Source: an optimization exercise on an open RTL-to-GDS flow (aim: small area). Production flows keep margins and buffers that such runs may drop. RTL that was checked went through simulation tests only; none was proved equivalent to the original. Not every run is shown, and edits may drop behaviour that the tests do not exercise. The RTL of runs 3 to 6 was laid out without a check of its function.

Fig. 1: run 1, met1 routing
Scale: 1 px per um.
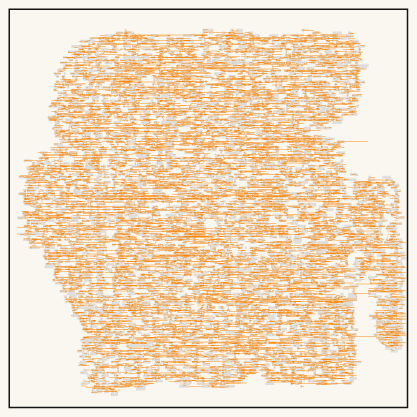
Fig. 2: run 1, signal wires on met2
Scale: 1 px per um.
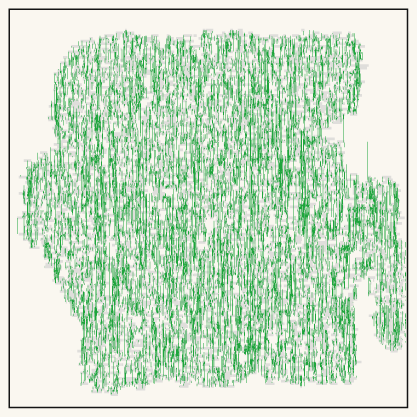
Fig. 3: run 1, metal 3
Scale: 1 px per um.
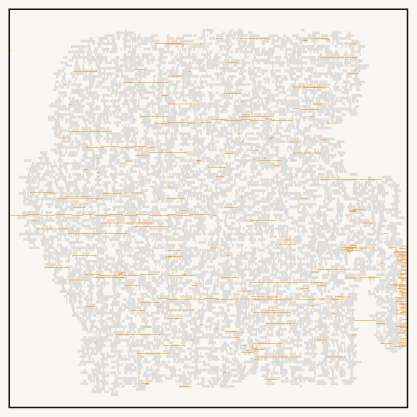
File: flow/design.v
`timescale 1ns / 1ps
module Signed_Mult_tap(
   input 	 	[1:0] rxin,		 
	input			[1:0] preamble,	 
	output 	 	[1:0] mult_out_Re, mult_out_Im   
    );
wire cmp1_Re = (rxin[0] == preamble[0]);
wire cmp2_Re = (rxin[1] == preamble[1]);
assign mult_out_Re[0] =  (cmp1_Re == cmp2_Re);
assign mult_out_Re[1] = ~(cmp1_Re |  cmp2_Re);
wire cmp1_Im = (rxin[1] == preamble[0]);
wire cmp2_Im = (rxin[0] == preamble[1]);
assign mult_out_Im[0] = ~(  cmp1_Im == cmp2_Im);
assign mult_out_Im[1] =  ((~cmp1_Im) & cmp2_Im);
endmodule
`timescale 1ns / 1ps
module Delay_reg #(parameter WIDTH = 32)(
	input 	clk,rst,
	input 	ena,
	input 	  [WIDTH - 1:0] dat_in,
	output reg [WIDTH - 1:0] dat_out
    );
always @(posedge clk) begin
	if(rst) 			dat_out <= {WIDTH{1'b0}};
	else if (ena) 	dat_out <= dat_in;	
end
endmodule
`timescale 1ns / 1ps
module Appr_Mag #(parameter WIDTH = 16)(
	input 						clk, rst, ena,
	input 	[WIDTH-1:0] 	real_in, imag_in,
	output	[WIDTH:0]		mag,
	output 						val
    );
reg	[WIDTH-1:0] real_abs, imag_abs;
reg	ena_abs;
always@(posedge clk)
begin	
	if(rst) begin
		ena_abs 	<= 1'b0;
		real_abs <= 0;
		imag_abs	<= 0;
		end
	else if(ena) begin
		ena_abs 	<= 1'b1;
		real_abs <= (real_in[WIDTH-1])? (~real_in + 1'b1): real_in;
		imag_abs	<= (imag_in[WIDTH-1])? (~imag_in + 1'b1): imag_in;
		end
	else ena_abs <= 1'b0;
end
assign	mag 	= (real_abs > imag_abs)? (real_abs + (imag_abs>>1)): (imag_abs + (real_abs>>1));
assign  	val	= ena_abs;
endmodule
`timescale 1ns / 1ps
module Signed_Correlator(
    input 	clk,rst,
	input 	ena,
	input 	[1:0] CR_in,	 
	output   [6:0] CR_out_Re, CR_out_Im
   );
localparam [127:0] SYNCH_KNOWN_COEFF = 128'h25e10b5fe7dea25873fac37d4a4960a8;
wire [1:0] Synch_known_coeff 	 [63:0];  
genvar ci;
generate
   for (ci=0; ci < 64; ci = ci + 1)
   begin: coeff_rom
			assign Synch_known_coeff[ci] = SYNCH_KNOWN_COEFF[2*ci+1:2*ci];
   end
endgenerate
wire 	[1:0] iCR_in = CR_in;
wire 			iena   = ena;
wire [1:0] tap_out_Re 	 [63:0];		
wire [1:0] tap_out_Im 	 [63:0];		
genvar ML_cnt;
generate
   for (ML_cnt=0; ML_cnt < 64; ML_cnt = ML_cnt + 1) 
   begin: ML_assign
			Signed_Mult_tap Signed_Mult_tap_ins(
				.rxin(iCR_in), 	 
				.preamble(Synch_known_coeff[ML_cnt][1:0]),  
				.mult_out_Re(tap_out_Re[ML_cnt]),  
				.mult_out_Im(tap_out_Im[ML_cnt])	 
				);				
   end
endgenerate	
wire [6:0] 	add_out_Re 	 [63:0];		 
wire [6:0] 	add_out_Im 	 [63:0];		 
assign 		add_out_Re[0] = {{5{tap_out_Re[0][1]}}, tap_out_Re[0]};
assign 		add_out_Im[0] = {{5{tap_out_Im[0][1]}}, tap_out_Im[0]};
wire [6:0] reg_out_Re [62:0];			 
wire [6:0] reg_out_Im [62:0];			 
genvar cnt;
generate
   for (cnt=0; cnt < 63; cnt = cnt + 1) 
   begin: AddCmpReg_ins				
			Delay_reg #(.WIDTH(7)) CR_Re_D(
					.clk(clk), 							.rst(rst),						.ena(iena),
					.dat_in(add_out_Re[cnt][6:0]),    		
					.dat_out(reg_out_Re[cnt][6:0])
					);		
			Delay_reg #(.WIDTH(7)) CR_Im_D(
					.clk(clk), 							.rst(rst),						.ena(iena),
					.dat_in(add_out_Im[cnt][6:0]),    		
					.dat_out(reg_out_Im[cnt][6:0])
					);					
			assign add_out_Re[cnt+1] = reg_out_Re[cnt] + {{5{tap_out_Re[cnt+1][1]}}, tap_out_Re[cnt+1]};
			assign add_out_Im[cnt+1] = reg_out_Im[cnt] + {{5{tap_out_Im[cnt+1][1]}}, tap_out_Im[cnt+1]};
   end
endgenerate	
assign CR_out_Re = add_out_Re[63][6:0];		
assign CR_out_Im = add_out_Im[63][6:0];	
endmodule
`timescale 1ns / 1ps
module Fine_Time_Synch(
   input clk, rst,
	input 				cyc_i, 
	input					stb_i,
	output 				ack_o,
	output reg [31:0]	dat_out,
	output reg			cyc_o, stb_o, 
	output				we_o,
	input					ack_i,
	input [31:0] 		dat_in,
	input 				dat_in_val,
	output reg			time_syn_run,	
	output 				out_halt
	);
reg	time_syn_done;	
wire 	fine_Time_ena = dat_in_val & time_syn_run;
reg 	cyc_i_pp;
always @(posedge clk)begin 
	if(rst) cyc_i_pp <= 1'b0;
	else    cyc_i_pp <= cyc_i;
end
always @(posedge clk)begin 
	if(rst) 									time_syn_run <= 1'b0;
	else if (cyc_i & (~cyc_i_pp)) 	time_syn_run <= 1'b1;
	else if (time_syn_done) 			time_syn_run <= 1'b0;
end
wire [1:0]	CR_in  = {dat_in[31], dat_in[15]};
wire [6:0] 	CR_out_Re, CR_out_Im;
Signed_Correlator Signed_Correlator_ins(
	.clk(clk), .rst(rst),
	.ena(fine_Time_ena),
	.CR_in(CR_in),				 
	.CR_out_Re(CR_out_Re), 
	.CR_out_Im(CR_out_Im)
   );
wire [7:0] CR_out_mag;
wire       CR_out_mag_val;
Appr_Mag #(.WIDTH(7)) CR_out_mag_ins(
	.clk(clk),  .rst(rst), .ena(fine_Time_ena),
	.real_in(CR_out_Re), 
	.imag_in(CR_out_Im),
	.mag(CR_out_mag),		
	.val(CR_out_mag_val)	 
    );
reg [6:0] CR_peak_dec_cnt;  
always @(posedge clk)begin 
	if(rst) 										CR_peak_dec_cnt <= 7'd0;
	else if (cyc_i & (~cyc_i_pp)) 		CR_peak_dec_cnt <= 7'd0;
	else if (fine_Time_ena) 				CR_peak_dec_cnt <= CR_peak_dec_cnt + 1'b1;
end
reg CR_peak_dec_ena;
always @(posedge clk)begin 
	if(rst) 										CR_peak_dec_ena <= 1'b0;
	else if (CR_peak_dec_cnt == 7'd63) 	CR_peak_dec_ena <= 1'b1;
	else if (CR_peak_dec_cnt == 7'd127)	CR_peak_dec_ena <= 1'b0;
end
reg [7:0] CR_max;
wire 		 CR_cmp = (CR_max < CR_out_mag);
always @(posedge clk)begin 
	if(rst)										CR_max	<= 8'd0;
	else if (cyc_i & (~cyc_i_pp)) 		CR_max	<= 8'd0;
	else if (CR_peak_dec_ena & CR_cmp) 	CR_max	<= CR_out_mag;
end
reg [5:0] syn_cnt;	 
always @(posedge clk)begin 
	if(rst)												syn_cnt	<= 6'b011111;
	else if (CR_peak_dec_cnt == 7'd63) 			syn_cnt	<= 6'b100000;
	else if (CR_peak_dec_ena & CR_cmp) 			syn_cnt	<= 6'b100000;
	else if (CR_out_mag_val & (syn_cnt[5])) 	syn_cnt	<= syn_cnt + 1'b1;
	else if (~cyc_i) 									syn_cnt	<= 6'b011111;
end
wire syn_dec = (syn_cnt == 6'b111110);
always @(posedge clk)begin 
	if(rst) 										time_syn_done <= 1'b0;
	else if (cyc_i & (~cyc_i_pp))			time_syn_done <= 1'b0;
	else if (syn_dec) 						time_syn_done <= 1'b1;
	else if (~cyc_i & (~dat_in_val) ) 	time_syn_done <= 1'b0;
end
always @(posedge clk)begin 
	if(rst) 	begin
			dat_out <= 32'b0;
			cyc_o	  <= 1'b0;
			stb_o	  <= 1'b0;
			end
	else if ((~out_halt) & time_syn_done) begin
			cyc_o	  <= 1'b1;
			dat_out <= dat_in;
			stb_o	  <= dat_in_val;
			end
	else if (~cyc_i & (~dat_in_val)) 	begin			
			cyc_o	  <= 1'b0;
			stb_o	  <= 1'b0;
			end
end
assign  out_halt 	= stb_o & (~ack_i);
assign  ack_o 		= (cyc_i & stb_i & (~out_halt));
assign  we_o 		= stb_o;
endmodule
File: flow/run.sh
#!/bin/bash
# synth_recipe.tcl (not shown) runs the flow's synth.tcl, then flattens the netlist and writes it again
# the make line also repeats each setting of config.mk as NAME=value (left out here)
make -C /OpenROAD-flow-scripts/flow DESIGN_CONFIG=/design/flow/config.mk WORK_HOME=/design/flow/orfs CLKGATE_MAP_FILE= SYNTH_SCRIPT=/design/flow/synth_recipe.tcl finish
File: flow/config.mk
export PLATFORM = sky130hd
export DESIGN_NAME = Fine_Time_Synch
export DESIGN_NICKNAME = Fine_Time_Synch
export VERILOG_FILES = /design/flow/design.v
export SDC_FILE = /design/flow/constraint.sdc
export NUM_CORES = 4
export LEC_CHECK = 0
export CAP_MARGIN = 20
export CORE_MARGIN = 2
export CORE_UTILIZATION = 40
export SLEW_MARGIN = 20
File: flow/constraint.sdc
create_clock -name core_clock -period 10.0 [get_ports {clk}]
set_input_delay 2.0000 -clock core_clock [delete_from_list [all_inputs] [get_ports {clk}]]
set_output_delay 2.0000 -clock core_clock [all_outputs]
set_load 0.01 [all_outputs]
==> flow_summary.html, run 1 <==
<table>
<tr><th>Metric</th><th>Value</th></tr>
<tr><th colspan="2">Clock network</th></tr>
<tr><td>TritonCTS clock tree</td><td>yes</td></tr>
<tr><td>Setup Fix Bufs, Post-CTS</td><td>0</td></tr>
<tr><td>Skew-Pair Late Insertion Delay</td><td>0.73 ns</td></tr>
<tr><td>CTS Buffer Depth</td><td>3</td></tr>
<tr><td>Clock root buffer</td><td>clkbuf_16</td></tr>
<tr><td>Hold buffers post-CTS</td><td>0</td></tr>
<tr><th colspan="2">Route</th></tr>
<tr><td>Number of vias per cell</td><td>5.239</td></tr>
<tr><td>Number of DRC markers after the initial detailed-route iteration</td><td>2475</td></tr>
<tr><td>Detail Route Antenna Nets</td><td>0</td></tr>
<tr><th colspan="2">Synth</th></tr>
<tr><td>Synthesis-stage register bit count</td><td>936</td></tr>
<tr><td>Syn_nets</td><td>8544</td></tr>
<tr><td>Most common flop cell mapped by yosys</td><td>dfxtp_1</td></tr>
<tr><td>Post-synthesis instance area</td><td>61740 um^2</td></tr>
<tr><td>Area fraction of the dominant cell type after synthesis</td><td>30.35%</td></tr>
<tr><td>Main combinational cell family by area after synthesis</td><td>simple AND/OR/NAND/NOR gates</td></tr>
<tr><td>Share of flip-flops with an asynchronous set or reset after synthesis</td><td>0%</td></tr>
<tr><td>Yosys warns</td><td>4</td></tr>
<tr><td>Share of the yosys chip area belonging to registers</td><td>30.35%</td></tr>
<tr><td>Count of cell types in the netlist</td><td>66</td></tr>
<tr><td>Synth Instances</td><td>7597</td></tr>
<tr><td>Simple-gate portion of the synthesized area</td><td>21.57%</td></tr>
<tr><td>Average footprint of a synthesized cell</td><td>8.127 um^2</td></tr>
<tr><td>Number of enable flip-flop cells after synthesis</td><td>0</td></tr>
<tr><td>Most area-hungry cell type in the Yosys netlist</td><td>dfxtp_1</td></tr>
<tr><th colspan="2">Setup path</th></tr>
<tr><td>Required time reported for the critical path endpoint</td><td>10.61 ns</td></tr>
<tr><td>Number of cell instances on the worst register-to-register path</td><td>15</td></tr>
<tr><td>Cell Chain, Critical Path</td><td>clkdlybuf4s50_1 &gt; inv_1 &gt; ha_4 &gt; inv_4 &gt; buf_4 &gt; ha_1 &gt; inv_1 &gt; fa_1 &gt; nor2b_1 &gt; o21ai_0 &gt; a21boi_0 &gt; o21a_1 &gt; o21ai_0 &gt; nor3b_1</td></tr>
<tr><td>Max stage delay cell, worst path</td><td>clkdlybuf4s50_1</td></tr>
<tr><td>Critical path fanouts, max</td><td>35</td></tr>
<tr><td>Total buffers and inverters traversed by the critical path</td><td>5</td></tr>
<tr><td>Largest delay share family, worst path</td><td>buffers and inverters</td></tr>
<tr><td>Instance count on the critical path</td><td>14</td></tr>
<tr><td>Critical setup path kind</td><td>in2reg</td></tr>
<tr><th colspan="2">Floorplan</th></tr>
<tr><td>Number of placed I/O pins</td><td>76</td></tr>
<tr><td>Standard-cell row count</td><td>144</td></tr>
<tr><td>Placeable core region</td><td>153700 um^2</td></tr>
<tr><th colspan="2">Finish</th></tr>
<tr><td>Leading cell type in the layout, fill and taps excluded</td><td>dfxtp_1</td></tr>
<tr><td>Commonest cells after routing, fill and taps aside</td><td>936 x dfxtp_1, 906 x a21oi_1, 771 x ha_1</td></tr>
<tr><th colspan="2">STA</th></tr>
<tr><td>Relative slew slack</td><td>29.12%</td></tr>
<tr><td>Total Neg Setup Slack</td><td>0 ns</td></tr>
<tr><td>Setup repair after global routing missed its margin</td><td>no</td></tr>
<tr><td>Maximum operating frequency</td><td>178.7 MHz</td></tr>
<tr><td>Clock period minus final worst setup slack</td><td>5.595 ns</td></tr>
<tr><td>Worst setup skew after layout</td><td>0.01696 ns</td></tr>
<tr><th colspan="2">GRT</th></tr>
<tr><td>Global-route wire length before repair</td><td>232.9 mm</td></tr>
<tr><td>Pin count of the biggest net entering global routing</td><td>241</td></tr>
<tr><td>Global route total overflow</td><td>0</td></tr>
<tr><td>GR Util All Layers</td><td>17.12%</td></tr>
<tr><th colspan="2">Run status</th></tr>
<tr><td>Run status</td><td>complete, no violations</td></tr>
<tr><th colspan="2">Min path</th></tr>
<tr><td>Instance count along the most critical hold path</td><td>2</td></tr>
</table>
About Fig. 1:
8100 nets have wire on it. The layer holds 49% of the routed length. The layer carries 66.1 mm of wire.
vias post-DR: 50240
total routed wirelength: 135.8 mm

About Fig. 2:
The layer carries 63.2 mm of wire. The wires run mostly vertical. The layer holds 47% of the routed length. The longest straight run is 85.7 um.

About Fig. 3:
The layer carries 3570 um of wire. The longest straight run is 72.7 um.
routing usage on met3: 2.272%

[run 1: per-layer routing]
metal	track usage (%)	up-vias	wire length (um)
met4	4.291	0	2949
li1	-	26140	-
met2	29.92	441	63250
met1	22.13	23470	66080
met5	0	-	0
met3	2.272	192	3570
[run 1: state kept, by name, summed over array words and instances (netlist names)]
name,cells
Signed_Correlator_ins.AddCmpReg_ins.CR_Im_D.dat_out,431
Signed_Correlator_ins.AddCmpReg_ins.CR_Re_D.dat_out,431
dat_out,32
CR_max,8
CR_out_mag_ins.imag_abs,7
CR_out_mag_ins.real_abs,7
CR_peak_dec_cnt,7
syn_cnt,6
CR_out_mag_ins.ena_abs,1
CR_peak_dec_ena,1
cyc_i_pp,1
cyc_o,1
stb_o,1
time_syn_done,1
time_syn_run,1
[run 1: final cells by class]
| class | count | area, um^2 |
|---|---|---|
| clock buffer | 178 | 3392 |
| sequential | 936 | 18740 |
| timing repair buffer | 118 | 1254 |
| clock inverter | 33 | 420.4 |
| inverter | 625 | 2354 |
| tap | 2044 | 2557 |
| fill | 15170 | 85760 |
| multi-input combinational | 5657 | 39210 |
[run 1: final timing paths]
kind | start | end | slack (ns)
max | dat_in[15] | register | 4.40
min | register | register | 0.45
max reg2reg | CR_out_mag_ins.imag_abs[2] | syn_cnt[1] | 5.71
min reg2reg | register | register | 0.45
[run 1: cell usage after synthesis, drive strengths merged, types with 120 or more instances]
master	instances
ha	775
dfxtp	936
a21o	138
nor3b	129
or4	120
o21ai	385
o21bai	124
o21a	128
nor2b	243
inv	625
nor2	514
nor3	366
fa	134
nand3	130
clkbuf	296
nand3b	121
a21oi	912
nand2	710
xnor2	252
a211oi	151
nand4b	120
[run 1: metrics by stage]
step	instance area (um^2)	util (%)	std cells	hold WS [ns]	setup slack [ns]
after floorplan	61740	-	7597	0.4356	1.287
after global placement	64100	41.71	9379	0.4411	3.736
after detailed placement	64100	41.71	9379	0.4472	3.633
after CTS	67910	44.19	9590	0.4557	4.431
after global routing	67920	44.20	9591	0.4721	4.139
final	67920	44.20	9591	0.4541	4.405
Fig. 4: run 1, M4 wires
Scale: 2 px per um.
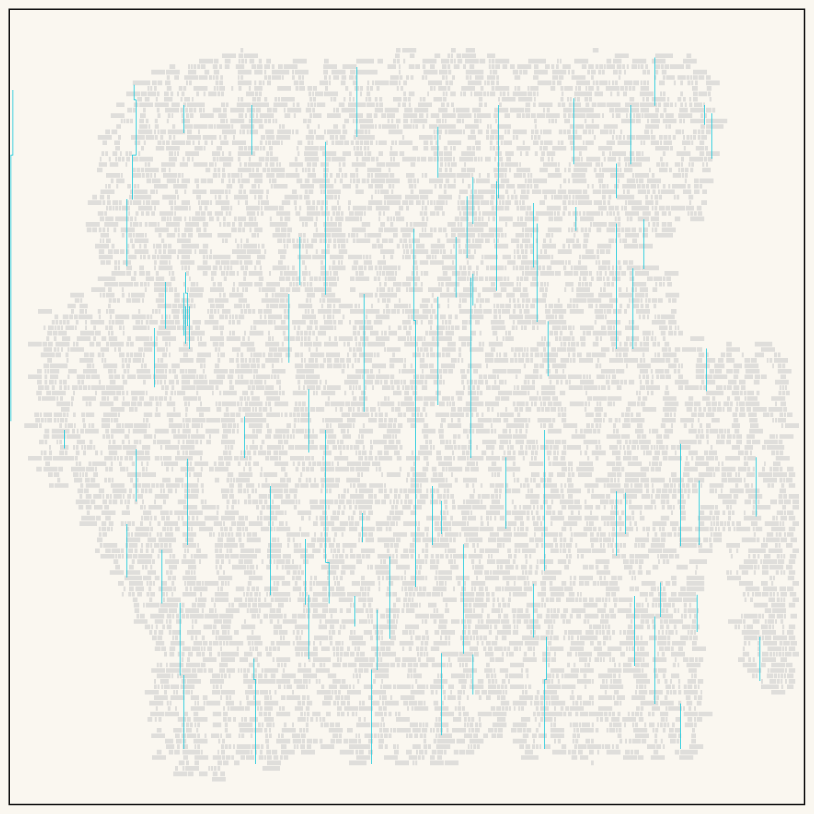

## Run 2: files that changed since run 1, shown whole
==> flow/design.v <==
`timescale 1ns / 1ps
module Signed_Mult_tap(
   input 	 	[1:0] rxin,		 
	input			[1:0] preamble,	 
	output 	 	[1:0] mult_out_Re, mult_out_Im   
    );
wire cmp1_Re = (rxin[0] == preamble[0]);
wire cmp2_Re = (rxin[1] == preamble[1]);
assign mult_out_Re[0] =  (cmp1_Re == cmp2_Re);
assign mult_out_Re[1] = ~(cmp1_Re |  cmp2_Re);
wire cmp1_Im = (rxin[1] == preamble[0]);
wire cmp2_Im = (rxin[0] == preamble[1]);
assign mult_out_Im[0] = ~(  cmp1_Im == cmp2_Im);
assign mult_out_Im[1] =  ((~cmp1_Im) & cmp2_Im);
endmodule
`timescale 1ns / 1ps
module Delay_reg #(parameter WIDTH = 32)(
	input 	clk,
	input 	ena,
	input 	  [WIDTH - 1:0] dat_in,
	output reg [WIDTH - 1:0] dat_out
    );
always @(posedge clk) begin
	if (ena) 	dat_out <= dat_in;
end
endmodule
`timescale 1ns / 1ps
module Appr_Mag #(parameter WIDTH = 7)(
	input 						clk, rst, ena,
	input 	[WIDTH-1:0] 	real_in, imag_in,
	output reg [WIDTH-1:0]	mag,
	output reg					val
    );
wire [WIDTH-1:0] real_abs = real_in[WIDTH-1] ? (~real_in + 1'b1) : real_in;
wire [WIDTH-1:0] imag_abs = imag_in[WIDTH-1] ? (~imag_in + 1'b1) : imag_in;
wire [WIDTH-1:0] mag_c = (real_abs > imag_abs) ? (real_abs + (imag_abs >> 1)) : (imag_abs + (real_abs >> 1));
always @(posedge clk) begin
	if (rst) val <= 1'b0;
	else     val <= ena;
	if (ena) mag <= mag_c;
end
endmodule
module Signed_Correlator(
	input 	clk,
	input 	ena,
	input 	mask,
	input 	[1:0] CR_in,	 
	output  [6:0] CR_out_Re, CR_out_Im
   );
localparam [127:0] SYNCH_KNOWN_COEFF = 128'h25e10b5fe7dea25873fac37d4a4960a8;
wire [62:0] sr_re, sr_im;
Delay_reg #(.WIDTH(63)) SR_Re(.clk(clk), .ena(ena), .dat_in({CR_in[0], sr_re[62:1]}), .dat_out(sr_re));
Delay_reg #(.WIDTH(63)) SR_Im(.clk(clk), .ena(ena), .dat_in({CR_in[1], sr_im[62:1]}), .dat_out(sr_im));
wire e1 = ~sr_re[0] & ~mask;
wire e2 = ~sr_im[0] | mask;
wire [6:0] U, V;
wire fs1;
wire fc2;
wire fs3;
wire fc4;
wire fs5;
wire fc6;
wire fs7;
wire fc8;
wire fs9;
wire fc10;
wire fs11;
wire fc12;
wire fs13;
wire fc14;
wire fs15;
wire fc16;
wire fs17;
wire fc18;
wire fs19;
wire fc20;
wire fs21;
wire fc22;
wire fs23;
wire fc24;
wire fs25;
wire fc26;
wire fs27;
wire fc28;
wire fs29;
wire fc30;
wire fs31;
wire fc32;
wire fs33;
wire fc34;
wire fs35;
wire fc36;
wire fs37;
wire fc38;
wire fs39;
wire fc40;
wire fs41;
wire fc42;
wire fs43;
wire fc44;
wire fs45;
wire fc46;
wire fs47;
wire fc48;
wire fs49;
wire fc50;
wire fs51;
wire fc52;
wire fs53;
wire fc54;
wire fs55;
wire fc56;
wire fs57;
wire fc58;
wire fs59;
wire fc60;
wire fs61;
wire fc62;
wire hs63;
wire hc64;
wire fs65;
wire fc66;
wire fs67;
wire fc68;
wire fs69;
wire fc70;
wire fs71;
wire fc72;
wire fs73;
wire fc74;
wire fs75;
wire fc76;
wire fs77;
wire fc78;
wire fs79;
wire fc80;
wire fs81;
wire fc82;
wire fs83;
wire fc84;
wire fs85;
wire fc86;
wire fs87;
wire fc88;
wire fs89;
wire fc90;
wire fs91;
wire fc92;
wire fs93;
wire fc94;
wire hs95;
wire hc96;
wire fs97;
wire fc98;
wire fs99;
wire fc100;
wire fs101;
wire fc102;
wire fs103;
wire fc104;
wire fs105;
wire fc106;
wire fs107;
wire fc108;
wire fs109;
wire fc110;
wire hs111;
wire hc112;
wire fs113;
wire fc114;
wire fs115;
wire fc116;
wire fs117;
wire fc118;
wire hs119;
wire hc120;
wire fs121;
wire fc122;
wire hs123;
wire hc124;
wire hs125;
wire hc126;
wire fs127;
wire fc128;
wire fs129;
wire fc130;
wire fs131;
wire fc132;
wire fs133;
wire fc134;
wire fs135;
wire fc136;
wire fs137;
wire fc138;
wire fs139;
wire fc140;
wire fs141;
wire fc142;
wire fs143;
wire fc144;
wire fs145;
wire fc146;
wire fs147;
wire fc148;
wire fs149;
wire fc150;
wire fs151;
wire fc152;
wire fs153;
wire fc154;
wire fs155;
wire fc156;
wire fs157;
wire fc158;
wire fs159;
wire fc160;
wire fs161;
wire fc162;
wire fs163;
wire fc164;
wire fs165;
wire fc166;
wire fs167;
wire fc168;
wire fs169;
wire fc170;
wire fs171;
wire fc172;
wire fs173;
wire fc174;
wire fs175;
wire fc176;
wire fs177;
wire fc178;
wire fs179;
wire fc180;
wire fs181;
wire fc182;
wire fs183;
wire fc184;
wire fs185;
wire fc186;
wire fs187;
wire fc188;
wire hs189;
wire hc190;
wire fs191;
wire fc192;
wire fs193;
wire fc194;
wire fs195;
wire fc196;
wire fs197;
wire fc198;
wire fs199;
wire fc200;
wire fs201;
wire fc202;
wire fs203;
wire fc204;
wire fs205;
wire fc206;
wire fs207;
wire fc208;
wire fs209;
wire fc210;
wire fs211;
wire fc212;
wire fs213;
wire fc214;
wire fs215;
wire fc216;
wire fs217;
wire fc218;
wire fs219;
wire fc220;
wire hs221;
wire hc222;
wire fs223;
wire fc224;
wire fs225;
wire fc226;
wire fs227;
wire fc228;
wire fs229;
wire fc230;
wire fs231;
wire fc232;
wire fs233;
wire fc234;
wire fs235;
wire fc236;
wire hs237;
wire hc238;
wire fs239;
wire fc240;
wire fs241;
wire fc242;
wire fs243;
wire fc244;
wire hs245;
wire hc246;
wire fs247;
wire fc248;
wire hs249;
wire hc250;
wire hs251;
wire hc252;
assign fs1 = sr_im[1] ^ sr_im[2] ^ sr_im[3];
assign fc2 = (sr_im[1] & sr_im[2]) | (sr_im[3] & (sr_im[1] ^ sr_im[2]));
assign fs3 = sr_im[6] ^ sr_im[9] ^ sr_im[12];
assign fc4 = (sr_im[6] & sr_im[9]) | (sr_im[12] & (sr_im[6] ^ sr_im[9]));
assign fs5 = sr_im[13] ^ sr_re[17] ^ sr_re[18];
assign fc6 = (sr_im[13] & sr_re[17]) | (sr_re[18] & (sr_im[13] ^ sr_re[17]));
assign fs7 = sr_re[20] ^ sr_re[23] ^ sr_im[24];
assign fc8 = (sr_re[20] & sr_re[23]) | (sr_im[24] & (sr_re[20] ^ sr_re[23]));
assign fs9 = sr_im[25] ^ sr_re[26] ^ sr_re[27];
assign fc10 = (sr_im[25] & sr_re[26]) | (sr_re[27] & (sr_im[25] ^ sr_re[26]));
assign fs11 = sr_re[28] ^ sr_re[30] ^ sr_im[33];
assign fc12 = (sr_re[28] & sr_re[30]) | (sr_im[33] & (sr_re[28] ^ sr_re[30]));
assign fs13 = sr_im[36] ^ sr_im[38] ^ sr_im[39];
assign fc14 = (sr_im[36] & sr_im[38]) | (sr_im[39] & (sr_im[36] ^ sr_im[38]));
assign fs15 = sr_im[40] ^ sr_re[41] ^ sr_re[43];
assign fc16 = (sr_im[40] & sr_re[41]) | (sr_re[43] & (sr_im[40] ^ sr_re[41]));
assign fs17 = sr_re[44] ^ sr_im[46] ^ sr_re[47];
assign fc18 = (sr_re[44] & sr_im[46]) | (sr_re[47] & (sr_re[44] ^ sr_im[46]));
assign fs19 = sr_re[48] ^ sr_re[49] ^ sr_re[52];
assign fc20 = (sr_re[48] & sr_re[49]) | (sr_re[52] & (sr_re[48] ^ sr_re[49]));
assign fs21 = sr_im[53] ^ sr_im[58] ^ sr_re[59];
assign fc22 = (sr_im[53] & sr_im[58]) | (sr_re[59] & (sr_im[53] ^ sr_im[58]));
assign fs23 = sr_re[4] ^ sr_re[5] ^ sr_im[7];
assign fc24 = (sr_re[4] & sr_re[5]) | (sr_im[7] & (sr_re[4] ^ sr_re[5]));
assign fs25 = sr_im[8] ^ sr_re[10] ^ sr_im[11];
assign fc26 = (sr_im[8] & sr_re[10]) | (sr_im[11] & (sr_im[8] ^ sr_re[10]));
assign fs27 = sr_re[14] ^ sr_im[15] ^ sr_im[16];
assign fc28 = (sr_re[14] & sr_im[15]) | (sr_im[16] & (sr_re[14] ^ sr_im[15]));
assign fs29 = sr_im[19] ^ sr_re[21] ^ sr_re[22];
assign fc30 = (sr_im[19] & sr_re[21]) | (sr_re[22] & (sr_im[19] ^ sr_re[21]));
assign fs31 = sr_re[29] ^ sr_im[31] ^ sr_re[32];
assign fc32 = (sr_re[29] & sr_im[31]) | (sr_re[32] & (sr_re[29] ^ sr_im[31]));
assign fs33 = sr_im[34] ^ sr_im[35] ^ sr_re[37];
assign fc34 = (sr_im[34] & sr_im[35]) | (sr_re[37] & (sr_im[34] ^ sr_im[35]));
assign fs35 = sr_im[42] ^ sr_im[45] ^ sr_im[50];
assign fc36 = (sr_im[42] & sr_im[45]) | (sr_im[50] & (sr_im[42] ^ sr_im[45]));
assign fs37 = sr_im[51] ^ sr_re[54] ^ sr_re[55];
assign fc38 = (sr_im[51] & sr_re[54]) | (sr_re[55] & (sr_im[51] ^ sr_re[54]));
assign fs39 = sr_im[56] ^ sr_re[57] ^ sr_im[60];
assign fc40 = (sr_im[56] & sr_re[57]) | (sr_im[60] & (sr_im[56] ^ sr_re[57]));
assign fs41 = sr_im[62] ^ e1 ^ fs1;
assign fc42 = (sr_im[62] & e1) | (fs1 & (sr_im[62] ^ e1));
assign fs43 = fs3 ^ fs5 ^ fs7;
assign fc44 = (fs3 & fs5) | (fs7 & (fs3 ^ fs5));
assign fs45 = fs9 ^ fs11 ^ fs13;
assign fc46 = (fs9 & fs11) | (fs13 & (fs9 ^ fs11));
assign fs47 = fs15 ^ fs17 ^ fs19;
assign fc48 = (fs15 & fs17) | (fs19 & (fs15 ^ fs17));
assign fs49 = sr_im[61] ^ fs23 ^ fs25;
assign fc50 = (sr_im[61] & fs23) | (fs25 & (sr_im[61] ^ fs23));
assign fs51 = fs27 ^ fs29 ^ fs31;
assign fc52 = (fs27 & fs29) | (fs31 & (fs27 ^ fs29));
assign fs53 = fs33 ^ fs35 ^ fs37;
assign fc54 = (fs33 & fs35) | (fs37 & (fs33 ^ fs35));
assign fs55 = fs21 ^ fs41 ^ fs43;
assign fc56 = (fs21 & fs41) | (fs43 & (fs21 ^ fs41));
assign fs57 = fs39 ^ fs49 ^ fs51;
assign fc58 = (fs39 & fs49) | (fs51 & (fs39 ^ fs49));
assign fs59 = fs45 ^ fs47 ^ fs55;
assign fc60 = (fs45 & fs47) | (fs55 & (fs45 ^ fs47));
assign fs61 = fs53 ^ fs57 ^ CR_in[0];
assign fc62 = (fs53 & fs57) | (CR_in[0] & (fs53 ^ fs57));
assign hs63 = fs59 ^ ~fs61;
assign hc64 = fs59 & ~fs61;
assign fs65 = fc2 ^ fc4 ^ fc6;
assign fc66 = (fc2 & fc4) | (fc6 & (fc2 ^ fc4));
assign fs67 = fc8 ^ fc10 ^ fc12;
assign fc68 = (fc8 & fc10) | (fc12 & (fc8 ^ fc10));
assign fs69 = fc14 ^ fc16 ^ fc18;
assign fc70 = (fc14 & fc16) | (fc18 & (fc14 ^ fc16));
assign fs71 = fc24 ^ fc26 ^ fc28;
assign fc72 = (fc24 & fc26) | (fc28 & (fc24 ^ fc26));
assign fs73 = fc30 ^ fc32 ^ fc34;
assign fc74 = (fc30 & fc32) | (fc34 & (fc30 ^ fc32));
assign fs75 = fc36 ^ fc38 ^ fc40;
assign fc76 = (fc36 & fc38) | (fc40 & (fc36 ^ fc38));
assign fs77 = fc20 ^ fc22 ^ fc42;
assign fc78 = (fc20 & fc22) | (fc42 & (fc20 ^ fc22));
assign fs79 = fc44 ^ fc46 ^ fc48;
assign fc80 = (fc44 & fc46) | (fc48 & (fc44 ^ fc46));
assign fs81 = fs65 ^ fs67 ^ fs69;
assign fc82 = (fs65 & fs67) | (fs69 & (fs65 ^ fs67));
assign fs83 = fc50 ^ fc52 ^ fc54;
assign fc84 = (fc50 & fc52) | (fc54 & (fc50 ^ fc52));
assign fs85 = fs71 ^ fs73 ^ fs75;
assign fc86 = (fs71 & fs73) | (fs75 & (fs71 ^ fs73));
assign fs87 = fc56 ^ fs77 ^ fs79;
assign fc88 = (fc56 & fs77) | (fs79 & (fc56 ^ fs77));
assign fs89 = fc58 ^ fs83 ^ fs85;
assign fc90 = (fc58 & fs83) | (fs85 & (fc58 ^ fs83));
assign fs91 = fs81 ^ fc60 ^ fs87;
assign fc92 = (fs81 & fc60) | (fs87 & (fs81 ^ fc60));
assign fs93 = fs91 ^ hc64 ^ ~fs89;
assign fc94 = (fs91 & hc64) | (~fs89 & (fs91 ^ hc64));
assign hs95 = ~fc62 ^ fs93;
assign hc96 = ~fc62 & fs93;
assign fs97 = fc66 ^ fc68 ^ fc70;
assign fc98 = (fc66 & fc68) | (fc70 & (fc66 ^ fc68));
assign fs99 = fc72 ^ fc74 ^ fc76;
assign fc100 = (fc72 & fc74) | (fc76 & (fc72 ^ fc74));
assign fs101 = fc78 ^ fc80 ^ fc82;
assign fc102 = (fc78 & fc80) | (fc82 & (fc78 ^ fc80));
assign fs103 = fc84 ^ fc86 ^ fs99;
assign fc104 = (fc84 & fc86) | (fs99 & (fc84 ^ fc86));
assign fs105 = fs97 ^ fc88 ^ fs101;
assign fc106 = (fs97 & fc88) | (fs101 & (fs97 ^ fc88));
assign fs107 = fc92 ^ fs105 ^ fc94;
assign fc108 = (fc92 & fs105) | (fc94 & (fc92 ^ fs105));
assign fs109 = hc96 ^ fs107 ^ ~fc90;
assign fc110 = (hc96 & fs107) | (~fc90 & (hc96 ^ fs107));
assign hs111 = ~fs103 ^ fs109;
assign hc112 = ~fs103 & fs109;
assign fs113 = fc98 ^ fc102 ^ fc106;
assign fc114 = (fc98 & fc102) | (fc106 & (fc98 ^ fc102));
assign fs115 = fs113 ^ fc108 ^ fc110;
assign fc116 = (fs113 & fc108) | (fc110 & (fs113 ^ fc108));
assign fs117 = hc112 ^ fs115 ^ ~fc100;
assign fc118 = (hc112 & fs115) | (~fc100 & (hc112 ^ fs115));
assign hs119 = ~fc104 ^ fs117;
assign hc120 = ~fc104 & fs117;
assign fs121 = fc114 ^ fc116 ^ fc118;
assign fc122 = (fc114 & fc116) | (fc118 & (fc114 ^ fc116));
assign hs123 = hc120 ^ fs121;
assign hc124 = hc120 & fs121;
assign hs125 = fc122 ^ hc124;
assign hc126 = fc122 & hc124;
assign U = {hc126, hs125, hs123, hs119, hs111, hs95, hs63};
assign fs127 = sr_re[7] ^ sr_re[8] ^ sr_re[11];
assign fc128 = (sr_re[7] & sr_re[8]) | (sr_re[11] & (sr_re[7] ^ sr_re[8]));
assign fs129 = sr_re[15] ^ sr_re[16] ^ sr_im[17];
assign fc130 = (sr_re[15] & sr_re[16]) | (sr_im[17] & (sr_re[15] ^ sr_re[16]));
assign fs131 = sr_im[18] ^ sr_re[19] ^ sr_im[20];
assign fc132 = (sr_im[18] & sr_re[19]) | (sr_im[20] & (sr_im[18] ^ sr_re[19]));
assign fs133 = sr_im[23] ^ sr_im[26] ^ sr_im[27];
assign fc134 = (sr_im[23] & sr_im[26]) | (sr_im[27] & (sr_im[23] ^ sr_im[26]));
assign fs135 = sr_im[28] ^ sr_im[30] ^ sr_re[31];
assign fc136 = (sr_im[28] & sr_im[30]) | (sr_re[31] & (sr_im[28] ^ sr_im[30]));
assign fs137 = sr_re[34] ^ sr_re[35] ^ sr_im[41];
assign fc138 = (sr_re[34] & sr_re[35]) | (sr_im[41] & (sr_re[34] ^ sr_re[35]));
assign fs139 = sr_re[42] ^ sr_im[43] ^ sr_im[44];
assign fc140 = (sr_re[42] & sr_im[43]) | (sr_im[44] & (sr_re[42] ^ sr_im[43]));
assign fs141 = sr_re[45] ^ sr_im[47] ^ sr_im[48];
assign fc142 = (sr_re[45] & sr_im[47]) | (sr_im[48] & (sr_re[45] ^ sr_im[47]));
assign fs143 = sr_im[49] ^ sr_re[50] ^ sr_re[51];
assign fc144 = (sr_im[49] & sr_re[50]) | (sr_re[51] & (sr_im[49] ^ sr_re[50]));
assign fs145 = sr_im[52] ^ sr_re[56] ^ sr_im[59];
assign fc146 = (sr_im[52] & sr_re[56]) | (sr_im[59] & (sr_im[52] ^ sr_re[56]));
assign fs147 = sr_re[1] ^ sr_re[2] ^ sr_re[3];
assign fc148 = (sr_re[1] & sr_re[2]) | (sr_re[3] & (sr_re[1] ^ sr_re[2]));
assign fs149 = sr_im[4] ^ sr_im[5] ^ sr_re[6];
assign fc150 = (sr_im[4] & sr_im[5]) | (sr_re[6] & (sr_im[4] ^ sr_im[5]));
assign fs151 = sr_re[9] ^ sr_im[10] ^ sr_re[12];
assign fc152 = (sr_re[9] & sr_im[10]) | (sr_re[12] & (sr_re[9] ^ sr_im[10]));
assign fs153 = sr_re[13] ^ sr_im[14] ^ sr_im[21];
assign fc154 = (sr_re[13] & sr_im[14]) | (sr_im[21] & (sr_re[13] ^ sr_im[14]));
assign fs155 = sr_im[22] ^ sr_re[24] ^ sr_re[25];
assign fc156 = (sr_im[22] & sr_re[24]) | (sr_re[25] & (sr_im[22] ^ sr_re[24]));
assign fs157 = sr_im[29] ^ sr_im[32] ^ sr_re[33];
assign fc158 = (sr_im[29] & sr_im[32]) | (sr_re[33] & (sr_im[29] ^ sr_im[32]));
assign fs159 = sr_re[36] ^ sr_im[37] ^ sr_re[38];
assign fc160 = (sr_re[36] & sr_im[37]) | (sr_re[38] & (sr_re[36] ^ sr_im[37]));
assign fs161 = sr_re[39] ^ sr_re[40] ^ sr_re[46];
assign fc162 = (sr_re[39] & sr_re[40]) | (sr_re[46] & (sr_re[39] ^ sr_re[40]));
assign fs163 = sr_re[53] ^ sr_im[54] ^ sr_im[55];
assign fc164 = (sr_re[53] & sr_im[54]) | (sr_im[55] & (sr_re[53] ^ sr_im[54]));
assign fs165 = sr_im[57] ^ sr_re[58] ^ sr_re[62];
assign fc166 = (sr_im[57] & sr_re[58]) | (sr_re[62] & (sr_im[57] ^ sr_re[58]));
assign fs167 = sr_re[60] ^ sr_re[61] ^ e2;
assign fc168 = (sr_re[60] & sr_re[61]) | (e2 & (sr_re[60] ^ sr_re[61]));
assign fs169 = fs127 ^ fs129 ^ fs131;
assign fc170 = (fs127 & fs129) | (fs131 & (fs127 ^ fs129));
assign fs171 = fs133 ^ fs135 ^ fs137;
assign fc172 = (fs133 & fs135) | (fs137 & (fs133 ^ fs135));
assign fs173 = fs139 ^ fs141 ^ fs143;
assign fc174 = (fs139 & fs141) | (fs143 & (fs139 ^ fs141));
assign fs175 = fs147 ^ fs149 ^ fs151;
assign fc176 = (fs147 & fs149) | (fs151 & (fs147 ^ fs149));
assign fs177 = fs153 ^ fs155 ^ fs157;
assign fc178 = (fs153 & fs155) | (fs157 & (fs153 ^ fs155));
assign fs179 = fs159 ^ fs161 ^ fs163;
assign fc180 = (fs159 & fs161) | (fs163 & (fs159 ^ fs161));
assign fs181 = fs145 ^ fs167 ^ fs169;
assign fc182 = (fs145 & fs167) | (fs169 & (fs145 ^ fs167));
assign fs183 = fs165 ^ fs175 ^ fs177;
assign fc184 = (fs165 & fs175) | (fs177 & (fs165 ^ fs175));
assign fs185 = fs171 ^ fs173 ^ fs181;
assign fc186 = (fs171 & fs173) | (fs181 & (fs171 ^ fs173));
assign fs187 = fs179 ^ fs183 ^ CR_in[1];
assign fc188 = (fs179 & fs183) | (CR_in[1] & (fs179 ^ fs183));
assign hs189 = fs185 ^ ~fs187;
assign hc190 = fs185 & ~fs187;
assign fs191 = fc128 ^ fc130 ^ fc132;
assign fc192 = (fc128 & fc130) | (fc132 & (fc128 ^ fc130));
assign fs193 = fc134 ^ fc136 ^ fc138;
assign fc194 = (fc134 & fc136) | (fc138 & (fc134 ^ fc136));
assign fs195 = fc140 ^ fc142 ^ fc144;
assign fc196 = (fc140 & fc142) | (fc144 & (fc140 ^ fc142));
assign fs197 = fc148 ^ fc150 ^ fc152;
assign fc198 = (fc148 & fc150) | (fc152 & (fc148 ^ fc150));
assign fs199 = fc154 ^ fc156 ^ fc158;
assign fc200 = (fc154 & fc156) | (fc158 & (fc154 ^ fc156));
assign fs201 = fc160 ^ fc162 ^ fc164;
assign fc202 = (fc160 & fc162) | (fc164 & (fc160 ^ fc162));
assign fs203 = fc146 ^ fc168 ^ fc170;
assign fc204 = (fc146 & fc168) | (fc170 & (fc146 ^ fc168));
assign fs205 = fc172 ^ fc174 ^ fs191;
assign fc206 = (fc172 & fc174) | (fs191 & (fc172 ^ fc174));
assign fs207 = fc166 ^ fc176 ^ fc178;
assign fc208 = (fc166 & fc176) | (fc178 & (fc166 ^ fc176));
assign fs209 = fc180 ^ fs197 ^ fs199;
assign fc210 = (fc180 & fs197) | (fs199 & (fc180 ^ fs197));
assign fs211 = fs193 ^ fs195 ^ fc182;
assign fc212 = (fs193 & fs195) | (fc182 & (fs193 ^ fs195));
assign fs213 = fs201 ^ fc184 ^ fs207;
assign fc214 = (fs201 & fc184) | (fs207 & (fs201 ^ fc184));
assign fs215 = fs203 ^ fs205 ^ fc186;
assign fc216 = (fs203 & fs205) | (fc186 & (fs203 ^ fs205));
assign fs217 = fs209 ^ fs213 ^ fc188;
assign fc218 = (fs209 & fs213) | (fc188 & (fs209 ^ fs213));
assign fs219 = fs211 ^ fs215 ^ hc190;
assign fc220 = (fs211 & fs215) | (hc190 & (fs211 ^ fs215));
assign hs221 = ~fs217 ^ fs219;
assign hc222 = ~fs217 & fs219;
assign fs223 = fc192 ^ fc194 ^ fc196;
assign fc224 = (fc192 & fc194) | (fc196 & (fc192 ^ fc194));
assign fs225 = fc198 ^ fc200 ^ fc202;
assign fc226 = (fc198 & fc200) | (fc202 & (fc198 ^ fc200));
assign fs227 = fc204 ^ fc206 ^ fs223;
assign fc228 = (fc204 & fc206) | (fs223 & (fc204 ^ fc206));
assign fs229 = fc208 ^ fc210 ^ fs225;
assign fc230 = (fc208 & fc210) | (fs225 & (fc208 ^ fc210));
assign fs231 = fc212 ^ fs227 ^ fc216;
assign fc232 = (fc212 & fs227) | (fc216 & (fc212 ^ fs227));
assign fs233 = fc214 ^ fs229 ^ fc218;
assign fc234 = (fc214 & fs229) | (fc218 & (fc214 ^ fs229));
assign fs235 = fs231 ^ fc220 ^ hc222;
assign fc236 = (fs231 & fc220) | (hc222 & (fs231 ^ fc220));
assign hs237 = ~fs233 ^ fs235;
assign hc238 = ~fs233 & fs235;
assign fs239 = fc224 ^ fc228 ^ fc232;
assign fc240 = (fc224 & fc228) | (fc232 & (fc224 ^ fc228));
assign fs241 = fc226 ^ fc230 ^ fc234;
assign fc242 = (fc226 & fc230) | (fc234 & (fc226 ^ fc230));
assign fs243 = fs239 ^ fc236 ^ hc238;
assign fc244 = (fs239 & fc236) | (hc238 & (fs239 ^ fc236));
assign hs245 = ~fs241 ^ fs243;
assign hc246 = ~fs241 & fs243;
assign fs247 = fc240 ^ fc244 ^ hc246;
assign fc248 = (fc240 & fc244) | (hc246 & (fc240 ^ fc244));
assign hs249 = ~fc242 ^ fs247;
assign hc250 = ~fc242 & fs247;
assign hs251 = fc248 ^ hc250;
assign hc252 = fc248 & hc250;
assign V = {hc252, hs251, hs249, hs245, hs237, hs221, hs189};
wire [7:0] rc, ic;
wire [6:0] re_s, im_s;
assign rc[0] = 1'b0;
assign ic[0] = ~mask;
genvar i;
generate
	for (i = 0; i < 7; i = i + 1) begin: fin
		assign re_s[i]  = U[i] ^ V[i] ^ rc[i];
		assign rc[i+1]  = (U[i] & V[i]) | (rc[i] & (U[i] ^ V[i]));
		assign im_s[i]  = ~U[i] ^ V[i] ^ ic[i];
		assign ic[i+1]  = (~U[i] & V[i]) | (ic[i] & (~U[i] ^ V[i]));
	end
endgenerate
assign CR_out_Re = {~re_s[6], re_s[5:0]};
assign CR_out_Im = im_s;
endmodule
`timescale 1ns / 1ps
module Fine_Time_Synch(
   input clk, rst,
	input 				cyc_i, 
	input					stb_i,
	output 				ack_o,
	output reg [31:0]	dat_out,
	output reg			cyc_o, stb_o, 
	output				we_o,
	input					ack_i,
	input [31:0] 		dat_in,
	input 				dat_in_val,
	output reg			time_syn_run,	
	output 				out_halt
	);
reg	time_syn_done;	
wire 	fine_Time_ena = dat_in_val & time_syn_run;
reg 	cyc_i_pp;
always @(posedge clk)begin 
	if(rst) cyc_i_pp <= 1'b0;
	else    cyc_i_pp <= cyc_i;
end
wire cyc_rise = cyc_i & (~cyc_i_pp);
always @(posedge clk)begin 
	if(rst) 									time_syn_run <= 1'b0;
	else if (cyc_rise) 					time_syn_run <= 1'b1;
	else if (time_syn_done) 			time_syn_run <= 1'b0;
end
reg [6:0] CR_peak_dec_cnt;  
always @(posedge clk)begin 
	if(rst) 										CR_peak_dec_cnt <= 7'd0;
	else if (cyc_rise) 						CR_peak_dec_cnt <= 7'd0;
	else if (fine_Time_ena) 				CR_peak_dec_cnt <= CR_peak_dec_cnt + 1'b1;
end
wire cnt_63  = (CR_peak_dec_cnt == 7'd63);
wire cnt_127 = (CR_peak_dec_cnt == 7'd127);
reg CR_seen;
always @(posedge clk)begin 
	if(rst) 										CR_seen <= 1'b0;
	else if (cnt_63 | (cyc_rise & (fine_Time_ena | (|CR_peak_dec_cnt)))) CR_seen <= 1'b1;
end
wire [1:0]	CR_in  = {dat_in[31], dat_in[15]};
wire [6:0] 	CR_out_Re, CR_out_Im;
Signed_Correlator Signed_Correlator_ins(
	.clk(clk),
	.ena(fine_Time_ena),
	.mask(~CR_seen),
	.CR_in(CR_in),
	.CR_out_Re(CR_out_Re), 
	.CR_out_Im(CR_out_Im)
   );
wire [6:0] CR_out_mag;
wire       CR_out_mag_val;
Appr_Mag #(.WIDTH(7)) CR_out_mag_ins(
	.clk(clk),  .rst(rst), .ena(fine_Time_ena),
	.real_in(CR_out_Re), 
	.imag_in(CR_out_Im),
	.mag(CR_out_mag),		
	.val(CR_out_mag_val)	 
    );
reg CR_peak_dec_ena;
always @(posedge clk)begin 
	if(rst) 							CR_peak_dec_ena <= 1'b0;
	else if (cnt_63) 				CR_peak_dec_ena <= 1'b1;
	else if (cnt_127)				CR_peak_dec_ena <= 1'b0;
end
reg [6:0] CR_max;
wire 		 CR_cmp = (CR_max < CR_out_mag);
wire		 CR_new = CR_peak_dec_ena & CR_cmp;
always @(posedge clk)begin 
	if(rst)							CR_max	<= 7'd0;
	else if (cyc_rise) 			CR_max	<= 7'd0;
	else if (CR_new) 				CR_max	<= CR_out_mag;
end
reg       syn_run;
reg [4:0] syn_cnt;
always @(posedge clk)begin 
	if(rst)												syn_run	<= 1'b0;
	else if (cnt_63 | CR_new) 						syn_run	<= 1'b1;
	else if (CR_out_mag_val & syn_run) 			syn_run	<= ~(&syn_cnt);
	else if (~cyc_i) 									syn_run	<= 1'b0;
end
always @(posedge clk)begin 
	if (cnt_63 | CR_new) 							syn_cnt	<= 5'd0;
	else if (CR_out_mag_val) 						syn_cnt	<= syn_cnt + 1'b1;
end
wire syn_dec = syn_run & (syn_cnt == 5'b11110);
always @(posedge clk)begin 
	if(rst) 										time_syn_done <= 1'b0;
	else if (cyc_rise)						time_syn_done <= 1'b0;
	else if (syn_dec) 						time_syn_done <= 1'b1;
	else if (~cyc_i & (~dat_in_val) ) 	time_syn_done <= 1'b0;
end
always @(posedge clk)begin 
	if ((~out_halt) & time_syn_done)	dat_out <= dat_in;
end
always @(posedge clk)begin 
	if(rst) 	begin
			cyc_o	  <= 1'b0;
			stb_o	  <= 1'b0;
			end
	else if ((~out_halt) & time_syn_done) begin
			cyc_o	  <= 1'b1;
			stb_o	  <= dat_in_val;
			end
	else if (~cyc_i & (~dat_in_val)) 	begin			
			cyc_o	  <= 1'b0;
			stb_o	  <= 1'b0;
			end
end
assign  out_halt 	= stb_o & (~ack_i);
assign  ack_o 		= (cyc_i & stb_i & (~out_halt));
assign  we_o 		= stb_o;
endmodule
Fig. 5: run 2, M4 wires
Scale: 4 px per um.
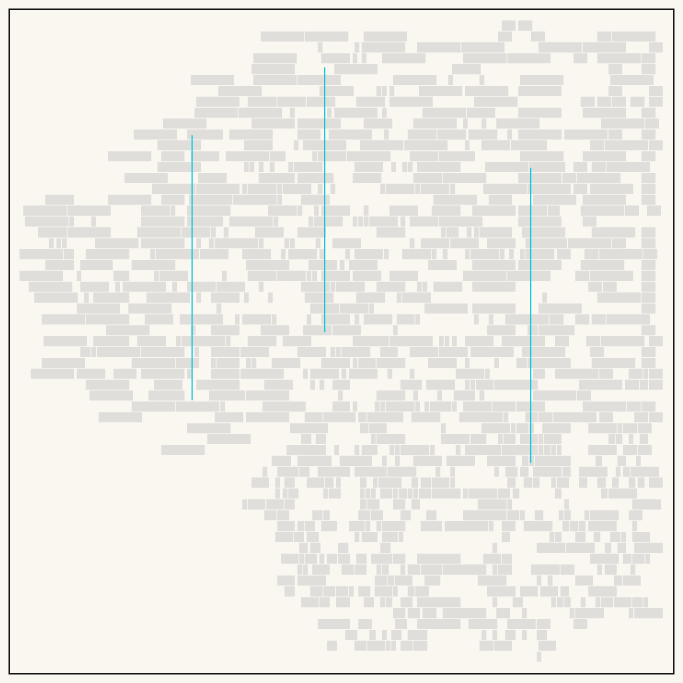
The layer holds 1.1% of the routed length. The wires run mostly vertical. The longest straight run is 73.4 um.
vias post-DR: 5369
total routed wirelength: 18.59 mm

Fig. 6: run 2, clock nets
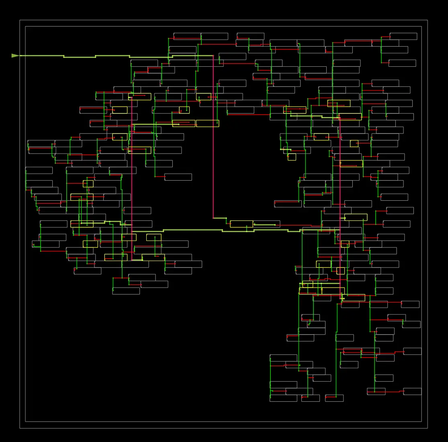
worst setup skew after layout: 0.01336 ns
clock sink count: 193
number of buffers created by CTS: 17

Fig. 7: run 2, met1 routing
Scale: 3 px per um.
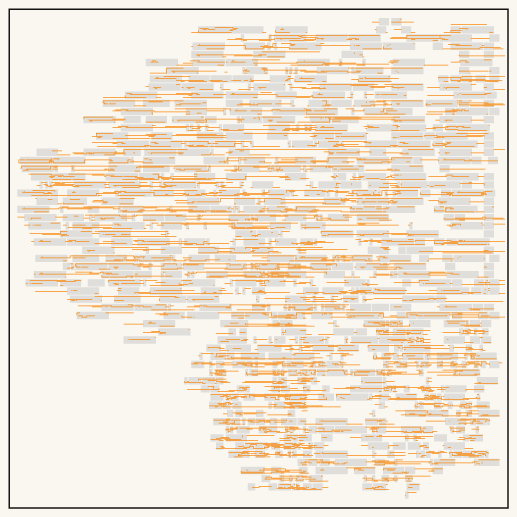
The layer holds 50% of the routed length. The layer carries 9330 um of wire. The longest straight run is 62.1 um. 965 nets have wire on it. The wires run mostly horizontal.
Global Route met1 Usage: 21.31%

==> run 2 against run 1 <==
Still clean on timing, DRC and antenna. Global-route usage decreased by 2.9 points. Critical path depth increased by 25. Count of clock-buffer cells in the layout decreased by 161. First-iteration DRC count decreased by 85%. Wire length decreased by 86%. Flip-flop and latch count decreased by 743.
==> flow_summary.html, run 2 <==
<table>
<tr><th>Metric</th><th>Value</th></tr>
<tr><th colspan="2">Synth</th></tr>
<tr><td>Share of flip-flops with an asynchronous set or reset after synthesis</td><td>0%</td></tr>
<tr><td>Simple-gate portion of the synthesized area</td><td>3.682%</td></tr>
<tr><td>Most area-hungry cell type in the Yosys netlist</td><td>edfxtp_1</td></tr>
<tr><td>Post-synthesis instance area</td><td>10470 um^2</td></tr>
<tr><td>Syn_nets</td><td>922</td></tr>
<tr><td>Number of enable flip-flop cells after synthesis</td><td>165</td></tr>
<tr><td>Synthesis-stage register bit count</td><td>193</td></tr>
<tr><td>Share of the yosys chip area belonging to registers</td><td>52.70%</td></tr>
<tr><td>Count of cell types in the netlist</td><td>47</td></tr>
<tr><td>Most common flop cell mapped by yosys</td><td>edfxtp_1</td></tr>
<tr><td>Synth Instances</td><td>721</td></tr>
<tr><td>Yosys warns</td><td>3</td></tr>
<tr><td>Area fraction of the dominant cell type after synthesis</td><td>47.35%</td></tr>
<tr><td>Commonest cells post-synth</td><td>180 x inv_1, 165 x edfxtp_1, 126 x fa_1</td></tr>
<tr><th colspan="2">GRT</th></tr>
<tr><td>GR Util All Layers</td><td>14.23%</td></tr>
<tr><td>Global route total overflow</td><td>0</td></tr>
<tr><td>Pin count of the biggest net entering global routing</td><td>73</td></tr>
<tr><td>Global-route wire length before repair</td><td>29.94 mm</td></tr>
<tr><th colspan="2">Setup path</th></tr>
<tr><td>R2R Setup Slk</td><td>0.18 ns</td></tr>
<tr><td>Critical path fanouts, max</td><td>4</td></tr>
<tr><td>Startpoint of the worst-slack reg-to-reg timing path</td><td>Signed_Correlator_ins.SR_Re.dat_out[11]</td></tr>
<tr><td>Critical setup path kind</td><td>reg2reg</td></tr>
<tr><td>Required time reported for the critical path endpoint</td><td>10.20 ns</td></tr>
<tr><td>Number of cell instances on the worst register-to-register path</td><td>39</td></tr>
<tr><th colspan="2">STA</th></tr>
<tr><td>Setup repair after global routing missed its margin</td><td>yes</td></tr>
<tr><td>Maximum operating frequency</td><td>101.8 MHz</td></tr>
<tr><td>Total Neg Setup Slack</td><td>0 ns</td></tr>
<tr><td>Relative slew slack</td><td>34.08%</td></tr>
<tr><td>Clock period minus final worst setup slack</td><td>9.822 ns</td></tr>
<tr><th colspan="2">Route</th></tr>
<tr><td>Number of DRC markers after the initial detailed-route iteration</td><td>367</td></tr>
<tr><td>Detail Route Antenna Nets</td><td>0</td></tr>
<tr><td>Number of vias per cell</td><td>4.550</td></tr>
<tr><td>Met1 layer wirelength in the final routing</td><td>9.329 mm</td></tr>
<tr><td>Wire length on met3</td><td>905 um</td></tr>
<tr><td>Met2 WL</td><td>8.150 mm</td></tr>
<tr><th colspan="2">Finish</th></tr>
<tr><td>Commonest cells after routing, fill and taps aside</td><td>169 x inv_1, 165 x edfxtp_1, 120 x fa_1</td></tr>
<tr><td>Final instance area</td><td>12470 um^2</td></tr>
<tr><td>Layout Cells excl Fill</td><td>1180</td></tr>
<tr><td>Leading registers by flop count</td><td>Signed_Correlator_ins.SR_Im.dat_out: 63 flops, Signed_Correlator_ins.SR_Re.dat_out: 63 flops, dat_out: 32 flops</td></tr>
<tr><td>Leading cell type in the layout, fill and taps excluded</td><td>inv_1</td></tr>
<tr><td>Fill cell count</td><td>2241</td></tr>
<tr><th colspan="2">Clock network</th></tr>
<tr><td>Clock root buffer</td><td>clkbuf_16</td></tr>
<tr><td>CTS Buffer Depth</td><td>2</td></tr>
<tr><td>Hold buffers post-CTS</td><td>0</td></tr>
<tr><th colspan="2">Min path</th></tr>
<tr><td>End point of the most critical hold path</td><td>Signed_Correlator_ins.SR_Im.dat_out[19]</td></tr>
<tr><td>Instance count along the most critical hold path</td><td>0</td></tr>
<tr><td>Startpoint of the most critical hold path</td><td>Signed_Correlator_ins.SR_Im.dat_out[20]</td></tr>
<tr><th colspan="2">Floorplan</th></tr>
<tr><td>Standard-cell row count</td><td>59</td></tr>
<tr><td>Placeable core region</td><td>25840 um^2</td></tr>
<tr><th colspan="2">Placed design</th></tr>
<tr><td>Post-detailed-placement half-perimeter wirelength</td><td>14.49 mm</td></tr>
<tr><td>Worst slack at placement</td><td>-0.2549 ns</td></tr>
<tr><td>DP Cell Count</td><td>1145</td></tr>
<tr><th colspan="2">Run status</th></tr>
<tr><td>Run status</td><td>complete, no violations</td></tr>
</table>
run 2: worst max path at each step:
stage,startpoint,end,slack [ns]
finish,Signed_Correlator_ins.SR_Re.dat_out[11],CR_out_mag_ins.mag[1],0.18
global route,Signed_Correlator_ins.SR_Re.dat_out[11],CR_out_mag_ins.mag[1],-0.14
CTS,Signed_Correlator_ins.SR_Im.dat_out[17],CR_out_mag_ins.mag[1],0.04
detailed placement,dat_in[15],CR_out_mag_ins.mag[1],-0.25
global placement,dat_in[31],CR_out_mag_ins.mag[0],-0.19
floorplan,Signed_Correlator_ins.SR_Im.dat_out[1],CR_out_mag_ins.mag[0],0.25
run 2: repair_timing:
item | 4_1_cts | 5_1_grt
pin swaps | 4 | 15
gates resized for setup | 5 | 23
gates cloned | 0 | 0
buffers inserted | 1 | 2
setup endpoints to repair | 7 | 7
run 2: per-layer routing:
metal,up-vias,track usage (%)
met4,0,3.629
met5,-,0
met3,14,3.480
met1,2694,21.31
met2,128,20.95
li1,2533,-
run 2: final cells by class:
class	count	area, um^2	share of cell area (%)
Clock buffer	17	425.4	3.412
Clock inverter	15	198.9	1.596
Inverter	180	680.7	5.459
Multi-Input combinational cell	344	4313	34.59
Sequential cell	193	5515	44.23
Tap cell	335	419.2	3.362
Timing Repair Buffer	96	915.9	7.346
run 2: logic make-up (layout without fill, tap and decap cells):
| family | Yosys count | count (layout) |
|---|---|---|
| muxes | 17 | 17 |
| and+or+nand+nor | 82 | 82 |
| DFF | 193 | 193 |
| AOI/OAI and AO/OA | 43 | 43 |
| adders and majority gates | 169 | 169 |
| buffers and inverters | 184 | 308 |
| xor gates and xnor gates | 33 | 33 |
run 2: critical path: cells and delay by family, from the launching register on:
| kind | cells | cell delay [ns] |
|---|---|---|
| compound gates | 2 | 0.30 |
| xor+xnor | 1 | 0.34 |
| fa+ha+maj | 20 | 7.09 |
| buf+inv | 13 | 0.75 |
| flops | 1 | 0.42 |
| mux | 2 | 0.51 |
| simple gates | 1 | 0.14 |
Fig. 8: run 2, metal 3
Scale: 3 px per um.
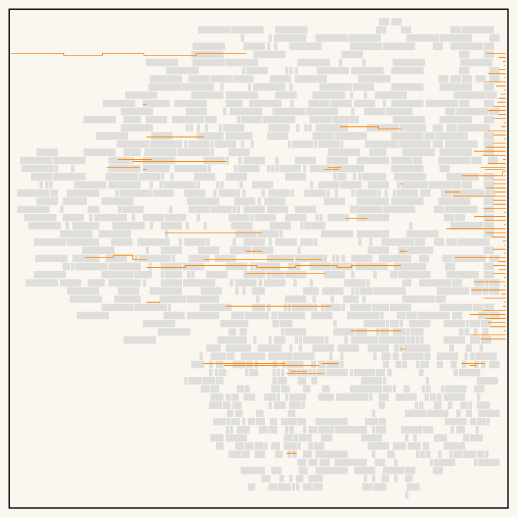

## Run 3: files that changed since run 2, shown whole
==> flow/design.v <==
`timescale 1ns / 1ps
module Signed_Mult_tap(
   input 	 	[1:0] rxin,		 
	input			[1:0] preamble,	 
	output 	 	[1:0] mult_out_Re, mult_out_Im   
    );
wire cmp1_Re = (rxin[0] == preamble[0]);
wire cmp2_Re = (rxin[1] == preamble[1]);
assign mult_out_Re[0] =  (cmp1_Re == cmp2_Re);
assign mult_out_Re[1] = ~(cmp1_Re |  cmp2_Re);
wire cmp1_Im = (rxin[1] == preamble[0]);
wire cmp2_Im = (rxin[0] == preamble[1]);
assign mult_out_Im[0] = ~(  cmp1_Im == cmp2_Im);
assign mult_out_Im[1] =  ((~cmp1_Im) & cmp2_Im);
endmodule
`timescale 1ns / 1ps
module Delay_reg #(parameter WIDTH = 32)(
	input 	clk,
	input 	ena,
	input 	  [WIDTH - 1:0] dat_in,
	output reg [WIDTH - 1:0] dat_out
    );
always @(posedge clk) begin
	if (ena) 	dat_out <= dat_in;
end
endmodule
`timescale 1ns / 1ps
module Appr_Mag #(parameter WIDTH = 7)(
	input 						clk, rst, ena,
	input 	[WIDTH-1:0] 	mag_in,
	output reg [WIDTH-1:0]	mag,
	output reg					val
    );
always @(posedge clk) begin
	if (rst) val <= 1'b0;
	else     val <= ena;
	if (ena) mag <= mag_in;
end
endmodule
module Signed_Correlator(
	input 	clk,
	input 	ena,
	input 	mask,
	input 	[1:0] CR_in,	 
	output  [6:0] CR_out_Re, CR_out_Im,
	output  [6:0] CR_mag	 
   );
localparam [127:0] SYNCH_KNOWN_COEFF = 128'h25e10b5fe7dea25873fac37d4a4960a8;
wire [62:0] sr_re, sr_im;
Delay_reg #(.WIDTH(63)) SR_Re(.clk(clk), .ena(ena), .dat_in({CR_in[0], sr_re[62:1]}), .dat_out(sr_re));
Delay_reg #(.WIDTH(63)) SR_Im(.clk(clk), .ena(ena), .dat_in({CR_in[1], sr_im[62:1]}), .dat_out(sr_im));
wire e1 = ~sr_re[0] & ~mask;
wire e2 = ~sr_im[0] | mask;
wire [6:0] U, V;
wire s1;
wire c2;
wire s3;
wire c4;
wire s5;
wire c6;
wire s7;
wire c8;
wire s9;
wire c10;
wire s11;
wire c12;
wire s13;
wire c14;
wire s15;
wire c16;
wire s17;
wire c18;
wire s19;
wire c20;
wire s21;
wire c22;
wire s23;
wire c24;
wire s25;
wire c26;
wire s27;
wire c28;
wire s29;
wire c30;
wire s31;
wire c32;
wire s33;
wire c34;
wire s35;
wire c36;
wire s37;
wire c38;
wire s39;
wire c40;
wire s41;
wire c42;
wire s43;
wire c44;
wire s45;
wire c46;
wire s47;
wire c48;
wire s49;
wire c50;
wire s51;
wire c52;
wire s53;
wire c54;
wire s55;
wire c56;
wire s57;
wire c58;
wire s59;
wire c60;
wire s61;
wire c62;
wire s63;
wire c64;
wire s65;
wire c66;
wire s67;
wire c68;
wire s69;
wire c70;
wire s71;
wire c72;
wire s73;
wire c74;
wire s75;
wire c76;
wire s77;
wire c78;
wire s79;
wire c80;
wire s81;
wire c82;
wire s83;
wire c84;
wire s85;
wire c86;
wire s87;
wire c88;
wire s89;
wire c90;
wire s91;
wire c92;
wire s93;
wire c94;
wire s95;
wire c96;
wire s97;
wire c98;
wire s99;
wire c100;
wire s101;
wire c102;
wire s103;
wire c104;
wire s105;
wire c106;
wire s107;
wire c108;
wire s109;
wire c110;
wire s111;
wire c112;
wire s113;
wire c114;
wire s115;
wire c116;
wire s117;
wire c118;
wire s119;
wire c120;
wire s121;
wire c122;
wire s123;
wire c124;
wire s125;
wire c126;
wire s127;
wire c128;
wire s129;
wire c130;
wire s131;
wire c132;
wire s133;
wire c134;
wire s135;
wire c136;
wire s137;
wire c138;
wire s139;
wire c140;
wire s141;
wire c142;
wire s143;
wire c144;
wire s145;
wire c146;
wire s147;
wire c148;
wire s149;
wire c150;
wire s151;
wire c152;
wire s153;
wire c154;
wire s155;
wire c156;
wire s157;
wire c158;
wire s159;
wire c160;
wire s161;
wire c162;
wire s163;
wire c164;
wire s165;
wire c166;
wire s167;
wire c168;
wire s169;
wire c170;
wire s171;
wire c172;
wire s173;
wire c174;
wire s175;
wire c176;
wire s177;
wire c178;
wire s179;
wire c180;
wire s181;
wire c182;
wire s183;
wire c184;
wire s185;
wire c186;
wire s187;
wire c188;
wire s189;
wire c190;
wire s191;
wire c192;
wire s193;
wire c194;
wire s195;
wire c196;
wire s197;
wire c198;
wire s199;
wire c200;
wire s201;
wire c202;
wire s203;
wire c204;
wire s205;
wire c206;
wire s207;
wire c208;
wire s209;
wire c210;
wire s211;
wire c212;
wire s213;
wire c214;
wire s215;
wire c216;
wire s217;
wire c218;
wire s219;
wire c220;
wire s221;
wire c222;
wire s223;
wire c224;
wire s225;
wire c226;
wire s227;
wire c228;
wire s229;
wire c230;
wire s231;
wire c232;
wire s233;
wire c234;
wire s235;
wire c236;
wire s237;
wire c238;
wire s239;
wire c240;
wire s241;
wire c242;
wire s243;
wire c244;
wire s245;
wire c246;
wire s247;
wire c248;
wire s249;
wire c250;
wire s251;
wire c252;
wire s253;
wire c254;
wire s255;
wire c256;
wire s257;
wire c258;
wire s259;
wire c260;
wire s261;
wire c262;
wire s263;
wire c264;
wire s265;
wire c266;
wire s267;
wire c268;
wire s269;
wire c270;
wire s271;
wire c272;
wire s273;
wire c274;
wire s275;
wire c276;
wire s277;
wire c278;
wire s279;
wire c280;
Corr_FA fa1 (.a(sr_im[1]), .b(sr_im[2]), .c(sr_im[3]), .s(s1), .co(c2));
Corr_FA fa3 (.a(sr_im[6]), .b(sr_im[9]), .c(sr_im[12]), .s(s3), .co(c4));
Corr_FA fa5 (.a(sr_im[13]), .b(sr_re[17]), .c(sr_re[18]), .s(s5), .co(c6));
Corr_FA fa7 (.a(sr_re[20]), .b(sr_re[23]), .c(sr_im[24]), .s(s7), .co(c8));
Corr_FA fa9 (.a(sr_im[25]), .b(sr_re[26]), .c(sr_re[27]), .s(s9), .co(c10));
Corr_FA fa11 (.a(sr_re[28]), .b(sr_re[30]), .c(sr_im[33]), .s(s11), .co(c12));
Corr_FA fa13 (.a(sr_im[36]), .b(sr_im[38]), .c(sr_im[39]), .s(s13), .co(c14));
Corr_FA fa15 (.a(sr_im[40]), .b(sr_re[41]), .c(sr_re[43]), .s(s15), .co(c16));
Corr_FA fa17 (.a(sr_re[44]), .b(sr_im[46]), .c(sr_re[47]), .s(s17), .co(c18));
Corr_FA fa19 (.a(sr_re[48]), .b(sr_re[49]), .c(sr_re[52]), .s(s19), .co(c20));
Corr_FA fa21 (.a(sr_im[53]), .b(sr_im[58]), .c(sr_re[59]), .s(s21), .co(c22));
Corr_FA fa23 (.a(sr_re[4]), .b(sr_re[5]), .c(sr_im[7]), .s(s23), .co(c24));
Corr_FA fa25 (.a(sr_im[8]), .b(sr_re[10]), .c(sr_im[11]), .s(s25), .co(c26));
Corr_FA fa27 (.a(sr_re[14]), .b(sr_im[15]), .c(sr_im[16]), .s(s27), .co(c28));
Corr_FA fa29 (.a(sr_im[19]), .b(sr_re[21]), .c(sr_re[22]), .s(s29), .co(c30));
Corr_FA fa31 (.a(sr_re[29]), .b(sr_im[31]), .c(sr_re[32]), .s(s31), .co(c32));
Corr_FA fa33 (.a(sr_im[34]), .b(sr_im[35]), .c(sr_re[37]), .s(s33), .co(c34));
Corr_FA fa35 (.a(sr_im[42]), .b(sr_im[45]), .c(sr_im[50]), .s(s35), .co(c36));
Corr_FA fa37 (.a(sr_im[51]), .b(sr_re[54]), .c(sr_re[55]), .s(s37), .co(c38));
Corr_FA fa39 (.a(sr_im[56]), .b(sr_re[57]), .c(sr_im[60]), .s(s39), .co(c40));
Corr_FA fa41 (.a(sr_im[62]), .b(e1), .c(s1), .s(s41), .co(c42));
Corr_FA fa43 (.a(s3), .b(s5), .c(s7), .s(s43), .co(c44));
Corr_FA fa45 (.a(s9), .b(s11), .c(s13), .s(s45), .co(c46));
Corr_FA fa47 (.a(s15), .b(s17), .c(s19), .s(s47), .co(c48));
Corr_FA fa49 (.a(sr_im[61]), .b(s23), .c(s25), .s(s49), .co(c50));
Corr_FA fa51 (.a(s27), .b(s29), .c(s31), .s(s51), .co(c52));
Corr_FA fa53 (.a(s33), .b(s35), .c(s37), .s(s53), .co(c54));
Corr_FA fa55 (.a(s21), .b(s41), .c(s43), .s(s55), .co(c56));
Corr_FA fa57 (.a(s39), .b(s49), .c(s51), .s(s57), .co(c58));
Corr_FA fa59 (.a(s45), .b(s47), .c(s55), .s(s59), .co(c60));
Corr_FA fa61 (.a(s53), .b(CR_in[0]), .c(s57), .s(s61), .co(c62));
Corr_HA ha63 (.a(s59), .b(~s61), .s(s63), .co(c64));
Corr_FA fa65 (.a(c2), .b(c4), .c(c6), .s(s65), .co(c66));
Corr_FA fa67 (.a(c8), .b(c10), .c(c12), .s(s67), .co(c68));
Corr_FA fa69 (.a(c14), .b(c16), .c(c18), .s(s69), .co(c70));
Corr_FA fa71 (.a(c24), .b(c26), .c(c28), .s(s71), .co(c72));
Corr_FA fa73 (.a(c30), .b(c32), .c(c34), .s(s73), .co(c74));
Corr_FA fa75 (.a(c36), .b(c38), .c(c40), .s(s75), .co(c76));
Corr_FA fa77 (.a(c20), .b(c22), .c(c42), .s(s77), .co(c78));
Corr_FA fa79 (.a(c44), .b(c46), .c(c48), .s(s79), .co(c80));
Corr_FA fa81 (.a(s65), .b(s67), .c(s69), .s(s81), .co(c82));
Corr_FA fa83 (.a(c50), .b(c52), .c(c54), .s(s83), .co(c84));
Corr_FA fa85 (.a(s71), .b(s73), .c(s75), .s(s85), .co(c86));
Corr_FA fa87 (.a(c56), .b(s77), .c(s79), .s(s87), .co(c88));
Corr_FA fa89 (.a(c58), .b(s83), .c(s85), .s(s89), .co(c90));
Corr_FA fa91 (.a(s81), .b(c60), .c(s87), .s(s91), .co(c92));
Corr_FA fa93 (.a(c64), .b(s91), .c(~c62), .s(s93), .co(c94));
Corr_HA ha95 (.a(~s89), .b(s93), .s(s95), .co(c96));
Corr_FA fa97 (.a(c66), .b(c68), .c(c70), .s(s97), .co(c98));
Corr_FA fa99 (.a(c72), .b(c74), .c(c76), .s(s99), .co(c100));
Corr_FA fa101 (.a(c78), .b(c80), .c(c82), .s(s101), .co(c102));
Corr_FA fa103 (.a(c84), .b(c86), .c(s99), .s(s103), .co(c104));
Corr_FA fa105 (.a(s97), .b(c88), .c(s101), .s(s105), .co(c106));
Corr_FA fa107 (.a(c92), .b(s105), .c(c94), .s(s107), .co(c108));
Corr_FA fa109 (.a(c96), .b(s107), .c(~c90), .s(s109), .co(c110));
Corr_HA ha111 (.a(~s103), .b(s109), .s(s111), .co(c112));
Corr_FA fa113 (.a(c98), .b(c102), .c(c106), .s(s113), .co(c114));
Corr_FA fa115 (.a(s113), .b(c108), .c(c110), .s(s115), .co(c116));
Corr_FA fa117 (.a(c112), .b(s115), .c(~c100), .s(s117), .co(c118));
Corr_HA ha119 (.a(~c104), .b(s117), .s(s119), .co(c120));
Corr_FA fa121 (.a(c114), .b(c116), .c(c118), .s(s121), .co(c122));
Corr_HA ha123 (.a(c120), .b(s121), .s(s123), .co(c124));
Corr_HA ha125 (.a(c122), .b(c124), .s(s125), .co(c126));
Corr_FA fa127 (.a(sr_re[7]), .b(sr_re[8]), .c(sr_re[11]), .s(s127), .co(c128));
Corr_FA fa129 (.a(sr_re[15]), .b(sr_re[16]), .c(sr_im[17]), .s(s129), .co(c130));
Corr_FA fa131 (.a(sr_im[18]), .b(sr_re[19]), .c(sr_im[20]), .s(s131), .co(c132));
Corr_FA fa133 (.a(sr_im[23]), .b(sr_im[26]), .c(sr_im[27]), .s(s133), .co(c134));
Corr_FA fa135 (.a(sr_im[28]), .b(sr_im[30]), .c(sr_re[31]), .s(s135), .co(c136));
Corr_FA fa137 (.a(sr_re[34]), .b(sr_re[35]), .c(sr_im[41]), .s(s137), .co(c138));
Corr_FA fa139 (.a(sr_re[42]), .b(sr_im[43]), .c(sr_im[44]), .s(s139), .co(c140));
Corr_FA fa141 (.a(sr_re[45]), .b(sr_im[47]), .c(sr_im[48]), .s(s141), .co(c142));
Corr_FA fa143 (.a(sr_im[49]), .b(sr_re[50]), .c(sr_re[51]), .s(s143), .co(c144));
Corr_FA fa145 (.a(sr_im[52]), .b(sr_re[56]), .c(sr_im[59]), .s(s145), .co(c146));
Corr_FA fa147 (.a(sr_re[1]), .b(sr_re[2]), .c(sr_re[3]), .s(s147), .co(c148));
Corr_FA fa149 (.a(sr_im[4]), .b(sr_im[5]), .c(sr_re[6]), .s(s149), .co(c150));
Corr_FA fa151 (.a(sr_re[9]), .b(sr_im[10]), .c(sr_re[12]), .s(s151), .co(c152));
Corr_FA fa153 (.a(sr_re[13]), .b(sr_im[14]), .c(sr_im[21]), .s(s153), .co(c154));
Corr_FA fa155 (.a(sr_im[22]), .b(sr_re[24]), .c(sr_re[25]), .s(s155), .co(c156));
Corr_FA fa157 (.a(sr_im[29]), .b(sr_im[32]), .c(sr_re[33]), .s(s157), .co(c158));
Corr_FA fa159 (.a(sr_re[36]), .b(sr_im[37]), .c(sr_re[38]), .s(s159), .co(c160));
Corr_FA fa161 (.a(sr_re[39]), .b(sr_re[40]), .c(sr_re[46]), .s(s161), .co(c162));
Corr_FA fa163 (.a(sr_re[53]), .b(sr_im[54]), .c(sr_im[55]), .s(s163), .co(c164));
Corr_FA fa165 (.a(sr_im[57]), .b(sr_re[58]), .c(sr_re[62]), .s(s165), .co(c166));
Corr_FA fa167 (.a(sr_re[60]), .b(sr_re[61]), .c(e2), .s(s167), .co(c168));
Corr_FA fa169 (.a(s127), .b(s129), .c(s131), .s(s169), .co(c170));
Corr_FA fa171 (.a(s133), .b(s135), .c(s137), .s(s171), .co(c172));
Corr_FA fa173 (.a(s139), .b(s141), .c(s143), .s(s173), .co(c174));
Corr_FA fa175 (.a(s147), .b(s149), .c(s151), .s(s175), .co(c176));
Corr_FA fa177 (.a(s153), .b(s155), .c(s157), .s(s177), .co(c178));
Corr_FA fa179 (.a(s159), .b(s161), .c(s163), .s(s179), .co(c180));
Corr_FA fa181 (.a(s145), .b(s167), .c(s169), .s(s181), .co(c182));
Corr_FA fa183 (.a(s165), .b(s175), .c(s177), .s(s183), .co(c184));
Corr_FA fa185 (.a(s171), .b(s173), .c(s181), .s(s185), .co(c186));
Corr_FA fa187 (.a(s179), .b(CR_in[1]), .c(s183), .s(s187), .co(c188));
Corr_HA ha189 (.a(s185), .b(~s187), .s(s189), .co(c190));
Corr_FA fa191 (.a(c128), .b(c130), .c(c132), .s(s191), .co(c192));
Corr_FA fa193 (.a(c134), .b(c136), .c(c138), .s(s193), .co(c194));
Corr_FA fa195 (.a(c140), .b(c142), .c(c144), .s(s195), .co(c196));
Corr_FA fa197 (.a(c148), .b(c150), .c(c152), .s(s197), .co(c198));
Corr_FA fa199 (.a(c154), .b(c156), .c(c158), .s(s199), .co(c200));
Corr_FA fa201 (.a(c160), .b(c162), .c(c164), .s(s201), .co(c202));
Corr_FA fa203 (.a(c146), .b(c168), .c(c170), .s(s203), .co(c204));
Corr_FA fa205 (.a(c172), .b(c174), .c(s191), .s(s205), .co(c206));
Corr_FA fa207 (.a(c166), .b(c176), .c(c178), .s(s207), .co(c208));
Corr_FA fa209 (.a(c180), .b(s197), .c(s199), .s(s209), .co(c210));
Corr_FA fa211 (.a(s193), .b(s195), .c(c182), .s(s211), .co(c212));
Corr_FA fa213 (.a(s201), .b(c184), .c(s207), .s(s213), .co(c214));
Corr_FA fa215 (.a(s203), .b(s205), .c(c186), .s(s215), .co(c216));
Corr_FA fa217 (.a(s209), .b(c188), .c(s213), .s(s217), .co(c218));
Corr_FA fa219 (.a(s211), .b(c190), .c(s215), .s(s219), .co(c220));
Corr_HA ha221 (.a(~s217), .b(s219), .s(s221), .co(c222));
Corr_FA fa223 (.a(c192), .b(c194), .c(c196), .s(s223), .co(c224));
Corr_FA fa225 (.a(c198), .b(c200), .c(c202), .s(s225), .co(c226));
Corr_FA fa227 (.a(c204), .b(c206), .c(s223), .s(s227), .co(c228));
Corr_FA fa229 (.a(c208), .b(c210), .c(s225), .s(s229), .co(c230));
Corr_FA fa231 (.a(c212), .b(s227), .c(c216), .s(s231), .co(c232));
Corr_FA fa233 (.a(c214), .b(s229), .c(c218), .s(s233), .co(c234));
Corr_FA fa235 (.a(c220), .b(s231), .c(c222), .s(s235), .co(c236));
Corr_HA ha237 (.a(~s233), .b(s235), .s(s237), .co(c238));
Corr_FA fa239 (.a(c224), .b(c228), .c(c232), .s(s239), .co(c240));
Corr_FA fa241 (.a(c226), .b(c230), .c(c234), .s(s241), .co(c242));
Corr_FA fa243 (.a(s239), .b(c236), .c(c238), .s(s243), .co(c244));
Corr_HA ha245 (.a(~s241), .b(s243), .s(s245), .co(c246));
Corr_FA fa247 (.a(c240), .b(c244), .c(c246), .s(s247), .co(c248));
Corr_HA ha249 (.a(~c242), .b(s247), .s(s249), .co(c250));
Corr_HA ha251 (.a(c248), .b(c250), .s(s251), .co(c252));
Corr_HA ha253 (.a(s63), .b(s189), .s(s253), .co(c254));
Corr_FA fa255 (.a(s95), .b(s221), .c(c254), .s(s255), .co(c256));
Corr_FA fa257 (.a(s111), .b(s237), .c(c256), .s(s257), .co(c258));
Corr_FA fa259 (.a(s119), .b(s245), .c(c258), .s(s259), .co(c260));
Corr_FA fa261 (.a(s123), .b(s249), .c(c260), .s(s261), .co(c262));
Corr_FA fa263 (.a(s125), .b(s251), .c(c262), .s(s263), .co(c264));
Corr_FA fa265 (.a(c126), .b(c252), .c(c264), .s(s265), .co(c266));
Corr_FA fa267 (.a(~s189), .b(s63), .c(mask), .s(s267), .co(c268));
Corr_FA fa269 (.a(~s221), .b(s95), .c(c268), .s(s269), .co(c270));
Corr_FA fa271 (.a(~s237), .b(s111), .c(c270), .s(s271), .co(c272));
Corr_FA fa273 (.a(~s245), .b(s119), .c(c272), .s(s273), .co(c274));
Corr_FA fa275 (.a(~s249), .b(s123), .c(c274), .s(s275), .co(c276));
Corr_FA fa277 (.a(~s251), .b(s125), .c(c276), .s(s277), .co(c278));
Corr_FA fa279 (.a(~c252), .b(c126), .c(c278), .s(s279), .co(c280));
assign U = {c126, s125, s123, s119, s111, s95, s63};
assign V = {c252, s251, s249, s245, s237, s221, s189};
assign CR_out_Re = {~s265, s263, s261, s259, s257, s255, s253};
assign CR_out_Im = {~s279, ~s277, ~s275, ~s273, ~s271, ~s269, ~s267};
wire v_hi = V[6] | (V[5] & (|V[4:0]));                  
wire v_lo = ~V[6] & (~V[5] | (mask & ~(|V[4:0])));      
wire u_hi = U[6] | (U[5] & (mask | (|U[4:0])));         
wire u_lo = ~U[6] & ~U[5];                              
wire re_max = (v_hi & u_hi) | (v_lo & u_lo);
wire [6:0] mx = re_max ? CR_out_Re : CR_out_Im;
wire [6:0] mn = re_max ? CR_out_Im : CR_out_Re;
wire [5:0] mx_r = mx[5:0] ^ {6{mx[6]}};
wire [5:0] mn_r = mn[5:0] ^ {6{mn[6]}};
wire [6:0] mn_abs = mn_r + mn[6];
assign CR_mag = mx_r + mn_abs[6:1] + mx[6];
endmodule
module Corr_FA(input a, b, c, output s, co);
assign s  = a ^ b ^ c;
assign co = (a & b) | (c & (a ^ b));
endmodule
module Corr_HA(input a, b, output s, co);
assign s  = a ^ b;
assign co = a & b;
endmodule
`timescale 1ns / 1ps
module Fine_Time_Synch(
   input clk, rst,
	input 				cyc_i, 
	input					stb_i,
	output 				ack_o,
	output reg [31:0]	dat_out,
	output reg			cyc_o, stb_o, 
	output				we_o,
	input					ack_i,
	input [31:0] 		dat_in,
	input 				dat_in_val,
	output reg			time_syn_run,	
	output 				out_halt
	);
reg	time_syn_done;	
wire 	fine_Time_ena = dat_in_val & time_syn_run;
reg 	cyc_i_pp;
always @(posedge clk)begin 
	if(rst) cyc_i_pp <= 1'b0;
	else    cyc_i_pp <= cyc_i;
end
wire cyc_rise = cyc_i & (~cyc_i_pp);
always @(posedge clk)begin 
	if(rst) 									time_syn_run <= 1'b0;
	else if (cyc_rise) 					time_syn_run <= 1'b1;
	else if (time_syn_done) 			time_syn_run <= 1'b0;
end
reg [6:0] CR_peak_dec_cnt;  
always @(posedge clk)begin 
	if(rst) 										CR_peak_dec_cnt <= 7'd0;
	else if (cyc_rise) 						CR_peak_dec_cnt <= 7'd0;
	else if (fine_Time_ena) 				CR_peak_dec_cnt <= CR_peak_dec_cnt + 1'b1;
end
wire cnt_63  = (CR_peak_dec_cnt == 7'd63);
wire cnt_127 = (CR_peak_dec_cnt == 7'd127);
reg CR_seen;
always @(posedge clk)begin 
	if(rst) 										CR_seen <= 1'b0;
	else if (cnt_63 | (cyc_rise & (fine_Time_ena | (|CR_peak_dec_cnt)))) CR_seen <= 1'b1;
end
wire [1:0]	CR_in  = {dat_in[31], dat_in[15]};
wire [6:0] 	CR_out_Re, CR_out_Im, CR_mag_c;
Signed_Correlator Signed_Correlator_ins(
	.clk(clk),
	.ena(fine_Time_ena),
	.mask(~CR_seen),
	.CR_in(CR_in),
	.CR_out_Re(CR_out_Re), 
	.CR_out_Im(CR_out_Im),
	.CR_mag(CR_mag_c)
   );
wire [6:0] CR_out_mag;
wire       CR_out_mag_val;
Appr_Mag #(.WIDTH(7)) CR_out_mag_ins(
	.clk(clk),  .rst(rst), .ena(fine_Time_ena),
	.mag_in(CR_mag_c),
	.mag(CR_out_mag),		
	.val(CR_out_mag_val)	 
    );
reg CR_peak_dec_ena;
always @(posedge clk)begin 
	if(rst) 							CR_peak_dec_ena <= 1'b0;
	else if (cnt_63) 				CR_peak_dec_ena <= 1'b1;
	else if (cnt_127)				CR_peak_dec_ena <= 1'b0;
end
reg [6:0] CR_max;
wire 		 CR_cmp = (CR_max < CR_out_mag);
wire		 CR_new = CR_peak_dec_ena & CR_cmp;
always @(posedge clk)begin 
	if(rst)							CR_max	<= 7'd0;
	else if (cyc_rise) 			CR_max	<= 7'd0;
	else if (CR_new) 				CR_max	<= CR_out_mag;
end
reg       syn_run;
reg [4:0] syn_cnt;
always @(posedge clk)begin 
	if(rst)												syn_run	<= 1'b0;
	else if (cnt_63 | CR_new) 						syn_run	<= 1'b1;
	else if (CR_out_mag_val & syn_run) 			syn_run	<= ~(&syn_cnt);
	else if (~cyc_i) 									syn_run	<= 1'b0;
end
always @(posedge clk)begin 
	if (cnt_63 | CR_new) 							syn_cnt	<= 5'd0;
	else if (CR_out_mag_val) 						syn_cnt	<= syn_cnt + 1'b1;
end
wire syn_dec = syn_run & (syn_cnt == 5'b11110);
always @(posedge clk)begin 
	if(rst) 										time_syn_done <= 1'b0;
	else if (cyc_rise)						time_syn_done <= 1'b0;
	else if (syn_dec) 						time_syn_done <= 1'b1;
	else if (~cyc_i & (~dat_in_val) ) 	time_syn_done <= 1'b0;
end
always @(posedge clk)begin 
	if ((~out_halt) & time_syn_done)	dat_out <= dat_in;
end
always @(posedge clk)begin 
	if(rst) 	begin
			cyc_o	  <= 1'b0;
			stb_o	  <= 1'b0;
			end
	else if ((~out_halt) & time_syn_done) begin
			cyc_o	  <= 1'b1;
			stb_o	  <= dat_in_val;
			end
	else if (~cyc_i & (~dat_in_val)) 	begin			
			cyc_o	  <= 1'b0;
			stb_o	  <= 1'b0;
			end
end
assign  out_halt 	= stb_o & (~ack_i);
assign  ack_o 		= (cyc_i & stb_i & (~out_halt));
assign  we_o 		= stb_o;
endmodule
==> flow/config.mk <==
export PLATFORM = sky130hd
export DESIGN_NAME = Fine_Time_Synch
export DESIGN_NICKNAME = Fine_Time_Synch
export VERILOG_FILES = /design/flow/design.v
export SDC_FILE = /design/flow/constraint.sdc
export NUM_CORES = 4
export LEC_CHECK = 0
export CAP_MARGIN = 20
export CORE_MARGIN = 2
export CORE_UTILIZATION = 40
export SLEW_MARGIN = 20
export SYNTH_HIERARCHICAL = 1
export SYNTH_MINIMUM_KEEP_SIZE = 0
Fig. 9: run 3, metal 3
Scale: 3 px per um.
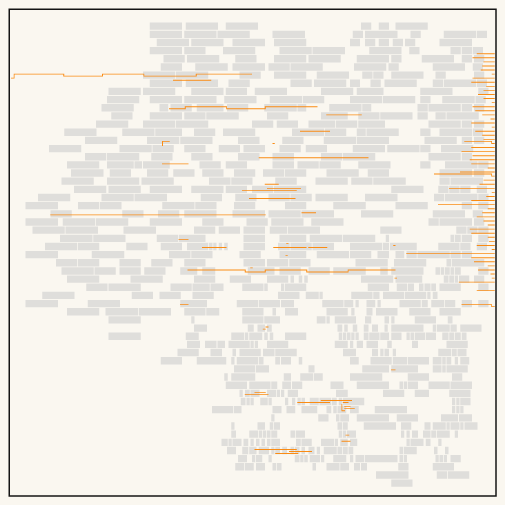
The longest straight run is 71.5 um. The layer holds 4.7% of the routed length. The layer carries 880 um of wire. The wires run mostly horizontal.

Fig. 10: run 3, clock nets
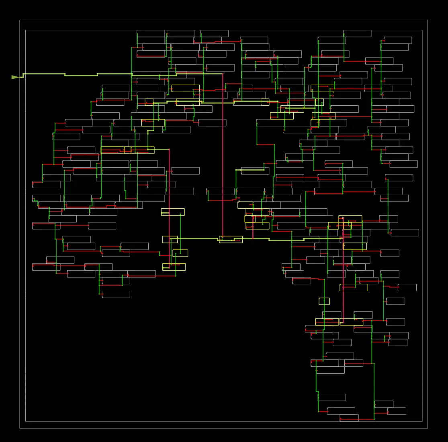
worst setup skew after layout: 0.01530 ns
count of clock buffers in the final design: 17
Skew-Pair Late Insertion Delay: 0.44 ns
sequential cell count: 193

==> run 3 against run 2 <==
Flip-flop and latch count unchanged. Utilization fell by 0.14 points. Count of clock-buffer cells in the layout unchanged. Critical path depth decreased by 12. Wire length is 0.97% higher. Synthesized area shrank 4.8%. Hold slack improved by 0.016 ns. Final area fell by 5.9%. Critical endpoint is now CR_out_mag_ins.mag[5]. Highest routed layer unchanged.
==> flow_summary.html, run 3 <==
<table>
<tr><th>Metric</th><th>Value</th></tr>
<tr><th colspan="2">Setup path</th></tr>
<tr><td>Critical setup path kind</td><td>reg2reg</td></tr>
<tr><td>Instance count on the critical path</td><td>27</td></tr>
<tr><td>Largest delay share family, worst path</td><td>adder cells</td></tr>
<tr><td>Max stage delay cell, worst path</td><td>fa_1</td></tr>
<tr><td>R2R Setup Slk</td><td>0.40 ns</td></tr>
<tr><td>Total buffers and inverters traversed by the critical path</td><td>2</td></tr>
<tr><td>Required time reported for the critical path endpoint</td><td>10.18 ns</td></tr>
<tr><td>CP endpoint</td><td>CR_out_mag_ins.mag[5]</td></tr>
<tr><td>Critical R2R Capture</td><td>CR_out_mag_ins.mag[5]</td></tr>
<tr><td>Critical path fanouts, max</td><td>9</td></tr>
<tr><td>Startpoint of the worst-slack reg-to-reg timing path</td><td>Signed_Correlator_ins.SR_Re.dat_out[20]</td></tr>
<tr><td>Worst setup startpoint</td><td>Signed_Correlator_ins.SR_Re.dat_out[20]</td></tr>
<tr><th colspan="2">Clock network</th></tr>
<tr><td>Clock root buffer</td><td>clkbuf_16</td></tr>
<tr><td>CTS Buffer Depth</td><td>2</td></tr>
<tr><td>TritonCTS clock tree</td><td>yes</td></tr>
<tr><td>Clock transition at path regs</td><td>0.08 ns</td></tr>
<tr><td>Number of buffers created by CTS</td><td>17</td></tr>
<tr><td>Clock sink count</td><td>193</td></tr>
<tr><td>Hold buffers post-CTS</td><td>0</td></tr>
<tr><th colspan="2">STA</th></tr>
<tr><td>Total Neg Setup Slack</td><td>0 ns</td></tr>
<tr><td>Setup repair after global routing missed its margin</td><td>no</td></tr>
<tr><td>Final count of pins violating max slew</td><td>0</td></tr>
<tr><td>Maximum operating frequency</td><td>104.2 MHz</td></tr>
<tr><th colspan="2">Placed design</th></tr>
<tr><td>DP Cell Count</td><td>1003</td></tr>
<tr><td>Post-detailed-placement half-perimeter wirelength</td><td>14.45 mm</td></tr>
<tr><td>Area after detailed placement</td><td>11110 um^2</td></tr>
<tr><td>Worst slack at placement</td><td>0.006596 ns</td></tr>
<tr><th colspan="2">Floorplan</th></tr>
<tr><td>Placeable core region</td><td>24390 um^2</td></tr>
<tr><td>Standard-cell row count</td><td>57</td></tr>
<tr><td>Number of placed I/O pins</td><td>76</td></tr>
<tr><th colspan="2">Finish</th></tr>
<tr><td>Layout Cells excl Fill</td><td>1034</td></tr>
<tr><td>Commonest cells after routing, fill and taps aside</td><td>165 x edfxtp_1, 127 x fa_1, 75 x clkdlybuf4s50_1</td></tr>
<tr><td>Final instance area</td><td>11740 um^2</td></tr>
<tr><td>Leading registers by flop count</td><td>Signed_Correlator_ins.SR_Im.dat_out: 63 flops, Signed_Correlator_ins.SR_Re.dat_out: 63 flops, dat_out: 32 flops</td></tr>
<tr><td>Area occupied by multi-input gates</td><td>4235 um^2</td></tr>
<tr><td>Fill cell count</td><td>2053</td></tr>
<tr><td>Leading cell type in the layout, fill and taps excluded</td><td>edfxtp_1</td></tr>
<tr><th colspan="2">Route</th></tr>
<tr><td>Number of DRC markers after the initial detailed-route iteration</td><td>483</td></tr>
<tr><td>Number of vias per cell</td><td>4.934</td></tr>
<tr><td>Detail Route Antenna Nets</td><td>0</td></tr>
<tr><th colspan="2">GRT</th></tr>
<tr><td>Global-route wire length before repair</td><td>29.97 mm</td></tr>
<tr><td>GR Util All Layers</td><td>15.16%</td></tr>
<tr><td>Pin count of the biggest net entering global routing</td><td>77</td></tr>
<tr><th colspan="2">Min path</th></tr>
<tr><td>Instance count along the most critical hold path</td><td>2</td></tr>
<tr><th colspan="2">Synth</th></tr>
<tr><td>Syn_nets</td><td>802</td></tr>
<tr><td>Average footprint of a synthesized cell</td><td>16.43 um^2</td></tr>
<tr><td>Post-synthesis instance area</td><td>9958 um^2</td></tr>
<tr><th colspan="2">Run status</th></tr>
<tr><td>Run status</td><td>complete, no violations</td></tr>
<tr><th colspan="2">Run</th></tr>
<tr><td># Max-Cap Violations</td><td>0</td></tr>
</table>
Fig. 11: run 3, signal wires on met2
Scale: 3 px per um.
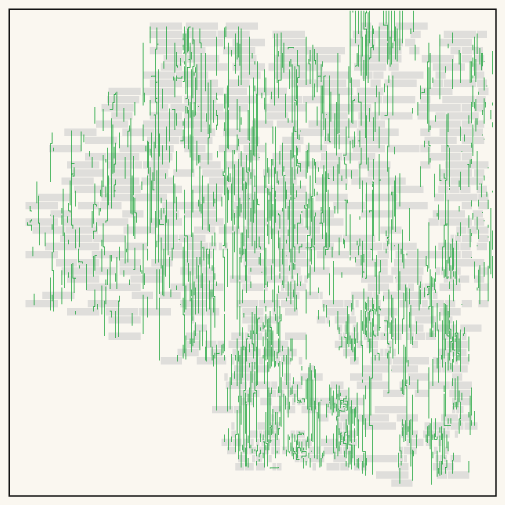
The wires run mostly vertical. The longest straight run is 64.3 um. The layer holds 47% of the routed length. The layer carries 8910 um of wire.
total routed wirelength: 18.77 mm
met2 usage in global routing: 23.91%
vias post-DR: 5102

## run 3: how the worst min path moves through the flow
| stage | start | to | slack (ns) |
|---|---|---|---|
| 6_report | CR_max[0] | CR_max[0] | 0.47 |
| 5_1_grt | CR_max[0] | CR_max[0] | 0.49 |
| 4_1_cts | CR_max[0] | CR_max[0] | 0.47 |
| 3_5_place_dp | CR_max[0] | CR_max[0] | 0.45 |
| 3_3_place_gp | CR_max[0] | CR_max[0] | 0.44 |
| 2_1_floorplan | CR_max[0] | CR_max[0] | 0.44 |
## run 3: routing by layer
layer  up-vias  track usage, %  part of all wire [%]
met5         -               0                     0
met4         0           4.143                   1.4
met3        23           3.498                   4.7
met2       125           23.91                    47
met1      2644           21.33                    46
li1       2310               -                     -
## run 3: cell type report
| cell class | count | area share [%] |
|---|---|---|
| Tap cell | 324 | 3.455 |
| Inverter | 43 | 1.397 |
| Clock buffer | 17 | 3.625 |
| Timing Repair Buffer | 81 | 6.781 |
| Sequential cell | 193 | 47.00 |
| Clock inverter | 14 | 1.653 |
| Multi-Input combinational cell | 362 | 36.09 |
## run 3: worst register-to-register path, cell delays in order (launching register included)
cell and delay (ns):
edfxtp_1 0.44, fa_1 0.54, fa_1 0.56, fa_1 0.42, fa_1 0.56, fa_1 0.43, fa_1 0.41, fa_1 0.46
fa_1 0.42, fa_1 0.47, fa_1 0.41, fa_1 0.45, ha_1 0.35, fa_1 0.47, fa_1 0.39, fa_1 0.49
buf_4 0.20, or3_1 0.36, nand2_1 0.13, nand3_1 0.09, o21ai_0 0.11, a32oi_1 0.09, ha_1 0.32, inv_1 0.12
o21bai_1 0.11, a21oi_2 0.22, o2111ai_1 0.15, o2111a_1 0.16
## run 3: stage by stage
step	hold slack, ns	utilization, %
floorplan	0.4351	-
global placement	0.4434	45.54
detailed placement	0.4543	45.54
CTS	0.4657	48.08
global route	0.4894	48.11
finish	0.4666	48.11
## run 3: timing repair
action | 4_1_cts | 5_1_grt
setup buffers | 0 | 0
resized for setup | 0 | 3
endpoints found under the setup margin | 0 | 2
Fig. 12: run 3, met1 routing
Scale: 3 px per um.
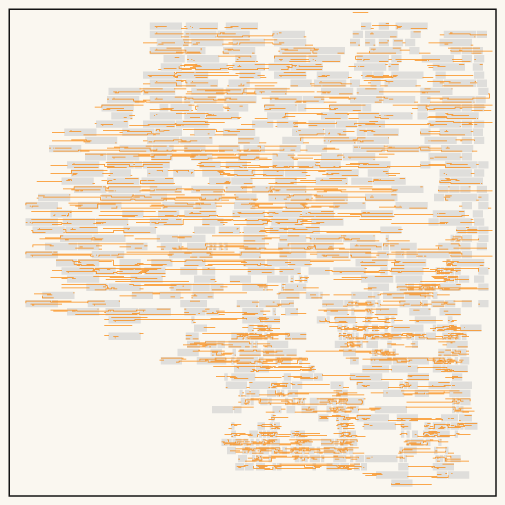

==> inputs of run 4 (changes only) <==
--- a/flow/design.v
+++ b/flow/design.v
@@ -26,15 +26,37 @@
 endmodule
 `timescale 1ns / 1ps
-module Appr_Mag #(parameter WIDTH = 7)(
+module Appr_Mag #(parameter WIDTH = 6)(
 	input 						clk, rst, ena,
-	input 	[WIDTH-1:0] 	mag_in,
-	output reg [WIDTH-1:0]	mag,
+	input 	[WIDTH-1:0] 	a_in, b_in,
+	input							half_in,
+	output	[WIDTH:0]		mag,
 	output reg					val
     );
+reg [WIDTH-1:0] a_abs, b_abs;
+reg             half;
 always @(posedge clk) begin
 	if (rst) val <= 1'b0;
 	else     val <= ena;
-	if (ena) mag <= mag_in;
+	if (ena) begin
+		a_abs <= a_in;
+		b_abs <= b_in;
+		half  <= half_in;
+	end
 end
+wire [WIDTH:0] s;
+wire [WIDTH:0] sc;
+assign sc[0] = 1'b0;
+wire [WIDTH-1:0] m = (a_abs < b_abs) ? b_abs : a_abs;
+wire [WIDTH:0] mc;
+assign mc[0] = half;
+genvar i;
+generate
+	for (i = 0; i < WIDTH; i = i + 1) begin: add
+		Corr_FA fs (.a(a_abs[i]), .b(b_abs[i]), .c(sc[i]), .s(s[i]), .co(sc[i+1]));
+		Corr_FA fm (.a(m[i]), .b(s[i+1]), .c(mc[i]), .s(mag[i]), .co(mc[i+1]));
+	end
+endgenerate
+assign s[WIDTH] = sc[WIDTH];
+assign mag[WIDTH] = mc[WIDTH];
 endmodule
 module Signed_Correlator(
@@ -43,6 +65,5 @@
 	input 	mask,
 	input 	[1:0] CR_in,	 
-	output  [6:0] CR_out_Re, CR_out_Im,
-	output  [6:0] CR_mag	 
+	output  [5:0] CR_A, CR_B
    );
 localparam [127:0] SYNCH_KNOWN_COEFF = 128'h25e10b5fe7dea25873fac37d4a4960a8;
@@ -51,5 +72,5 @@
 Delay_reg #(.WIDTH(63)) SR_Im(.clk(clk), .ena(ena), .dat_in({CR_in[1], sr_im[62:1]}), .dat_out(sr_im));
 wire e1 = ~sr_re[0] & ~mask;
-wire e2 = ~sr_im[0] | mask;
+wire e2 = ~sr_im[0] & ~mask;
 wire [6:0] U, V;
 wire s1;
@@ -305,32 +326,4 @@
 wire s251;
 wire c252;
-wire s253;
-wire c254;
-wire s255;
-wire c256;
-wire s257;
-wire c258;
-wire s259;
-wire c260;
-wire s261;
-wire c262;
-wire s263;
-wire c264;
-wire s265;
-wire c266;
-wire s267;
-wire c268;
-wire s269;
-wire c270;
-wire s271;
-wire c272;
-wire s273;
-wire c274;
-wire s275;
-wire c276;
-wire s277;
-wire c278;
-wire s279;
-wire c280;
 Corr_FA fa1 (.a(sr_im[1]), .b(sr_im[2]), .c(sr_im[3]), .s(s1), .co(c2));
 Corr_FA fa3 (.a(sr_im[6]), .b(sr_im[9]), .c(sr_im[12]), .s(s3), .co(c4));
@@ -459,33 +452,22 @@
 Corr_HA ha249 (.a(~c242), .b(s247), .s(s249), .co(c250));
 Corr_HA ha251 (.a(c248), .b(c250), .s(s251), .co(c252));
-Corr_HA ha253 (.a(s63), .b(s189), .s(s253), .co(c254));
-Corr_FA fa255 (.a(s95), .b(s221), .c(c254), .s(s255), .co(c256));
-Corr_FA fa257 (.a(s111), .b(s237), .c(c256), .s(s257), .co(c258));
-Corr_FA fa259 (.a(s119), .b(s245), .c(c258), .s(s259), .co(c260));
-Corr_FA fa261 (.a(s123), .b(s249), .c(c260), .s(s261), .co(c262));
-Corr_FA fa263 (.a(s125), .b(s251), .c(c262), .s(s263), .co(c264));
-Corr_FA fa265 (.a(c126), .b(c252), .c(c264), .s(s265), .co(c266));
-Corr_FA fa267 (.a(~s189), .b(s63), .c(mask), .s(s267), .co(c268));
-Corr_FA fa269 (.a(~s221), .b(s95), .c(c268), .s(s269), .co(c270));
-Corr_FA fa271 (.a(~s237), .b(s111), .c(c270), .s(s271), .co(c272));
-Corr_FA fa273 (.a(~s245), .b(s119), .c(c272), .s(s273), .co(c274));
-Corr_FA fa275 (.a(~s249), .b(s123), .c(c274), .s(s275), .co(c276));
-Corr_FA fa277 (.a(~s251), .b(s125), .c(c276), .s(s277), .co(c278));
-Corr_FA fa279 (.a(~c252), .b(c126), .c(c278), .s(s279), .co(c280));
 assign U = {c126, s125, s123, s119, s111, s95, s63};
 assign V = {c252, s251, s249, s245, s237, s221, s189};
-assign CR_out_Re = {~s265, s263, s261, s259, s257, s255, s253};
-assign CR_out_Im = {~s279, ~s277, ~s275, ~s273, ~s271, ~s269, ~s267};
-wire v_hi = V[6] | (V[5] & (|V[4:0]));                  
-wire v_lo = ~V[6] & (~V[5] | (mask & ~(|V[4:0])));      
-wire u_hi = U[6] | (U[5] & (mask | (|U[4:0])));         
-wire u_lo = ~U[6] & ~U[5];                              
-wire re_max = (v_hi & u_hi) | (v_lo & u_lo);
-wire [6:0] mx = re_max ? CR_out_Re : CR_out_Im;
-wire [6:0] mn = re_max ? CR_out_Im : CR_out_Re;
-wire [5:0] mx_r = mx[5:0] ^ {6{mx[6]}};
-wire [5:0] mn_r = mn[5:0] ^ {6{mn[6]}};
-wire [6:0] mn_abs = mn_r + mn[6];
-assign CR_mag = mx_r + mn_abs[6:1] + mx[6];
+wire sa = ~U[6] & ~U[5];
+wire sb = ~V[6] & ~V[5];
+wire [5:0] oa = {U[6], U[4:0] ^ {5{sa}}};
+wire [5:0] ob = {V[6], V[4:0] ^ {5{sb}}};
+wire [5:0] ca, cb;
+Corr_HA haA0 (.a(oa[0]), .b(sa & ~mask), .s(CR_A[0]), .co(ca[1]));
+Corr_HA haB0 (.a(ob[0]), .b(sb & ~mask), .s(CR_B[0]), .co(cb[1]));
+genvar i;
+generate
+	for (i = 1; i < 5; i = i + 1) begin: inc
+		Corr_HA haA (.a(oa[i]), .b(ca[i]), .s(CR_A[i]), .co(ca[i+1]));
+		Corr_HA haB (.a(ob[i]), .b(cb[i]), .s(CR_B[i]), .co(cb[i+1]));
+	end
+endgenerate
+assign CR_A[5] = oa[5] | ca[5];
+assign CR_B[5] = ob[5] | cb[5];
 endmodule
 module Corr_FA(input a, b, c, output s, co);
@@ -539,19 +521,19 @@
 end
 wire [1:0]	CR_in  = {dat_in[31], dat_in[15]};
-wire [6:0] 	CR_out_Re, CR_out_Im, CR_mag_c;
+wire [5:0] 	CR_A, CR_B;
+wire			CR_mask = ~(CR_seen | cnt_63);
 Signed_Correlator Signed_Correlator_ins(
 	.clk(clk),
 	.ena(fine_Time_ena),
-	.mask(~CR_seen),
+	.mask(CR_mask),
 	.CR_in(CR_in),
-	.CR_out_Re(CR_out_Re), 
-	.CR_out_Im(CR_out_Im),
-	.CR_mag(CR_mag_c)
+	.CR_A(CR_A),
+	.CR_B(CR_B)
    );
 wire [6:0] CR_out_mag;
 wire       CR_out_mag_val;
-Appr_Mag #(.WIDTH(7)) CR_out_mag_ins(
+Appr_Mag #(.WIDTH(6)) CR_out_mag_ins(
 	.clk(clk),  .rst(rst), .ena(fine_Time_ena),
-	.mag_in(CR_mag_c),
+	.a_in(CR_A), .b_in(CR_B), .half_in(CR_mask),
 	.mag(CR_out_mag),		
 	.val(CR_out_mag_val)	 
Fig. 13: run 4, met1 routing
Scale: 3 px per um.
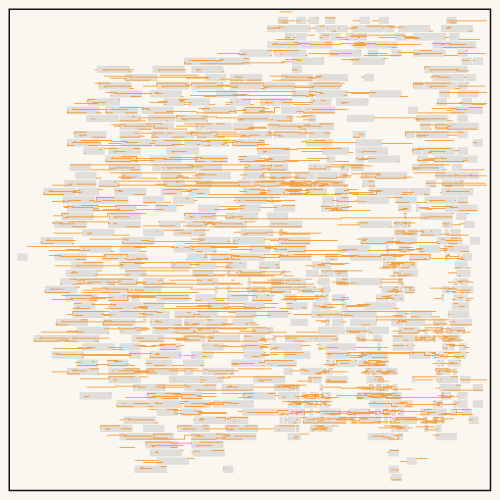
The longest straight run is 59.8 um. The layer holds 45% of the routed length. The layer carries 7950 um of wire. 759 nets have wire on it.

Fig. 14: run 4, clock nets
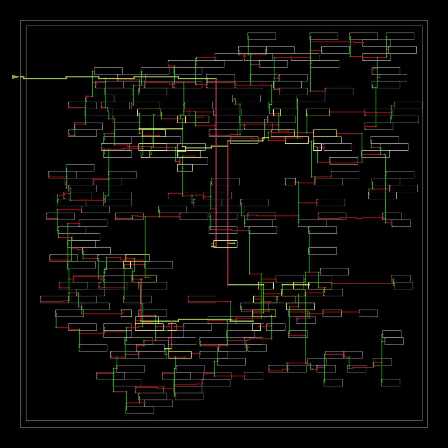
sequential cell count: 199
Skew-Pair Late Insertion Delay: 0.43 ns

Fig. 15: run 4, metal 3
Scale: 3 px per um.
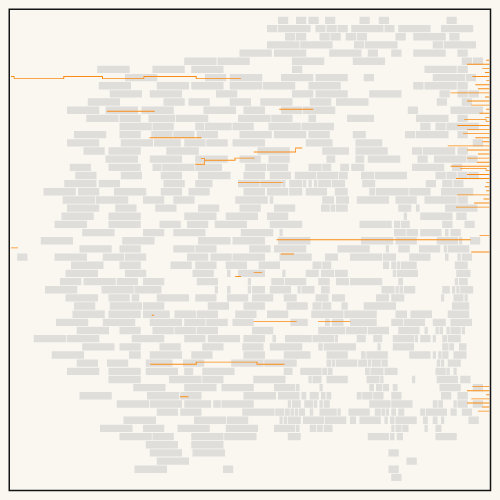
The wires run mostly horizontal. The layer carries 570 um of wire.

==> run 4 against run 3 <==
Worst setup slack improved by 1.2 ns. Fmax increased by 15%. First-iteration DRC count decreased by 41%. Wire length decreased by 6.2%. Via count decreased by 12%. Final area decreased by 2.1%. Register-to-register slack improved by 1.2 ns. Critical endpoint is now CR_out_mag_ins.a_abs[5].
==> flow_summary.html, run 4 <==
<table>
<tr><th>Metric</th><th>Value</th></tr>
<tr><th colspan="2">Finish</th></tr>
<tr><td>Fill cell count</td><td>2095</td></tr>
<tr><td>Commonest cells after routing, fill and taps aside</td><td>171 x edfxtp_1, 126 x fa_1, 75 x clkdlybuf4s50_1</td></tr>
<tr><td>Final instance area</td><td>11490 um^2</td></tr>
<tr><th colspan="2">Route</th></tr>
<tr><td>Number of vias per cell</td><td>4.696</td></tr>
<tr><td>Vias post-DR</td><td>4503</td></tr>
<tr><td>Number of DRC markers after the initial detailed-route iteration</td><td>287</td></tr>
<tr><th colspan="2">STA</th></tr>
<tr><td>Relative slew slack</td><td>29.10%</td></tr>
<tr><td>Total Neg Setup Slack</td><td>0 ns</td></tr>
<tr><th colspan="2">Setup path</th></tr>
<tr><td>Critical path fanouts, max</td><td>8</td></tr>
<tr><td>Number of cell instances on the worst register-to-register path</td><td>25</td></tr>
<tr><td>Max stage delay cell, worst path</td><td>fa_1</td></tr>
<tr><th colspan="2">GRT</th></tr>
<tr><td>GR Util All Layers</td><td>14.75%</td></tr>
<tr><td>Pin count of the biggest net entering global routing</td><td>88</td></tr>
<tr><td>Global-route wire length before repair</td><td>28.29 mm</td></tr>
<tr><th colspan="2">Floorplan</th></tr>
<tr><td>Placeable core region</td><td>24110 um^2</td></tr>
<tr><th colspan="2">Synth</th></tr>
<tr><td>Most frequent cell after synthesis</td><td>edfxtp_1</td></tr>
<tr><td>Average footprint of a synthesized cell</td><td>18.27 um^2</td></tr>
<tr><td>Post-synthesis instance area</td><td>9719 um^2</td></tr>
<tr><td>Synth Instances</td><td>532</td></tr>
<tr><td>Syn_nets</td><td>734</td></tr>
<tr><td>Commonest cells post-synth</td><td>171 x edfxtp_1, 126 x fa_1, 38 x ha_1</td></tr>
<tr><th colspan="2">Run</th></tr>
<tr><td># Max-Cap Violations</td><td>0</td></tr>
<tr><th colspan="2">Clock network</th></tr>
<tr><td>TritonCTS clock tree</td><td>yes</td></tr>
<tr><td>Clock transition at path regs</td><td>0.07 ns</td></tr>
<tr><td>Number of buffers created by CTS</td><td>17</td></tr>
<tr><th colspan="2">Run status</th></tr>
<tr><td>Run status</td><td>complete, no violations</td></tr>
</table>
==> run 4: worst min-delay path: cells and delay by family (launching register included) <==
| family | cells | cell delay (ns) |
|---|---|---|
| flops | 1 | 0.32 |
| mux | 1 | 0.05 |
| simple gates | 1 | 0.05 |
==> run 4: kinds of logic after synthesis <==
| group | after synthesis | synth area share, % |
|---|---|---|
| mux | 14 | 1.519 |
| xor+xnor | 18 | 1.622 |
| fa+ha+maj | 164 | 30.84 |
| compound gates | 25 | 1.751 |
| other cells | 1 | 0.03858 |
| simple gates | 74 | 3.939 |
| flops | 199 | 58.60 |
| buf+inv | 37 | 1.686 |
==> run 4: area by class of cell <==
cell class	instances	area, um^2	area share, %
sequential	199	5695	49.59
timing repair buffer	77	765.7	6.667
inverter	31	118.9	1.035
clock inverter	15	215.2	1.874
tap	324	405.4	3.529
multi-input combinational	296	3860	33.61
clock buffer	17	425.4	3.704
==> run 4: routing by layer <==
metal  wire [um]  vias up  share of wire [%]  global-route usage (%)
met4         149        0               0.85                   3.440
met5           0        -                  0                       0
met3         570       10                3.2                   3.065
li1            -     2043                  -                       -
met2        8925       71                 51                   25.03
met1        7953     2379                 45                   19.72
==> run 4: final timing paths <==
kind	from	to	slack [ns]
setup reg to reg	CR_peak_dec_cnt[0]	CR_out_mag_ins.a_abs[5]	1.63
hold reg to reg	CR_max[5]	CR_max[5]	0.47
hold / removal	CR_max[5]	CR_max[5]	0.47
setup / recovery	CR_peak_dec_cnt[0]	CR_out_mag_ins.a_abs[5]	1.63
==> run 4: Yosys stat by module (local to each module, per instance), excerpt <==
module | copies in the design | cells inside | flops+latches
Fine_Time_Synch | 1 | 188 | 59
Signed_Correlator | 1 | 30 | 0
Corr_FA | 126 | 1 | 0
Corr_HA | 22 | 1 | 0
==> run 4: stage by stage <==
stage / hold slack, ns / std cells
global route: 0.4845 / 959
CTS: 0.4686 / 959
finish: 0.4681 / 959
global placement: 0.4451 / 927
detailed placement: 0.4542 / 927
floorplan: 0.4351 / 532
Fig. 16: run 4, sequential cells coloured by instance or generate block
Scale: 2 px per um.
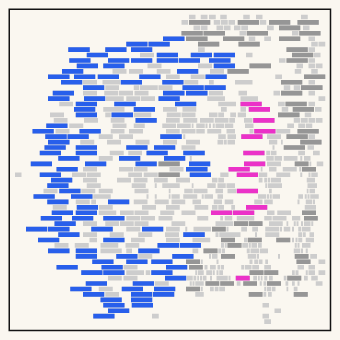

==> inputs of run 5 (changes only) <==
--- a/flow/config.mk
+++ b/flow/config.mk
@@ -9,4 +9,5 @@
 export CORE_MARGIN = 2
 export CORE_UTILIZATION = 40
+export CTS_BUF_LIST = sky130_fd_sc_hd__clkbuf_4 sky130_fd_sc_hd__clkbuf_8
 export SLEW_MARGIN = 20
 export SYNTH_HIERARCHICAL = 1
Fig. 17: run 5, sequential cells coloured by instance or generate block
Scale: 2 px per um.
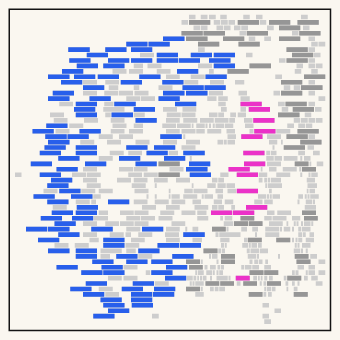
Magenta shows CR_out_mag_ins, placed flops 14, where east. Blue shows Signed_Correlator_ins, placed flops 126.
Another 59 sequential cells are not coloured.
DIE AREA: 25560 um^2
Util after Layout: 46.85%
Layout Cells excl Fill: 959

Fig. 18: run 5, metal 3
Scale: 3 px per um.
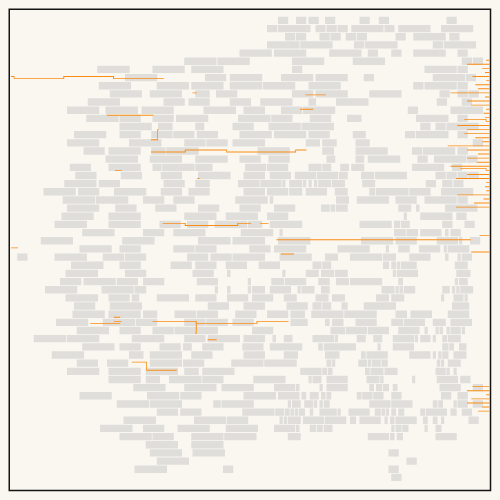
The longest straight run is 64.4 um. 57 nets have wire on it. The wires run mostly horizontal. The layer holds 3.3% of the routed length.

==> run 5 against run 4 <==
Sequential share of layout area rose by 0.84 points. Register-to-register slack about the same. Critical endpoint unchanged. Die area did not move. Fmax about the same. Via count rose by 0.89%. Critical path depth stayed put. Synthesized area unchanged. Still clean on timing, DRC and antenna. Utilization fell by 0.79 points.
==> flow_summary.html, run 5 <==
<table>
<tr><th>Metric</th><th>Value</th></tr>
<tr><th colspan="2">Route</th></tr>
<tr><td>Wire length on met3</td><td>570 um</td></tr>
<tr><td>Met2 WL</td><td>8.962 mm</td></tr>
<tr><td>Number of DRC markers after the initial detailed-route iteration</td><td>233</td></tr>
<tr><td>Vias post-DR</td><td>4543</td></tr>
<tr><td>Detail Route Antenna Nets</td><td>0</td></tr>
<tr><td>Total routed wirelength</td><td>17.53 mm</td></tr>
<tr><td>Number of vias per cell</td><td>4.737</td></tr>
<tr><td>Top layer reached by signal wires</td><td>met4</td></tr>
<tr><td>Met1 layer wirelength in the final routing</td><td>7.859 mm</td></tr>
<tr><th colspan="2">Synth</th></tr>
<tr><td>Synthesis-stage register bit count</td><td>199</td></tr>
<tr><td>Number of enable flip-flop cells after synthesis</td><td>171</td></tr>
<tr><td>Synth Instances</td><td>532</td></tr>
<tr><td>Yosys warns</td><td>9</td></tr>
<tr><td>Average footprint of a synthesized cell</td><td>18.27 um^2</td></tr>
<tr><td>Area fraction of the dominant cell type after synthesis</td><td>52.83%</td></tr>
<tr><td>Most area-hungry cell type in the Yosys netlist</td><td>edfxtp_1</td></tr>
<tr><td>Most frequent cell after synthesis</td><td>edfxtp_1</td></tr>
<tr><td>Syn_nets</td><td>734</td></tr>
<tr><td>Share of flip-flops with an asynchronous set or reset after synthesis</td><td>0%</td></tr>
<tr><td>Share of the yosys chip area belonging to registers</td><td>58.60%</td></tr>
<tr><td>Post-synthesis instance area</td><td>9719 um^2</td></tr>
<tr><td>Most common flop cell mapped by yosys</td><td>edfxtp_1</td></tr>
<tr><td>Commonest cells post-synth</td><td>171 x edfxtp_1, 126 x fa_1, 38 x ha_1</td></tr>
<tr><td>Count of cell types in the netlist</td><td>39</td></tr>
<tr><th colspan="2">Run status</th></tr>
<tr><td>Run status</td><td>complete, no violations</td></tr>
<tr><th colspan="2">Clock network</th></tr>
<tr><td>Clock transition at path regs</td><td>0.10 ns</td></tr>
<tr><td>Setup Fix Bufs, Post-CTS</td><td>0</td></tr>
<tr><td>Number of gates resized after CTS</td><td>0</td></tr>
<tr><td>Clock sink count</td><td>199</td></tr>
<tr><td>Number of buffers created by CTS</td><td>17</td></tr>
<tr><td>Clock root buffer</td><td>clkbuf_8</td></tr>
<tr><td>CTS Buffer Depth</td><td>2</td></tr>
<tr><td>Hold buffers post-CTS</td><td>0</td></tr>
<tr><th colspan="2">Finish</th></tr>
<tr><td>Leading registers by flop count</td><td>Signed_Correlator_ins.SR_Im.dat_out: 63 flops, Signed_Correlator_ins.SR_Re.dat_out: 63 flops, dat_out: 32 flops</td></tr>
<tr><td>Commonest cells after routing, fill and taps aside</td><td>171 x edfxtp_1, 126 x fa_1, 75 x clkdlybuf4s50_1</td></tr>
<tr><td>Leading cell type in the layout, fill and taps excluded</td><td>edfxtp_1</td></tr>
<tr><th colspan="2">Run</th></tr>
<tr><td># Max-Cap Violations</td><td>0</td></tr>
<tr><th colspan="2">Floorplan</th></tr>
<tr><td>Standard-cell row count</td><td>57</td></tr>
<tr><td>Placeable core region</td><td>24110 um^2</td></tr>
<tr><td>Number of placed I/O pins</td><td>76</td></tr>
<tr><th colspan="2">Setup path</th></tr>
<tr><td>Critical path fanouts, max</td><td>8</td></tr>
<tr><td>Critical setup path kind</td><td>reg2reg</td></tr>
<tr><td>Max stage delay cell, worst path</td><td>fa_1</td></tr>
<tr><td>Required time reported for the critical path endpoint</td><td>10.22 ns</td></tr>
<tr><th colspan="2">STA</th></tr>
<tr><td>Worst setup skew after layout</td><td>0.01651 ns</td></tr>
<tr><td>Relative slew slack</td><td>29.63%</td></tr>
<tr><td>Setup repair after global routing missed its margin</td><td>no</td></tr>
<tr><td>Crit path setup slack, layout</td><td>1.627 ns</td></tr>
<tr><td>Clock period minus final worst setup slack</td><td>8.373 ns</td></tr>
<tr><td>Total Neg Setup Slack</td><td>0 ns</td></tr>
<tr><td>Hold Worst Slack</td><td>0.4726 ns</td></tr>
<tr><td>Final count of pins violating max slew</td><td>0</td></tr>
<tr><th colspan="2">GRT</th></tr>
<tr><td>GR Util All Layers</td><td>14.72%</td></tr>
<tr><td>Global-route wire length before repair</td><td>28.23 mm</td></tr>
<tr><td>Global route total overflow</td><td>0</td></tr>
<tr><td>Pin count of the biggest net entering global routing</td><td>88</td></tr>
<tr><th colspan="2">Placed design</th></tr>
<tr><td>Worst slack at placement</td><td>1.604 ns</td></tr>
</table>
Fig. 19: run 5, signal wires on met2
Scale: 3 px per um.
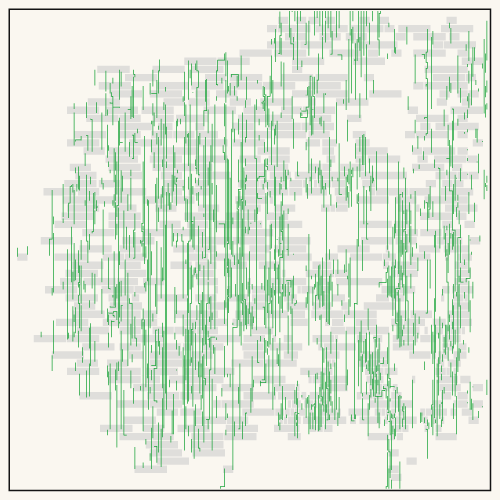
The layer carries 8960 um of wire. The longest straight run is 74.8 um. The wires run mostly vertical. The layer holds 51% of the routed length. 744 nets have wire on it.

-- run 5: cell types whose count changed in the layout (fill, tap and decap cells not counted) --
cell	delta
clkbuf_8	+17
clkbuf_16	-17
-- run 5: logic make-up after synthesis --
kind of cell,share of synthesized area [%]
DFF,58.60
adders and majority gates,30.84
and+or+nand+nor,3.939
buffers and inverters,1.686
AOI/OAI and AO/OA,1.751
xor gates and xnor gates,1.622
muxes,1.519
other,0.03858
-- run 5: layout make-up --
type	instances	area [um^2]
tap	324	405.4
sequential	199	5695
inverter	31	118.9
clock buffer	17	234.0
timing repair buffer	77	765.7
fill	2110	12810
clock inverter	15	215.2
multi-input combinational	296	3860
-- run 5: Yosys stat by module (local to each module, per instance), excerpt --
| module | cells inside | cell area, um^2 |
|---|---|---|
| Fine_Time_Synch | 188 | 2326 |
| Corr_HA | 1 | 12.51 |
| Signed_Correlator | 30 | 185.2 |
| Corr_FA | 1 | 20.02 |
-- run 5: metrics by stage --
stage	cell area [um^2]	instances
global placement	10850	927
detailed placement	10850	927
CTS	11290	959
finish	11290	959
floorplan	9719	532
global route	11290	959
-- run 5: worst paths after layout --
| path | startpoint | endpoint | depth (start not counted) | slack, ns |
|---|---|---|---|---|
| worst min register to register | CR_max[5] | CR_max[5] | 2 | 0.47 |
| worst max-delay path | CR_peak_dec_cnt[0] | CR_out_mag_ins.a_abs[5] | 25 | 1.63 |
| worst min-delay path | CR_max[5] | CR_max[5] | 2 | 0.47 |
| worst max register to register | CR_peak_dec_cnt[0] | CR_out_mag_ins.a_abs[5] | 25 | 1.63 |
-- run 5: critical path: cells and delay by family, from the launching register on --
family	cells	cell delay (ns)
XOR/XNOR	1	0.10
adder cells (fa/ha/maj)	18	6.24
flip-flops	1	0.40
AND/OR/NAND/NOR	6	1.44
-- run 5: routing by layer --
metal / vias to the layer above / global-route usage, %
li1: 2038 / -
met1: 2416 / 19.68
met2: 81 / 25.09
met3: 8 / 3.065
met4: 0 / 3.194
met5: - / 0
==> inputs of run 6 (changes only) <==
--- a/flow/config.mk
+++ b/flow/config.mk
@@ -6,9 +6,9 @@
 export NUM_CORES = 4
 export LEC_CHECK = 0
-export CAP_MARGIN = 20
+export CAP_MARGIN = 0
 export CORE_MARGIN = 2
 export CORE_UTILIZATION = 40
 export CTS_BUF_LIST = sky130_fd_sc_hd__clkbuf_4 sky130_fd_sc_hd__clkbuf_8
-export SLEW_MARGIN = 20
+export SLEW_MARGIN = 0
 export SYNTH_HIERARCHICAL = 1
 export SYNTH_MINIMUM_KEEP_SIZE = 0
Fig. 20: run 6, met1 routing
Scale: 3 px per um.
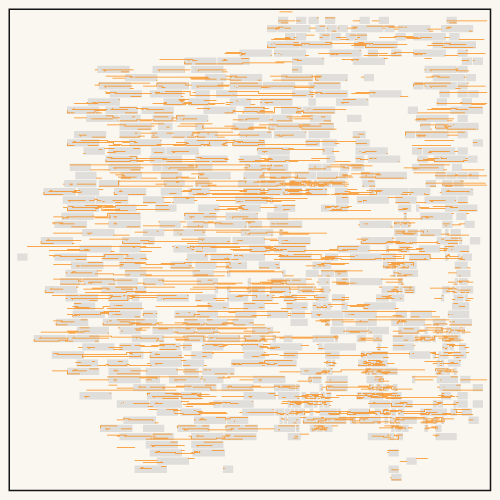
The layer holds 45% of the routed length. The layer carries 7860 um of wire. The longest straight run is 59.8 um.
total routed wirelength: 17.53 mm
Global Route met1 Usage: 19.68%
vias post-DR: 4543

Fig. 21: run 6, clock nets
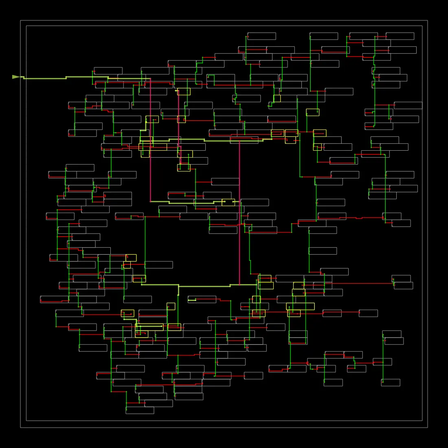
worst setup skew after layout: 0.01651 ns

==> run 6 against run 5 <==
Via count stayed put. Fmax stayed put. Non-clock buffer count stayed put. Die area stayed put. Flip-flop and latch count stayed put. First-iteration DRC count stayed put. Sequential share of layout area stayed put. Register-to-register slack hardly changed. Utilization stayed put. Synthesized area stayed put.
==> flow_summary.html, run 6 <==
<table>
<tr><th>Metric</th><th>Value</th></tr>
<tr><th colspan="2">Run status</th></tr>
<tr><td>Run status</td><td>complete, no violations</td></tr>
<tr><th colspan="2">Finish</th></tr>
<tr><td>Commonest cells after routing, fill and taps aside</td><td>171 x edfxtp_1, 126 x fa_1, 75 x clkdlybuf4s50_1</td></tr>
<tr><td>Seq. cell area</td><td>5695 um^2</td></tr>
<tr><td>Leading cell type in the layout, fill and taps excluded</td><td>edfxtp_1</td></tr>
<tr><td>Area occupied by multi-input gates</td><td>3860 um^2</td></tr>
<tr><td>Leading registers by flop count</td><td>Signed_Correlator_ins.SR_Im.dat_out: 63 flops, Signed_Correlator_ins.SR_Re.dat_out: 63 flops, dat_out: 32 flops</td></tr>
<tr><td>Fill cell count</td><td>2110</td></tr>
<tr><th colspan="2">GRT</th></tr>
<tr><td>Global route total overflow</td><td>0</td></tr>
<tr><th colspan="2">Synth</th></tr>
<tr><td>Adder and majority cell fraction of the synthesized area</td><td>30.84%</td></tr>
<tr><td>Share of the yosys chip area belonging to registers</td><td>58.60%</td></tr>
<tr><td>Yosys warns</td><td>9</td></tr>
<tr><td>Syn_nets</td><td>734</td></tr>
<tr><td>Synth Area in Compound Gates</td><td>1.751%</td></tr>
<tr><td>Number of enable flip-flop cells after synthesis</td><td>171</td></tr>
<tr><td>Synth Instances</td><td>532</td></tr>
<tr><td>Share of synthesized area spent on multiplexers</td><td>1.519%</td></tr>
<tr><td>Post-synthesis instance area</td><td>9719 um^2</td></tr>
<tr><td>Most common flop cell mapped by yosys</td><td>edfxtp_1</td></tr>
<tr><td>Simple-gate portion of the synthesized area</td><td>3.939%</td></tr>
<tr><td>Count of cell types in the netlist</td><td>39</td></tr>
<tr><td>Commonest cells post-synth</td><td>171 x edfxtp_1, 126 x fa_1, 38 x ha_1</td></tr>
<tr><td>Main combinational cell family by area after synthesis</td><td>adder cells</td></tr>
<tr><td>Parity-gate share of the synthesized area counting xor and xnor cells</td><td>1.622%</td></tr>
<tr><td>Most area-hungry cell type in the Yosys netlist</td><td>edfxtp_1</td></tr>
<tr><td>Area fraction of the dominant cell type after synthesis</td><td>52.83%</td></tr>
<tr><th colspan="2">Floorplan</th></tr>
<tr><td>DIE AREA</td><td>25560 um^2</td></tr>
<tr><td>Standard-cell row count</td><td>57</td></tr>
<tr><td>Placeable core region</td><td>24110 um^2</td></tr>
<tr><th colspan="2">Route</th></tr>
<tr><td>Number of vias per cell</td><td>4.737</td></tr>
<tr><td>Detail Route Antenna Nets</td><td>0</td></tr>
<tr><td>Number of DRC markers after the initial detailed-route iteration</td><td>233</td></tr>
<tr><th colspan="2">STA</th></tr>
<tr><td>Maximum operating frequency</td><td>119.4 MHz</td></tr>
<tr><td>Final count of pins violating max slew</td><td>0</td></tr>
<tr><td>Clock period minus final worst setup slack</td><td>8.373 ns</td></tr>
<tr><td>Total Neg Setup Slack</td><td>0 ns</td></tr>
<tr><th colspan="2">Clock network</th></tr>
<tr><td>Number of gates resized after CTS</td><td>0</td></tr>
<tr><td>Clock sink count</td><td>199</td></tr>
<tr><td>Number of buffers created by CTS</td><td>17</td></tr>
<tr><td>Hold buffers post-CTS</td><td>0</td></tr>
<tr><td>Skew-Pair Late Insertion Delay</td><td>0.47 ns</td></tr>
<tr><td>CTS Buffer Depth</td><td>2</td></tr>
<tr><td>TritonCTS clock tree</td><td>yes</td></tr>
<tr><td>Clock root buffer</td><td>clkbuf_8</td></tr>
<tr><td>Clock transition at path regs</td><td>0.10 ns</td></tr>
<tr><td>Setup Fix Bufs, Post-CTS</td><td>0</td></tr>
<tr><th colspan="2">Run</th></tr>
<tr><td># Max-Cap Violations</td><td>0</td></tr>
<tr><th colspan="2">Setup path</th></tr>
<tr><td>Max stage delay cell, worst path</td><td>fa_1</td></tr>
<tr><td>Critical setup path kind</td><td>reg2reg</td></tr>
<tr><td>Critical path fanouts, max</td><td>8</td></tr>
<tr><td>Required time reported for the critical path endpoint</td><td>10.22 ns</td></tr>
</table>
[run 6: logic make-up (layout without fill, tap and decap cells)]
group	count (synthesis)	count (layout)
AOI/OAI and AO/OA	25	25
xor gates and xnor gates	18	18
adders and majority gates	164	164
buffers and inverters	37	140
DFF	199	199
muxes	14	14
other	1	1
and+or+nand+nor	74	74
[run 6: layout make-up]
cell class                      count  area share (%)
Sequential cell                   199           50.43
Multi-Input combinational cell    296           34.18
Timing Repair Buffer               77           6.780
Tap cell                          324           3.589
Clock buffer                       17           2.072
Clock inverter                     15           1.905
Inverter                           31           1.052
[run 6: metal layers]
| metal | wire length, um | global-route usage (%) |
|---|---|---|
| met1 | 7859 | 19.68 |
| met2 | 8962 | 25.09 |
| met3 | 570 | 3.065 |
| met4 | 134 | 3.194 |
| met5 | 0 | 0 |
[run 6: path summary, 6_finish.rpt]
path,start,to,slack (ns),cells past startpoint
setup reg to reg,CR_peak_dec_cnt[0],CR_out_mag_ins.a_abs[5],1.63,25
hold reg to reg,CR_max[5],CR_max[5],0.47,2
hold / removal,CR_max[5],CR_max[5],0.47,2
setup / recovery,CR_peak_dec_cnt[0],CR_out_mag_ins.a_abs[5],1.63,25
[run 6: Yosys stat by module (local to each module, per instance), a selection]
module,cell area (um^2),times used,cells inside,flops+latches
Signed_Correlator,185.2,1,30,0
Fine_Time_Synch,2326,1,188,59
Corr_FA,20.02,126,1,0
Corr_HA,12.51,22,1,0
[run 6: critical path, delay by kind of cell (launching register included)]
| family | cells | cell delay (ns) |
|---|---|---|
| xor gates and xnor gates | 1 | 0.10 |
| adders and majority gates | 18 | 6.24 |
| DFF | 1 | 0.40 |
| and+or+nand+nor | 6 | 1.44 |
[run 6: metrics by stage]
step	cell area (um^2)	utilization [%]	hold slack [ns]	std cells
6_report	11290	46.85	0.4726	959
5_1_grt	11290	46.85	0.4917	959
4_1_cts	11290	46.85	0.4736	959
3_5_place_dp	10850	44.99	0.4542	927
3_3_place_gp	10850	44.99	0.4451	927
2_1_floorplan	9719	-	0.4351	532

-- separate check: timing with driven ports --
The results above use ideal ports. As a check the final layouts listed here were re-extracted and re-timed, cells and wires unchanged. Step 1: set_driving_cell puts a clkbuf_16 on clk and a buf_2 on each other input, an assumption about the parent block. Step 2 moves the port delays by t, midway between the first and last clock arrival at a register: inputs arrive t later, outputs are due t later. That takes back most of the time a late clock gives input paths. a / b / c = ideal ports / drivers / drivers and shift; a / b = the first two.
run	t (ns)	slack for setup (ns)	clock arrival spread, ns	worst data-port slew with drivers (ns)
run 1	0.793	4.405 / 4.451 / 3.658	0.022 / 0.022	0.05
run 2	0.486	0.178 / 0.178 / -0.070	0.018 / 0.019	0.05
run 3	0.476	0.403 / 0.403 / 0.070	0.019 / 0.019	0.05
run 4	0.474	1.633 / 1.633 / 1.633	0.012 / 0.012	0.05
run 5	0.498	1.627 / 1.627 / 1.627	0.017 / 0.017	0.05
run 6	0.498	1.627 / 1.627 / 1.627	0.017 / 0.017	0.05
With both steps, setup timing fails in run 2, where it was met with ideal ports. The setup slack of run 1, which loses most, moves by +0.046 ns with the drivers and by -0.747 ns with both steps.
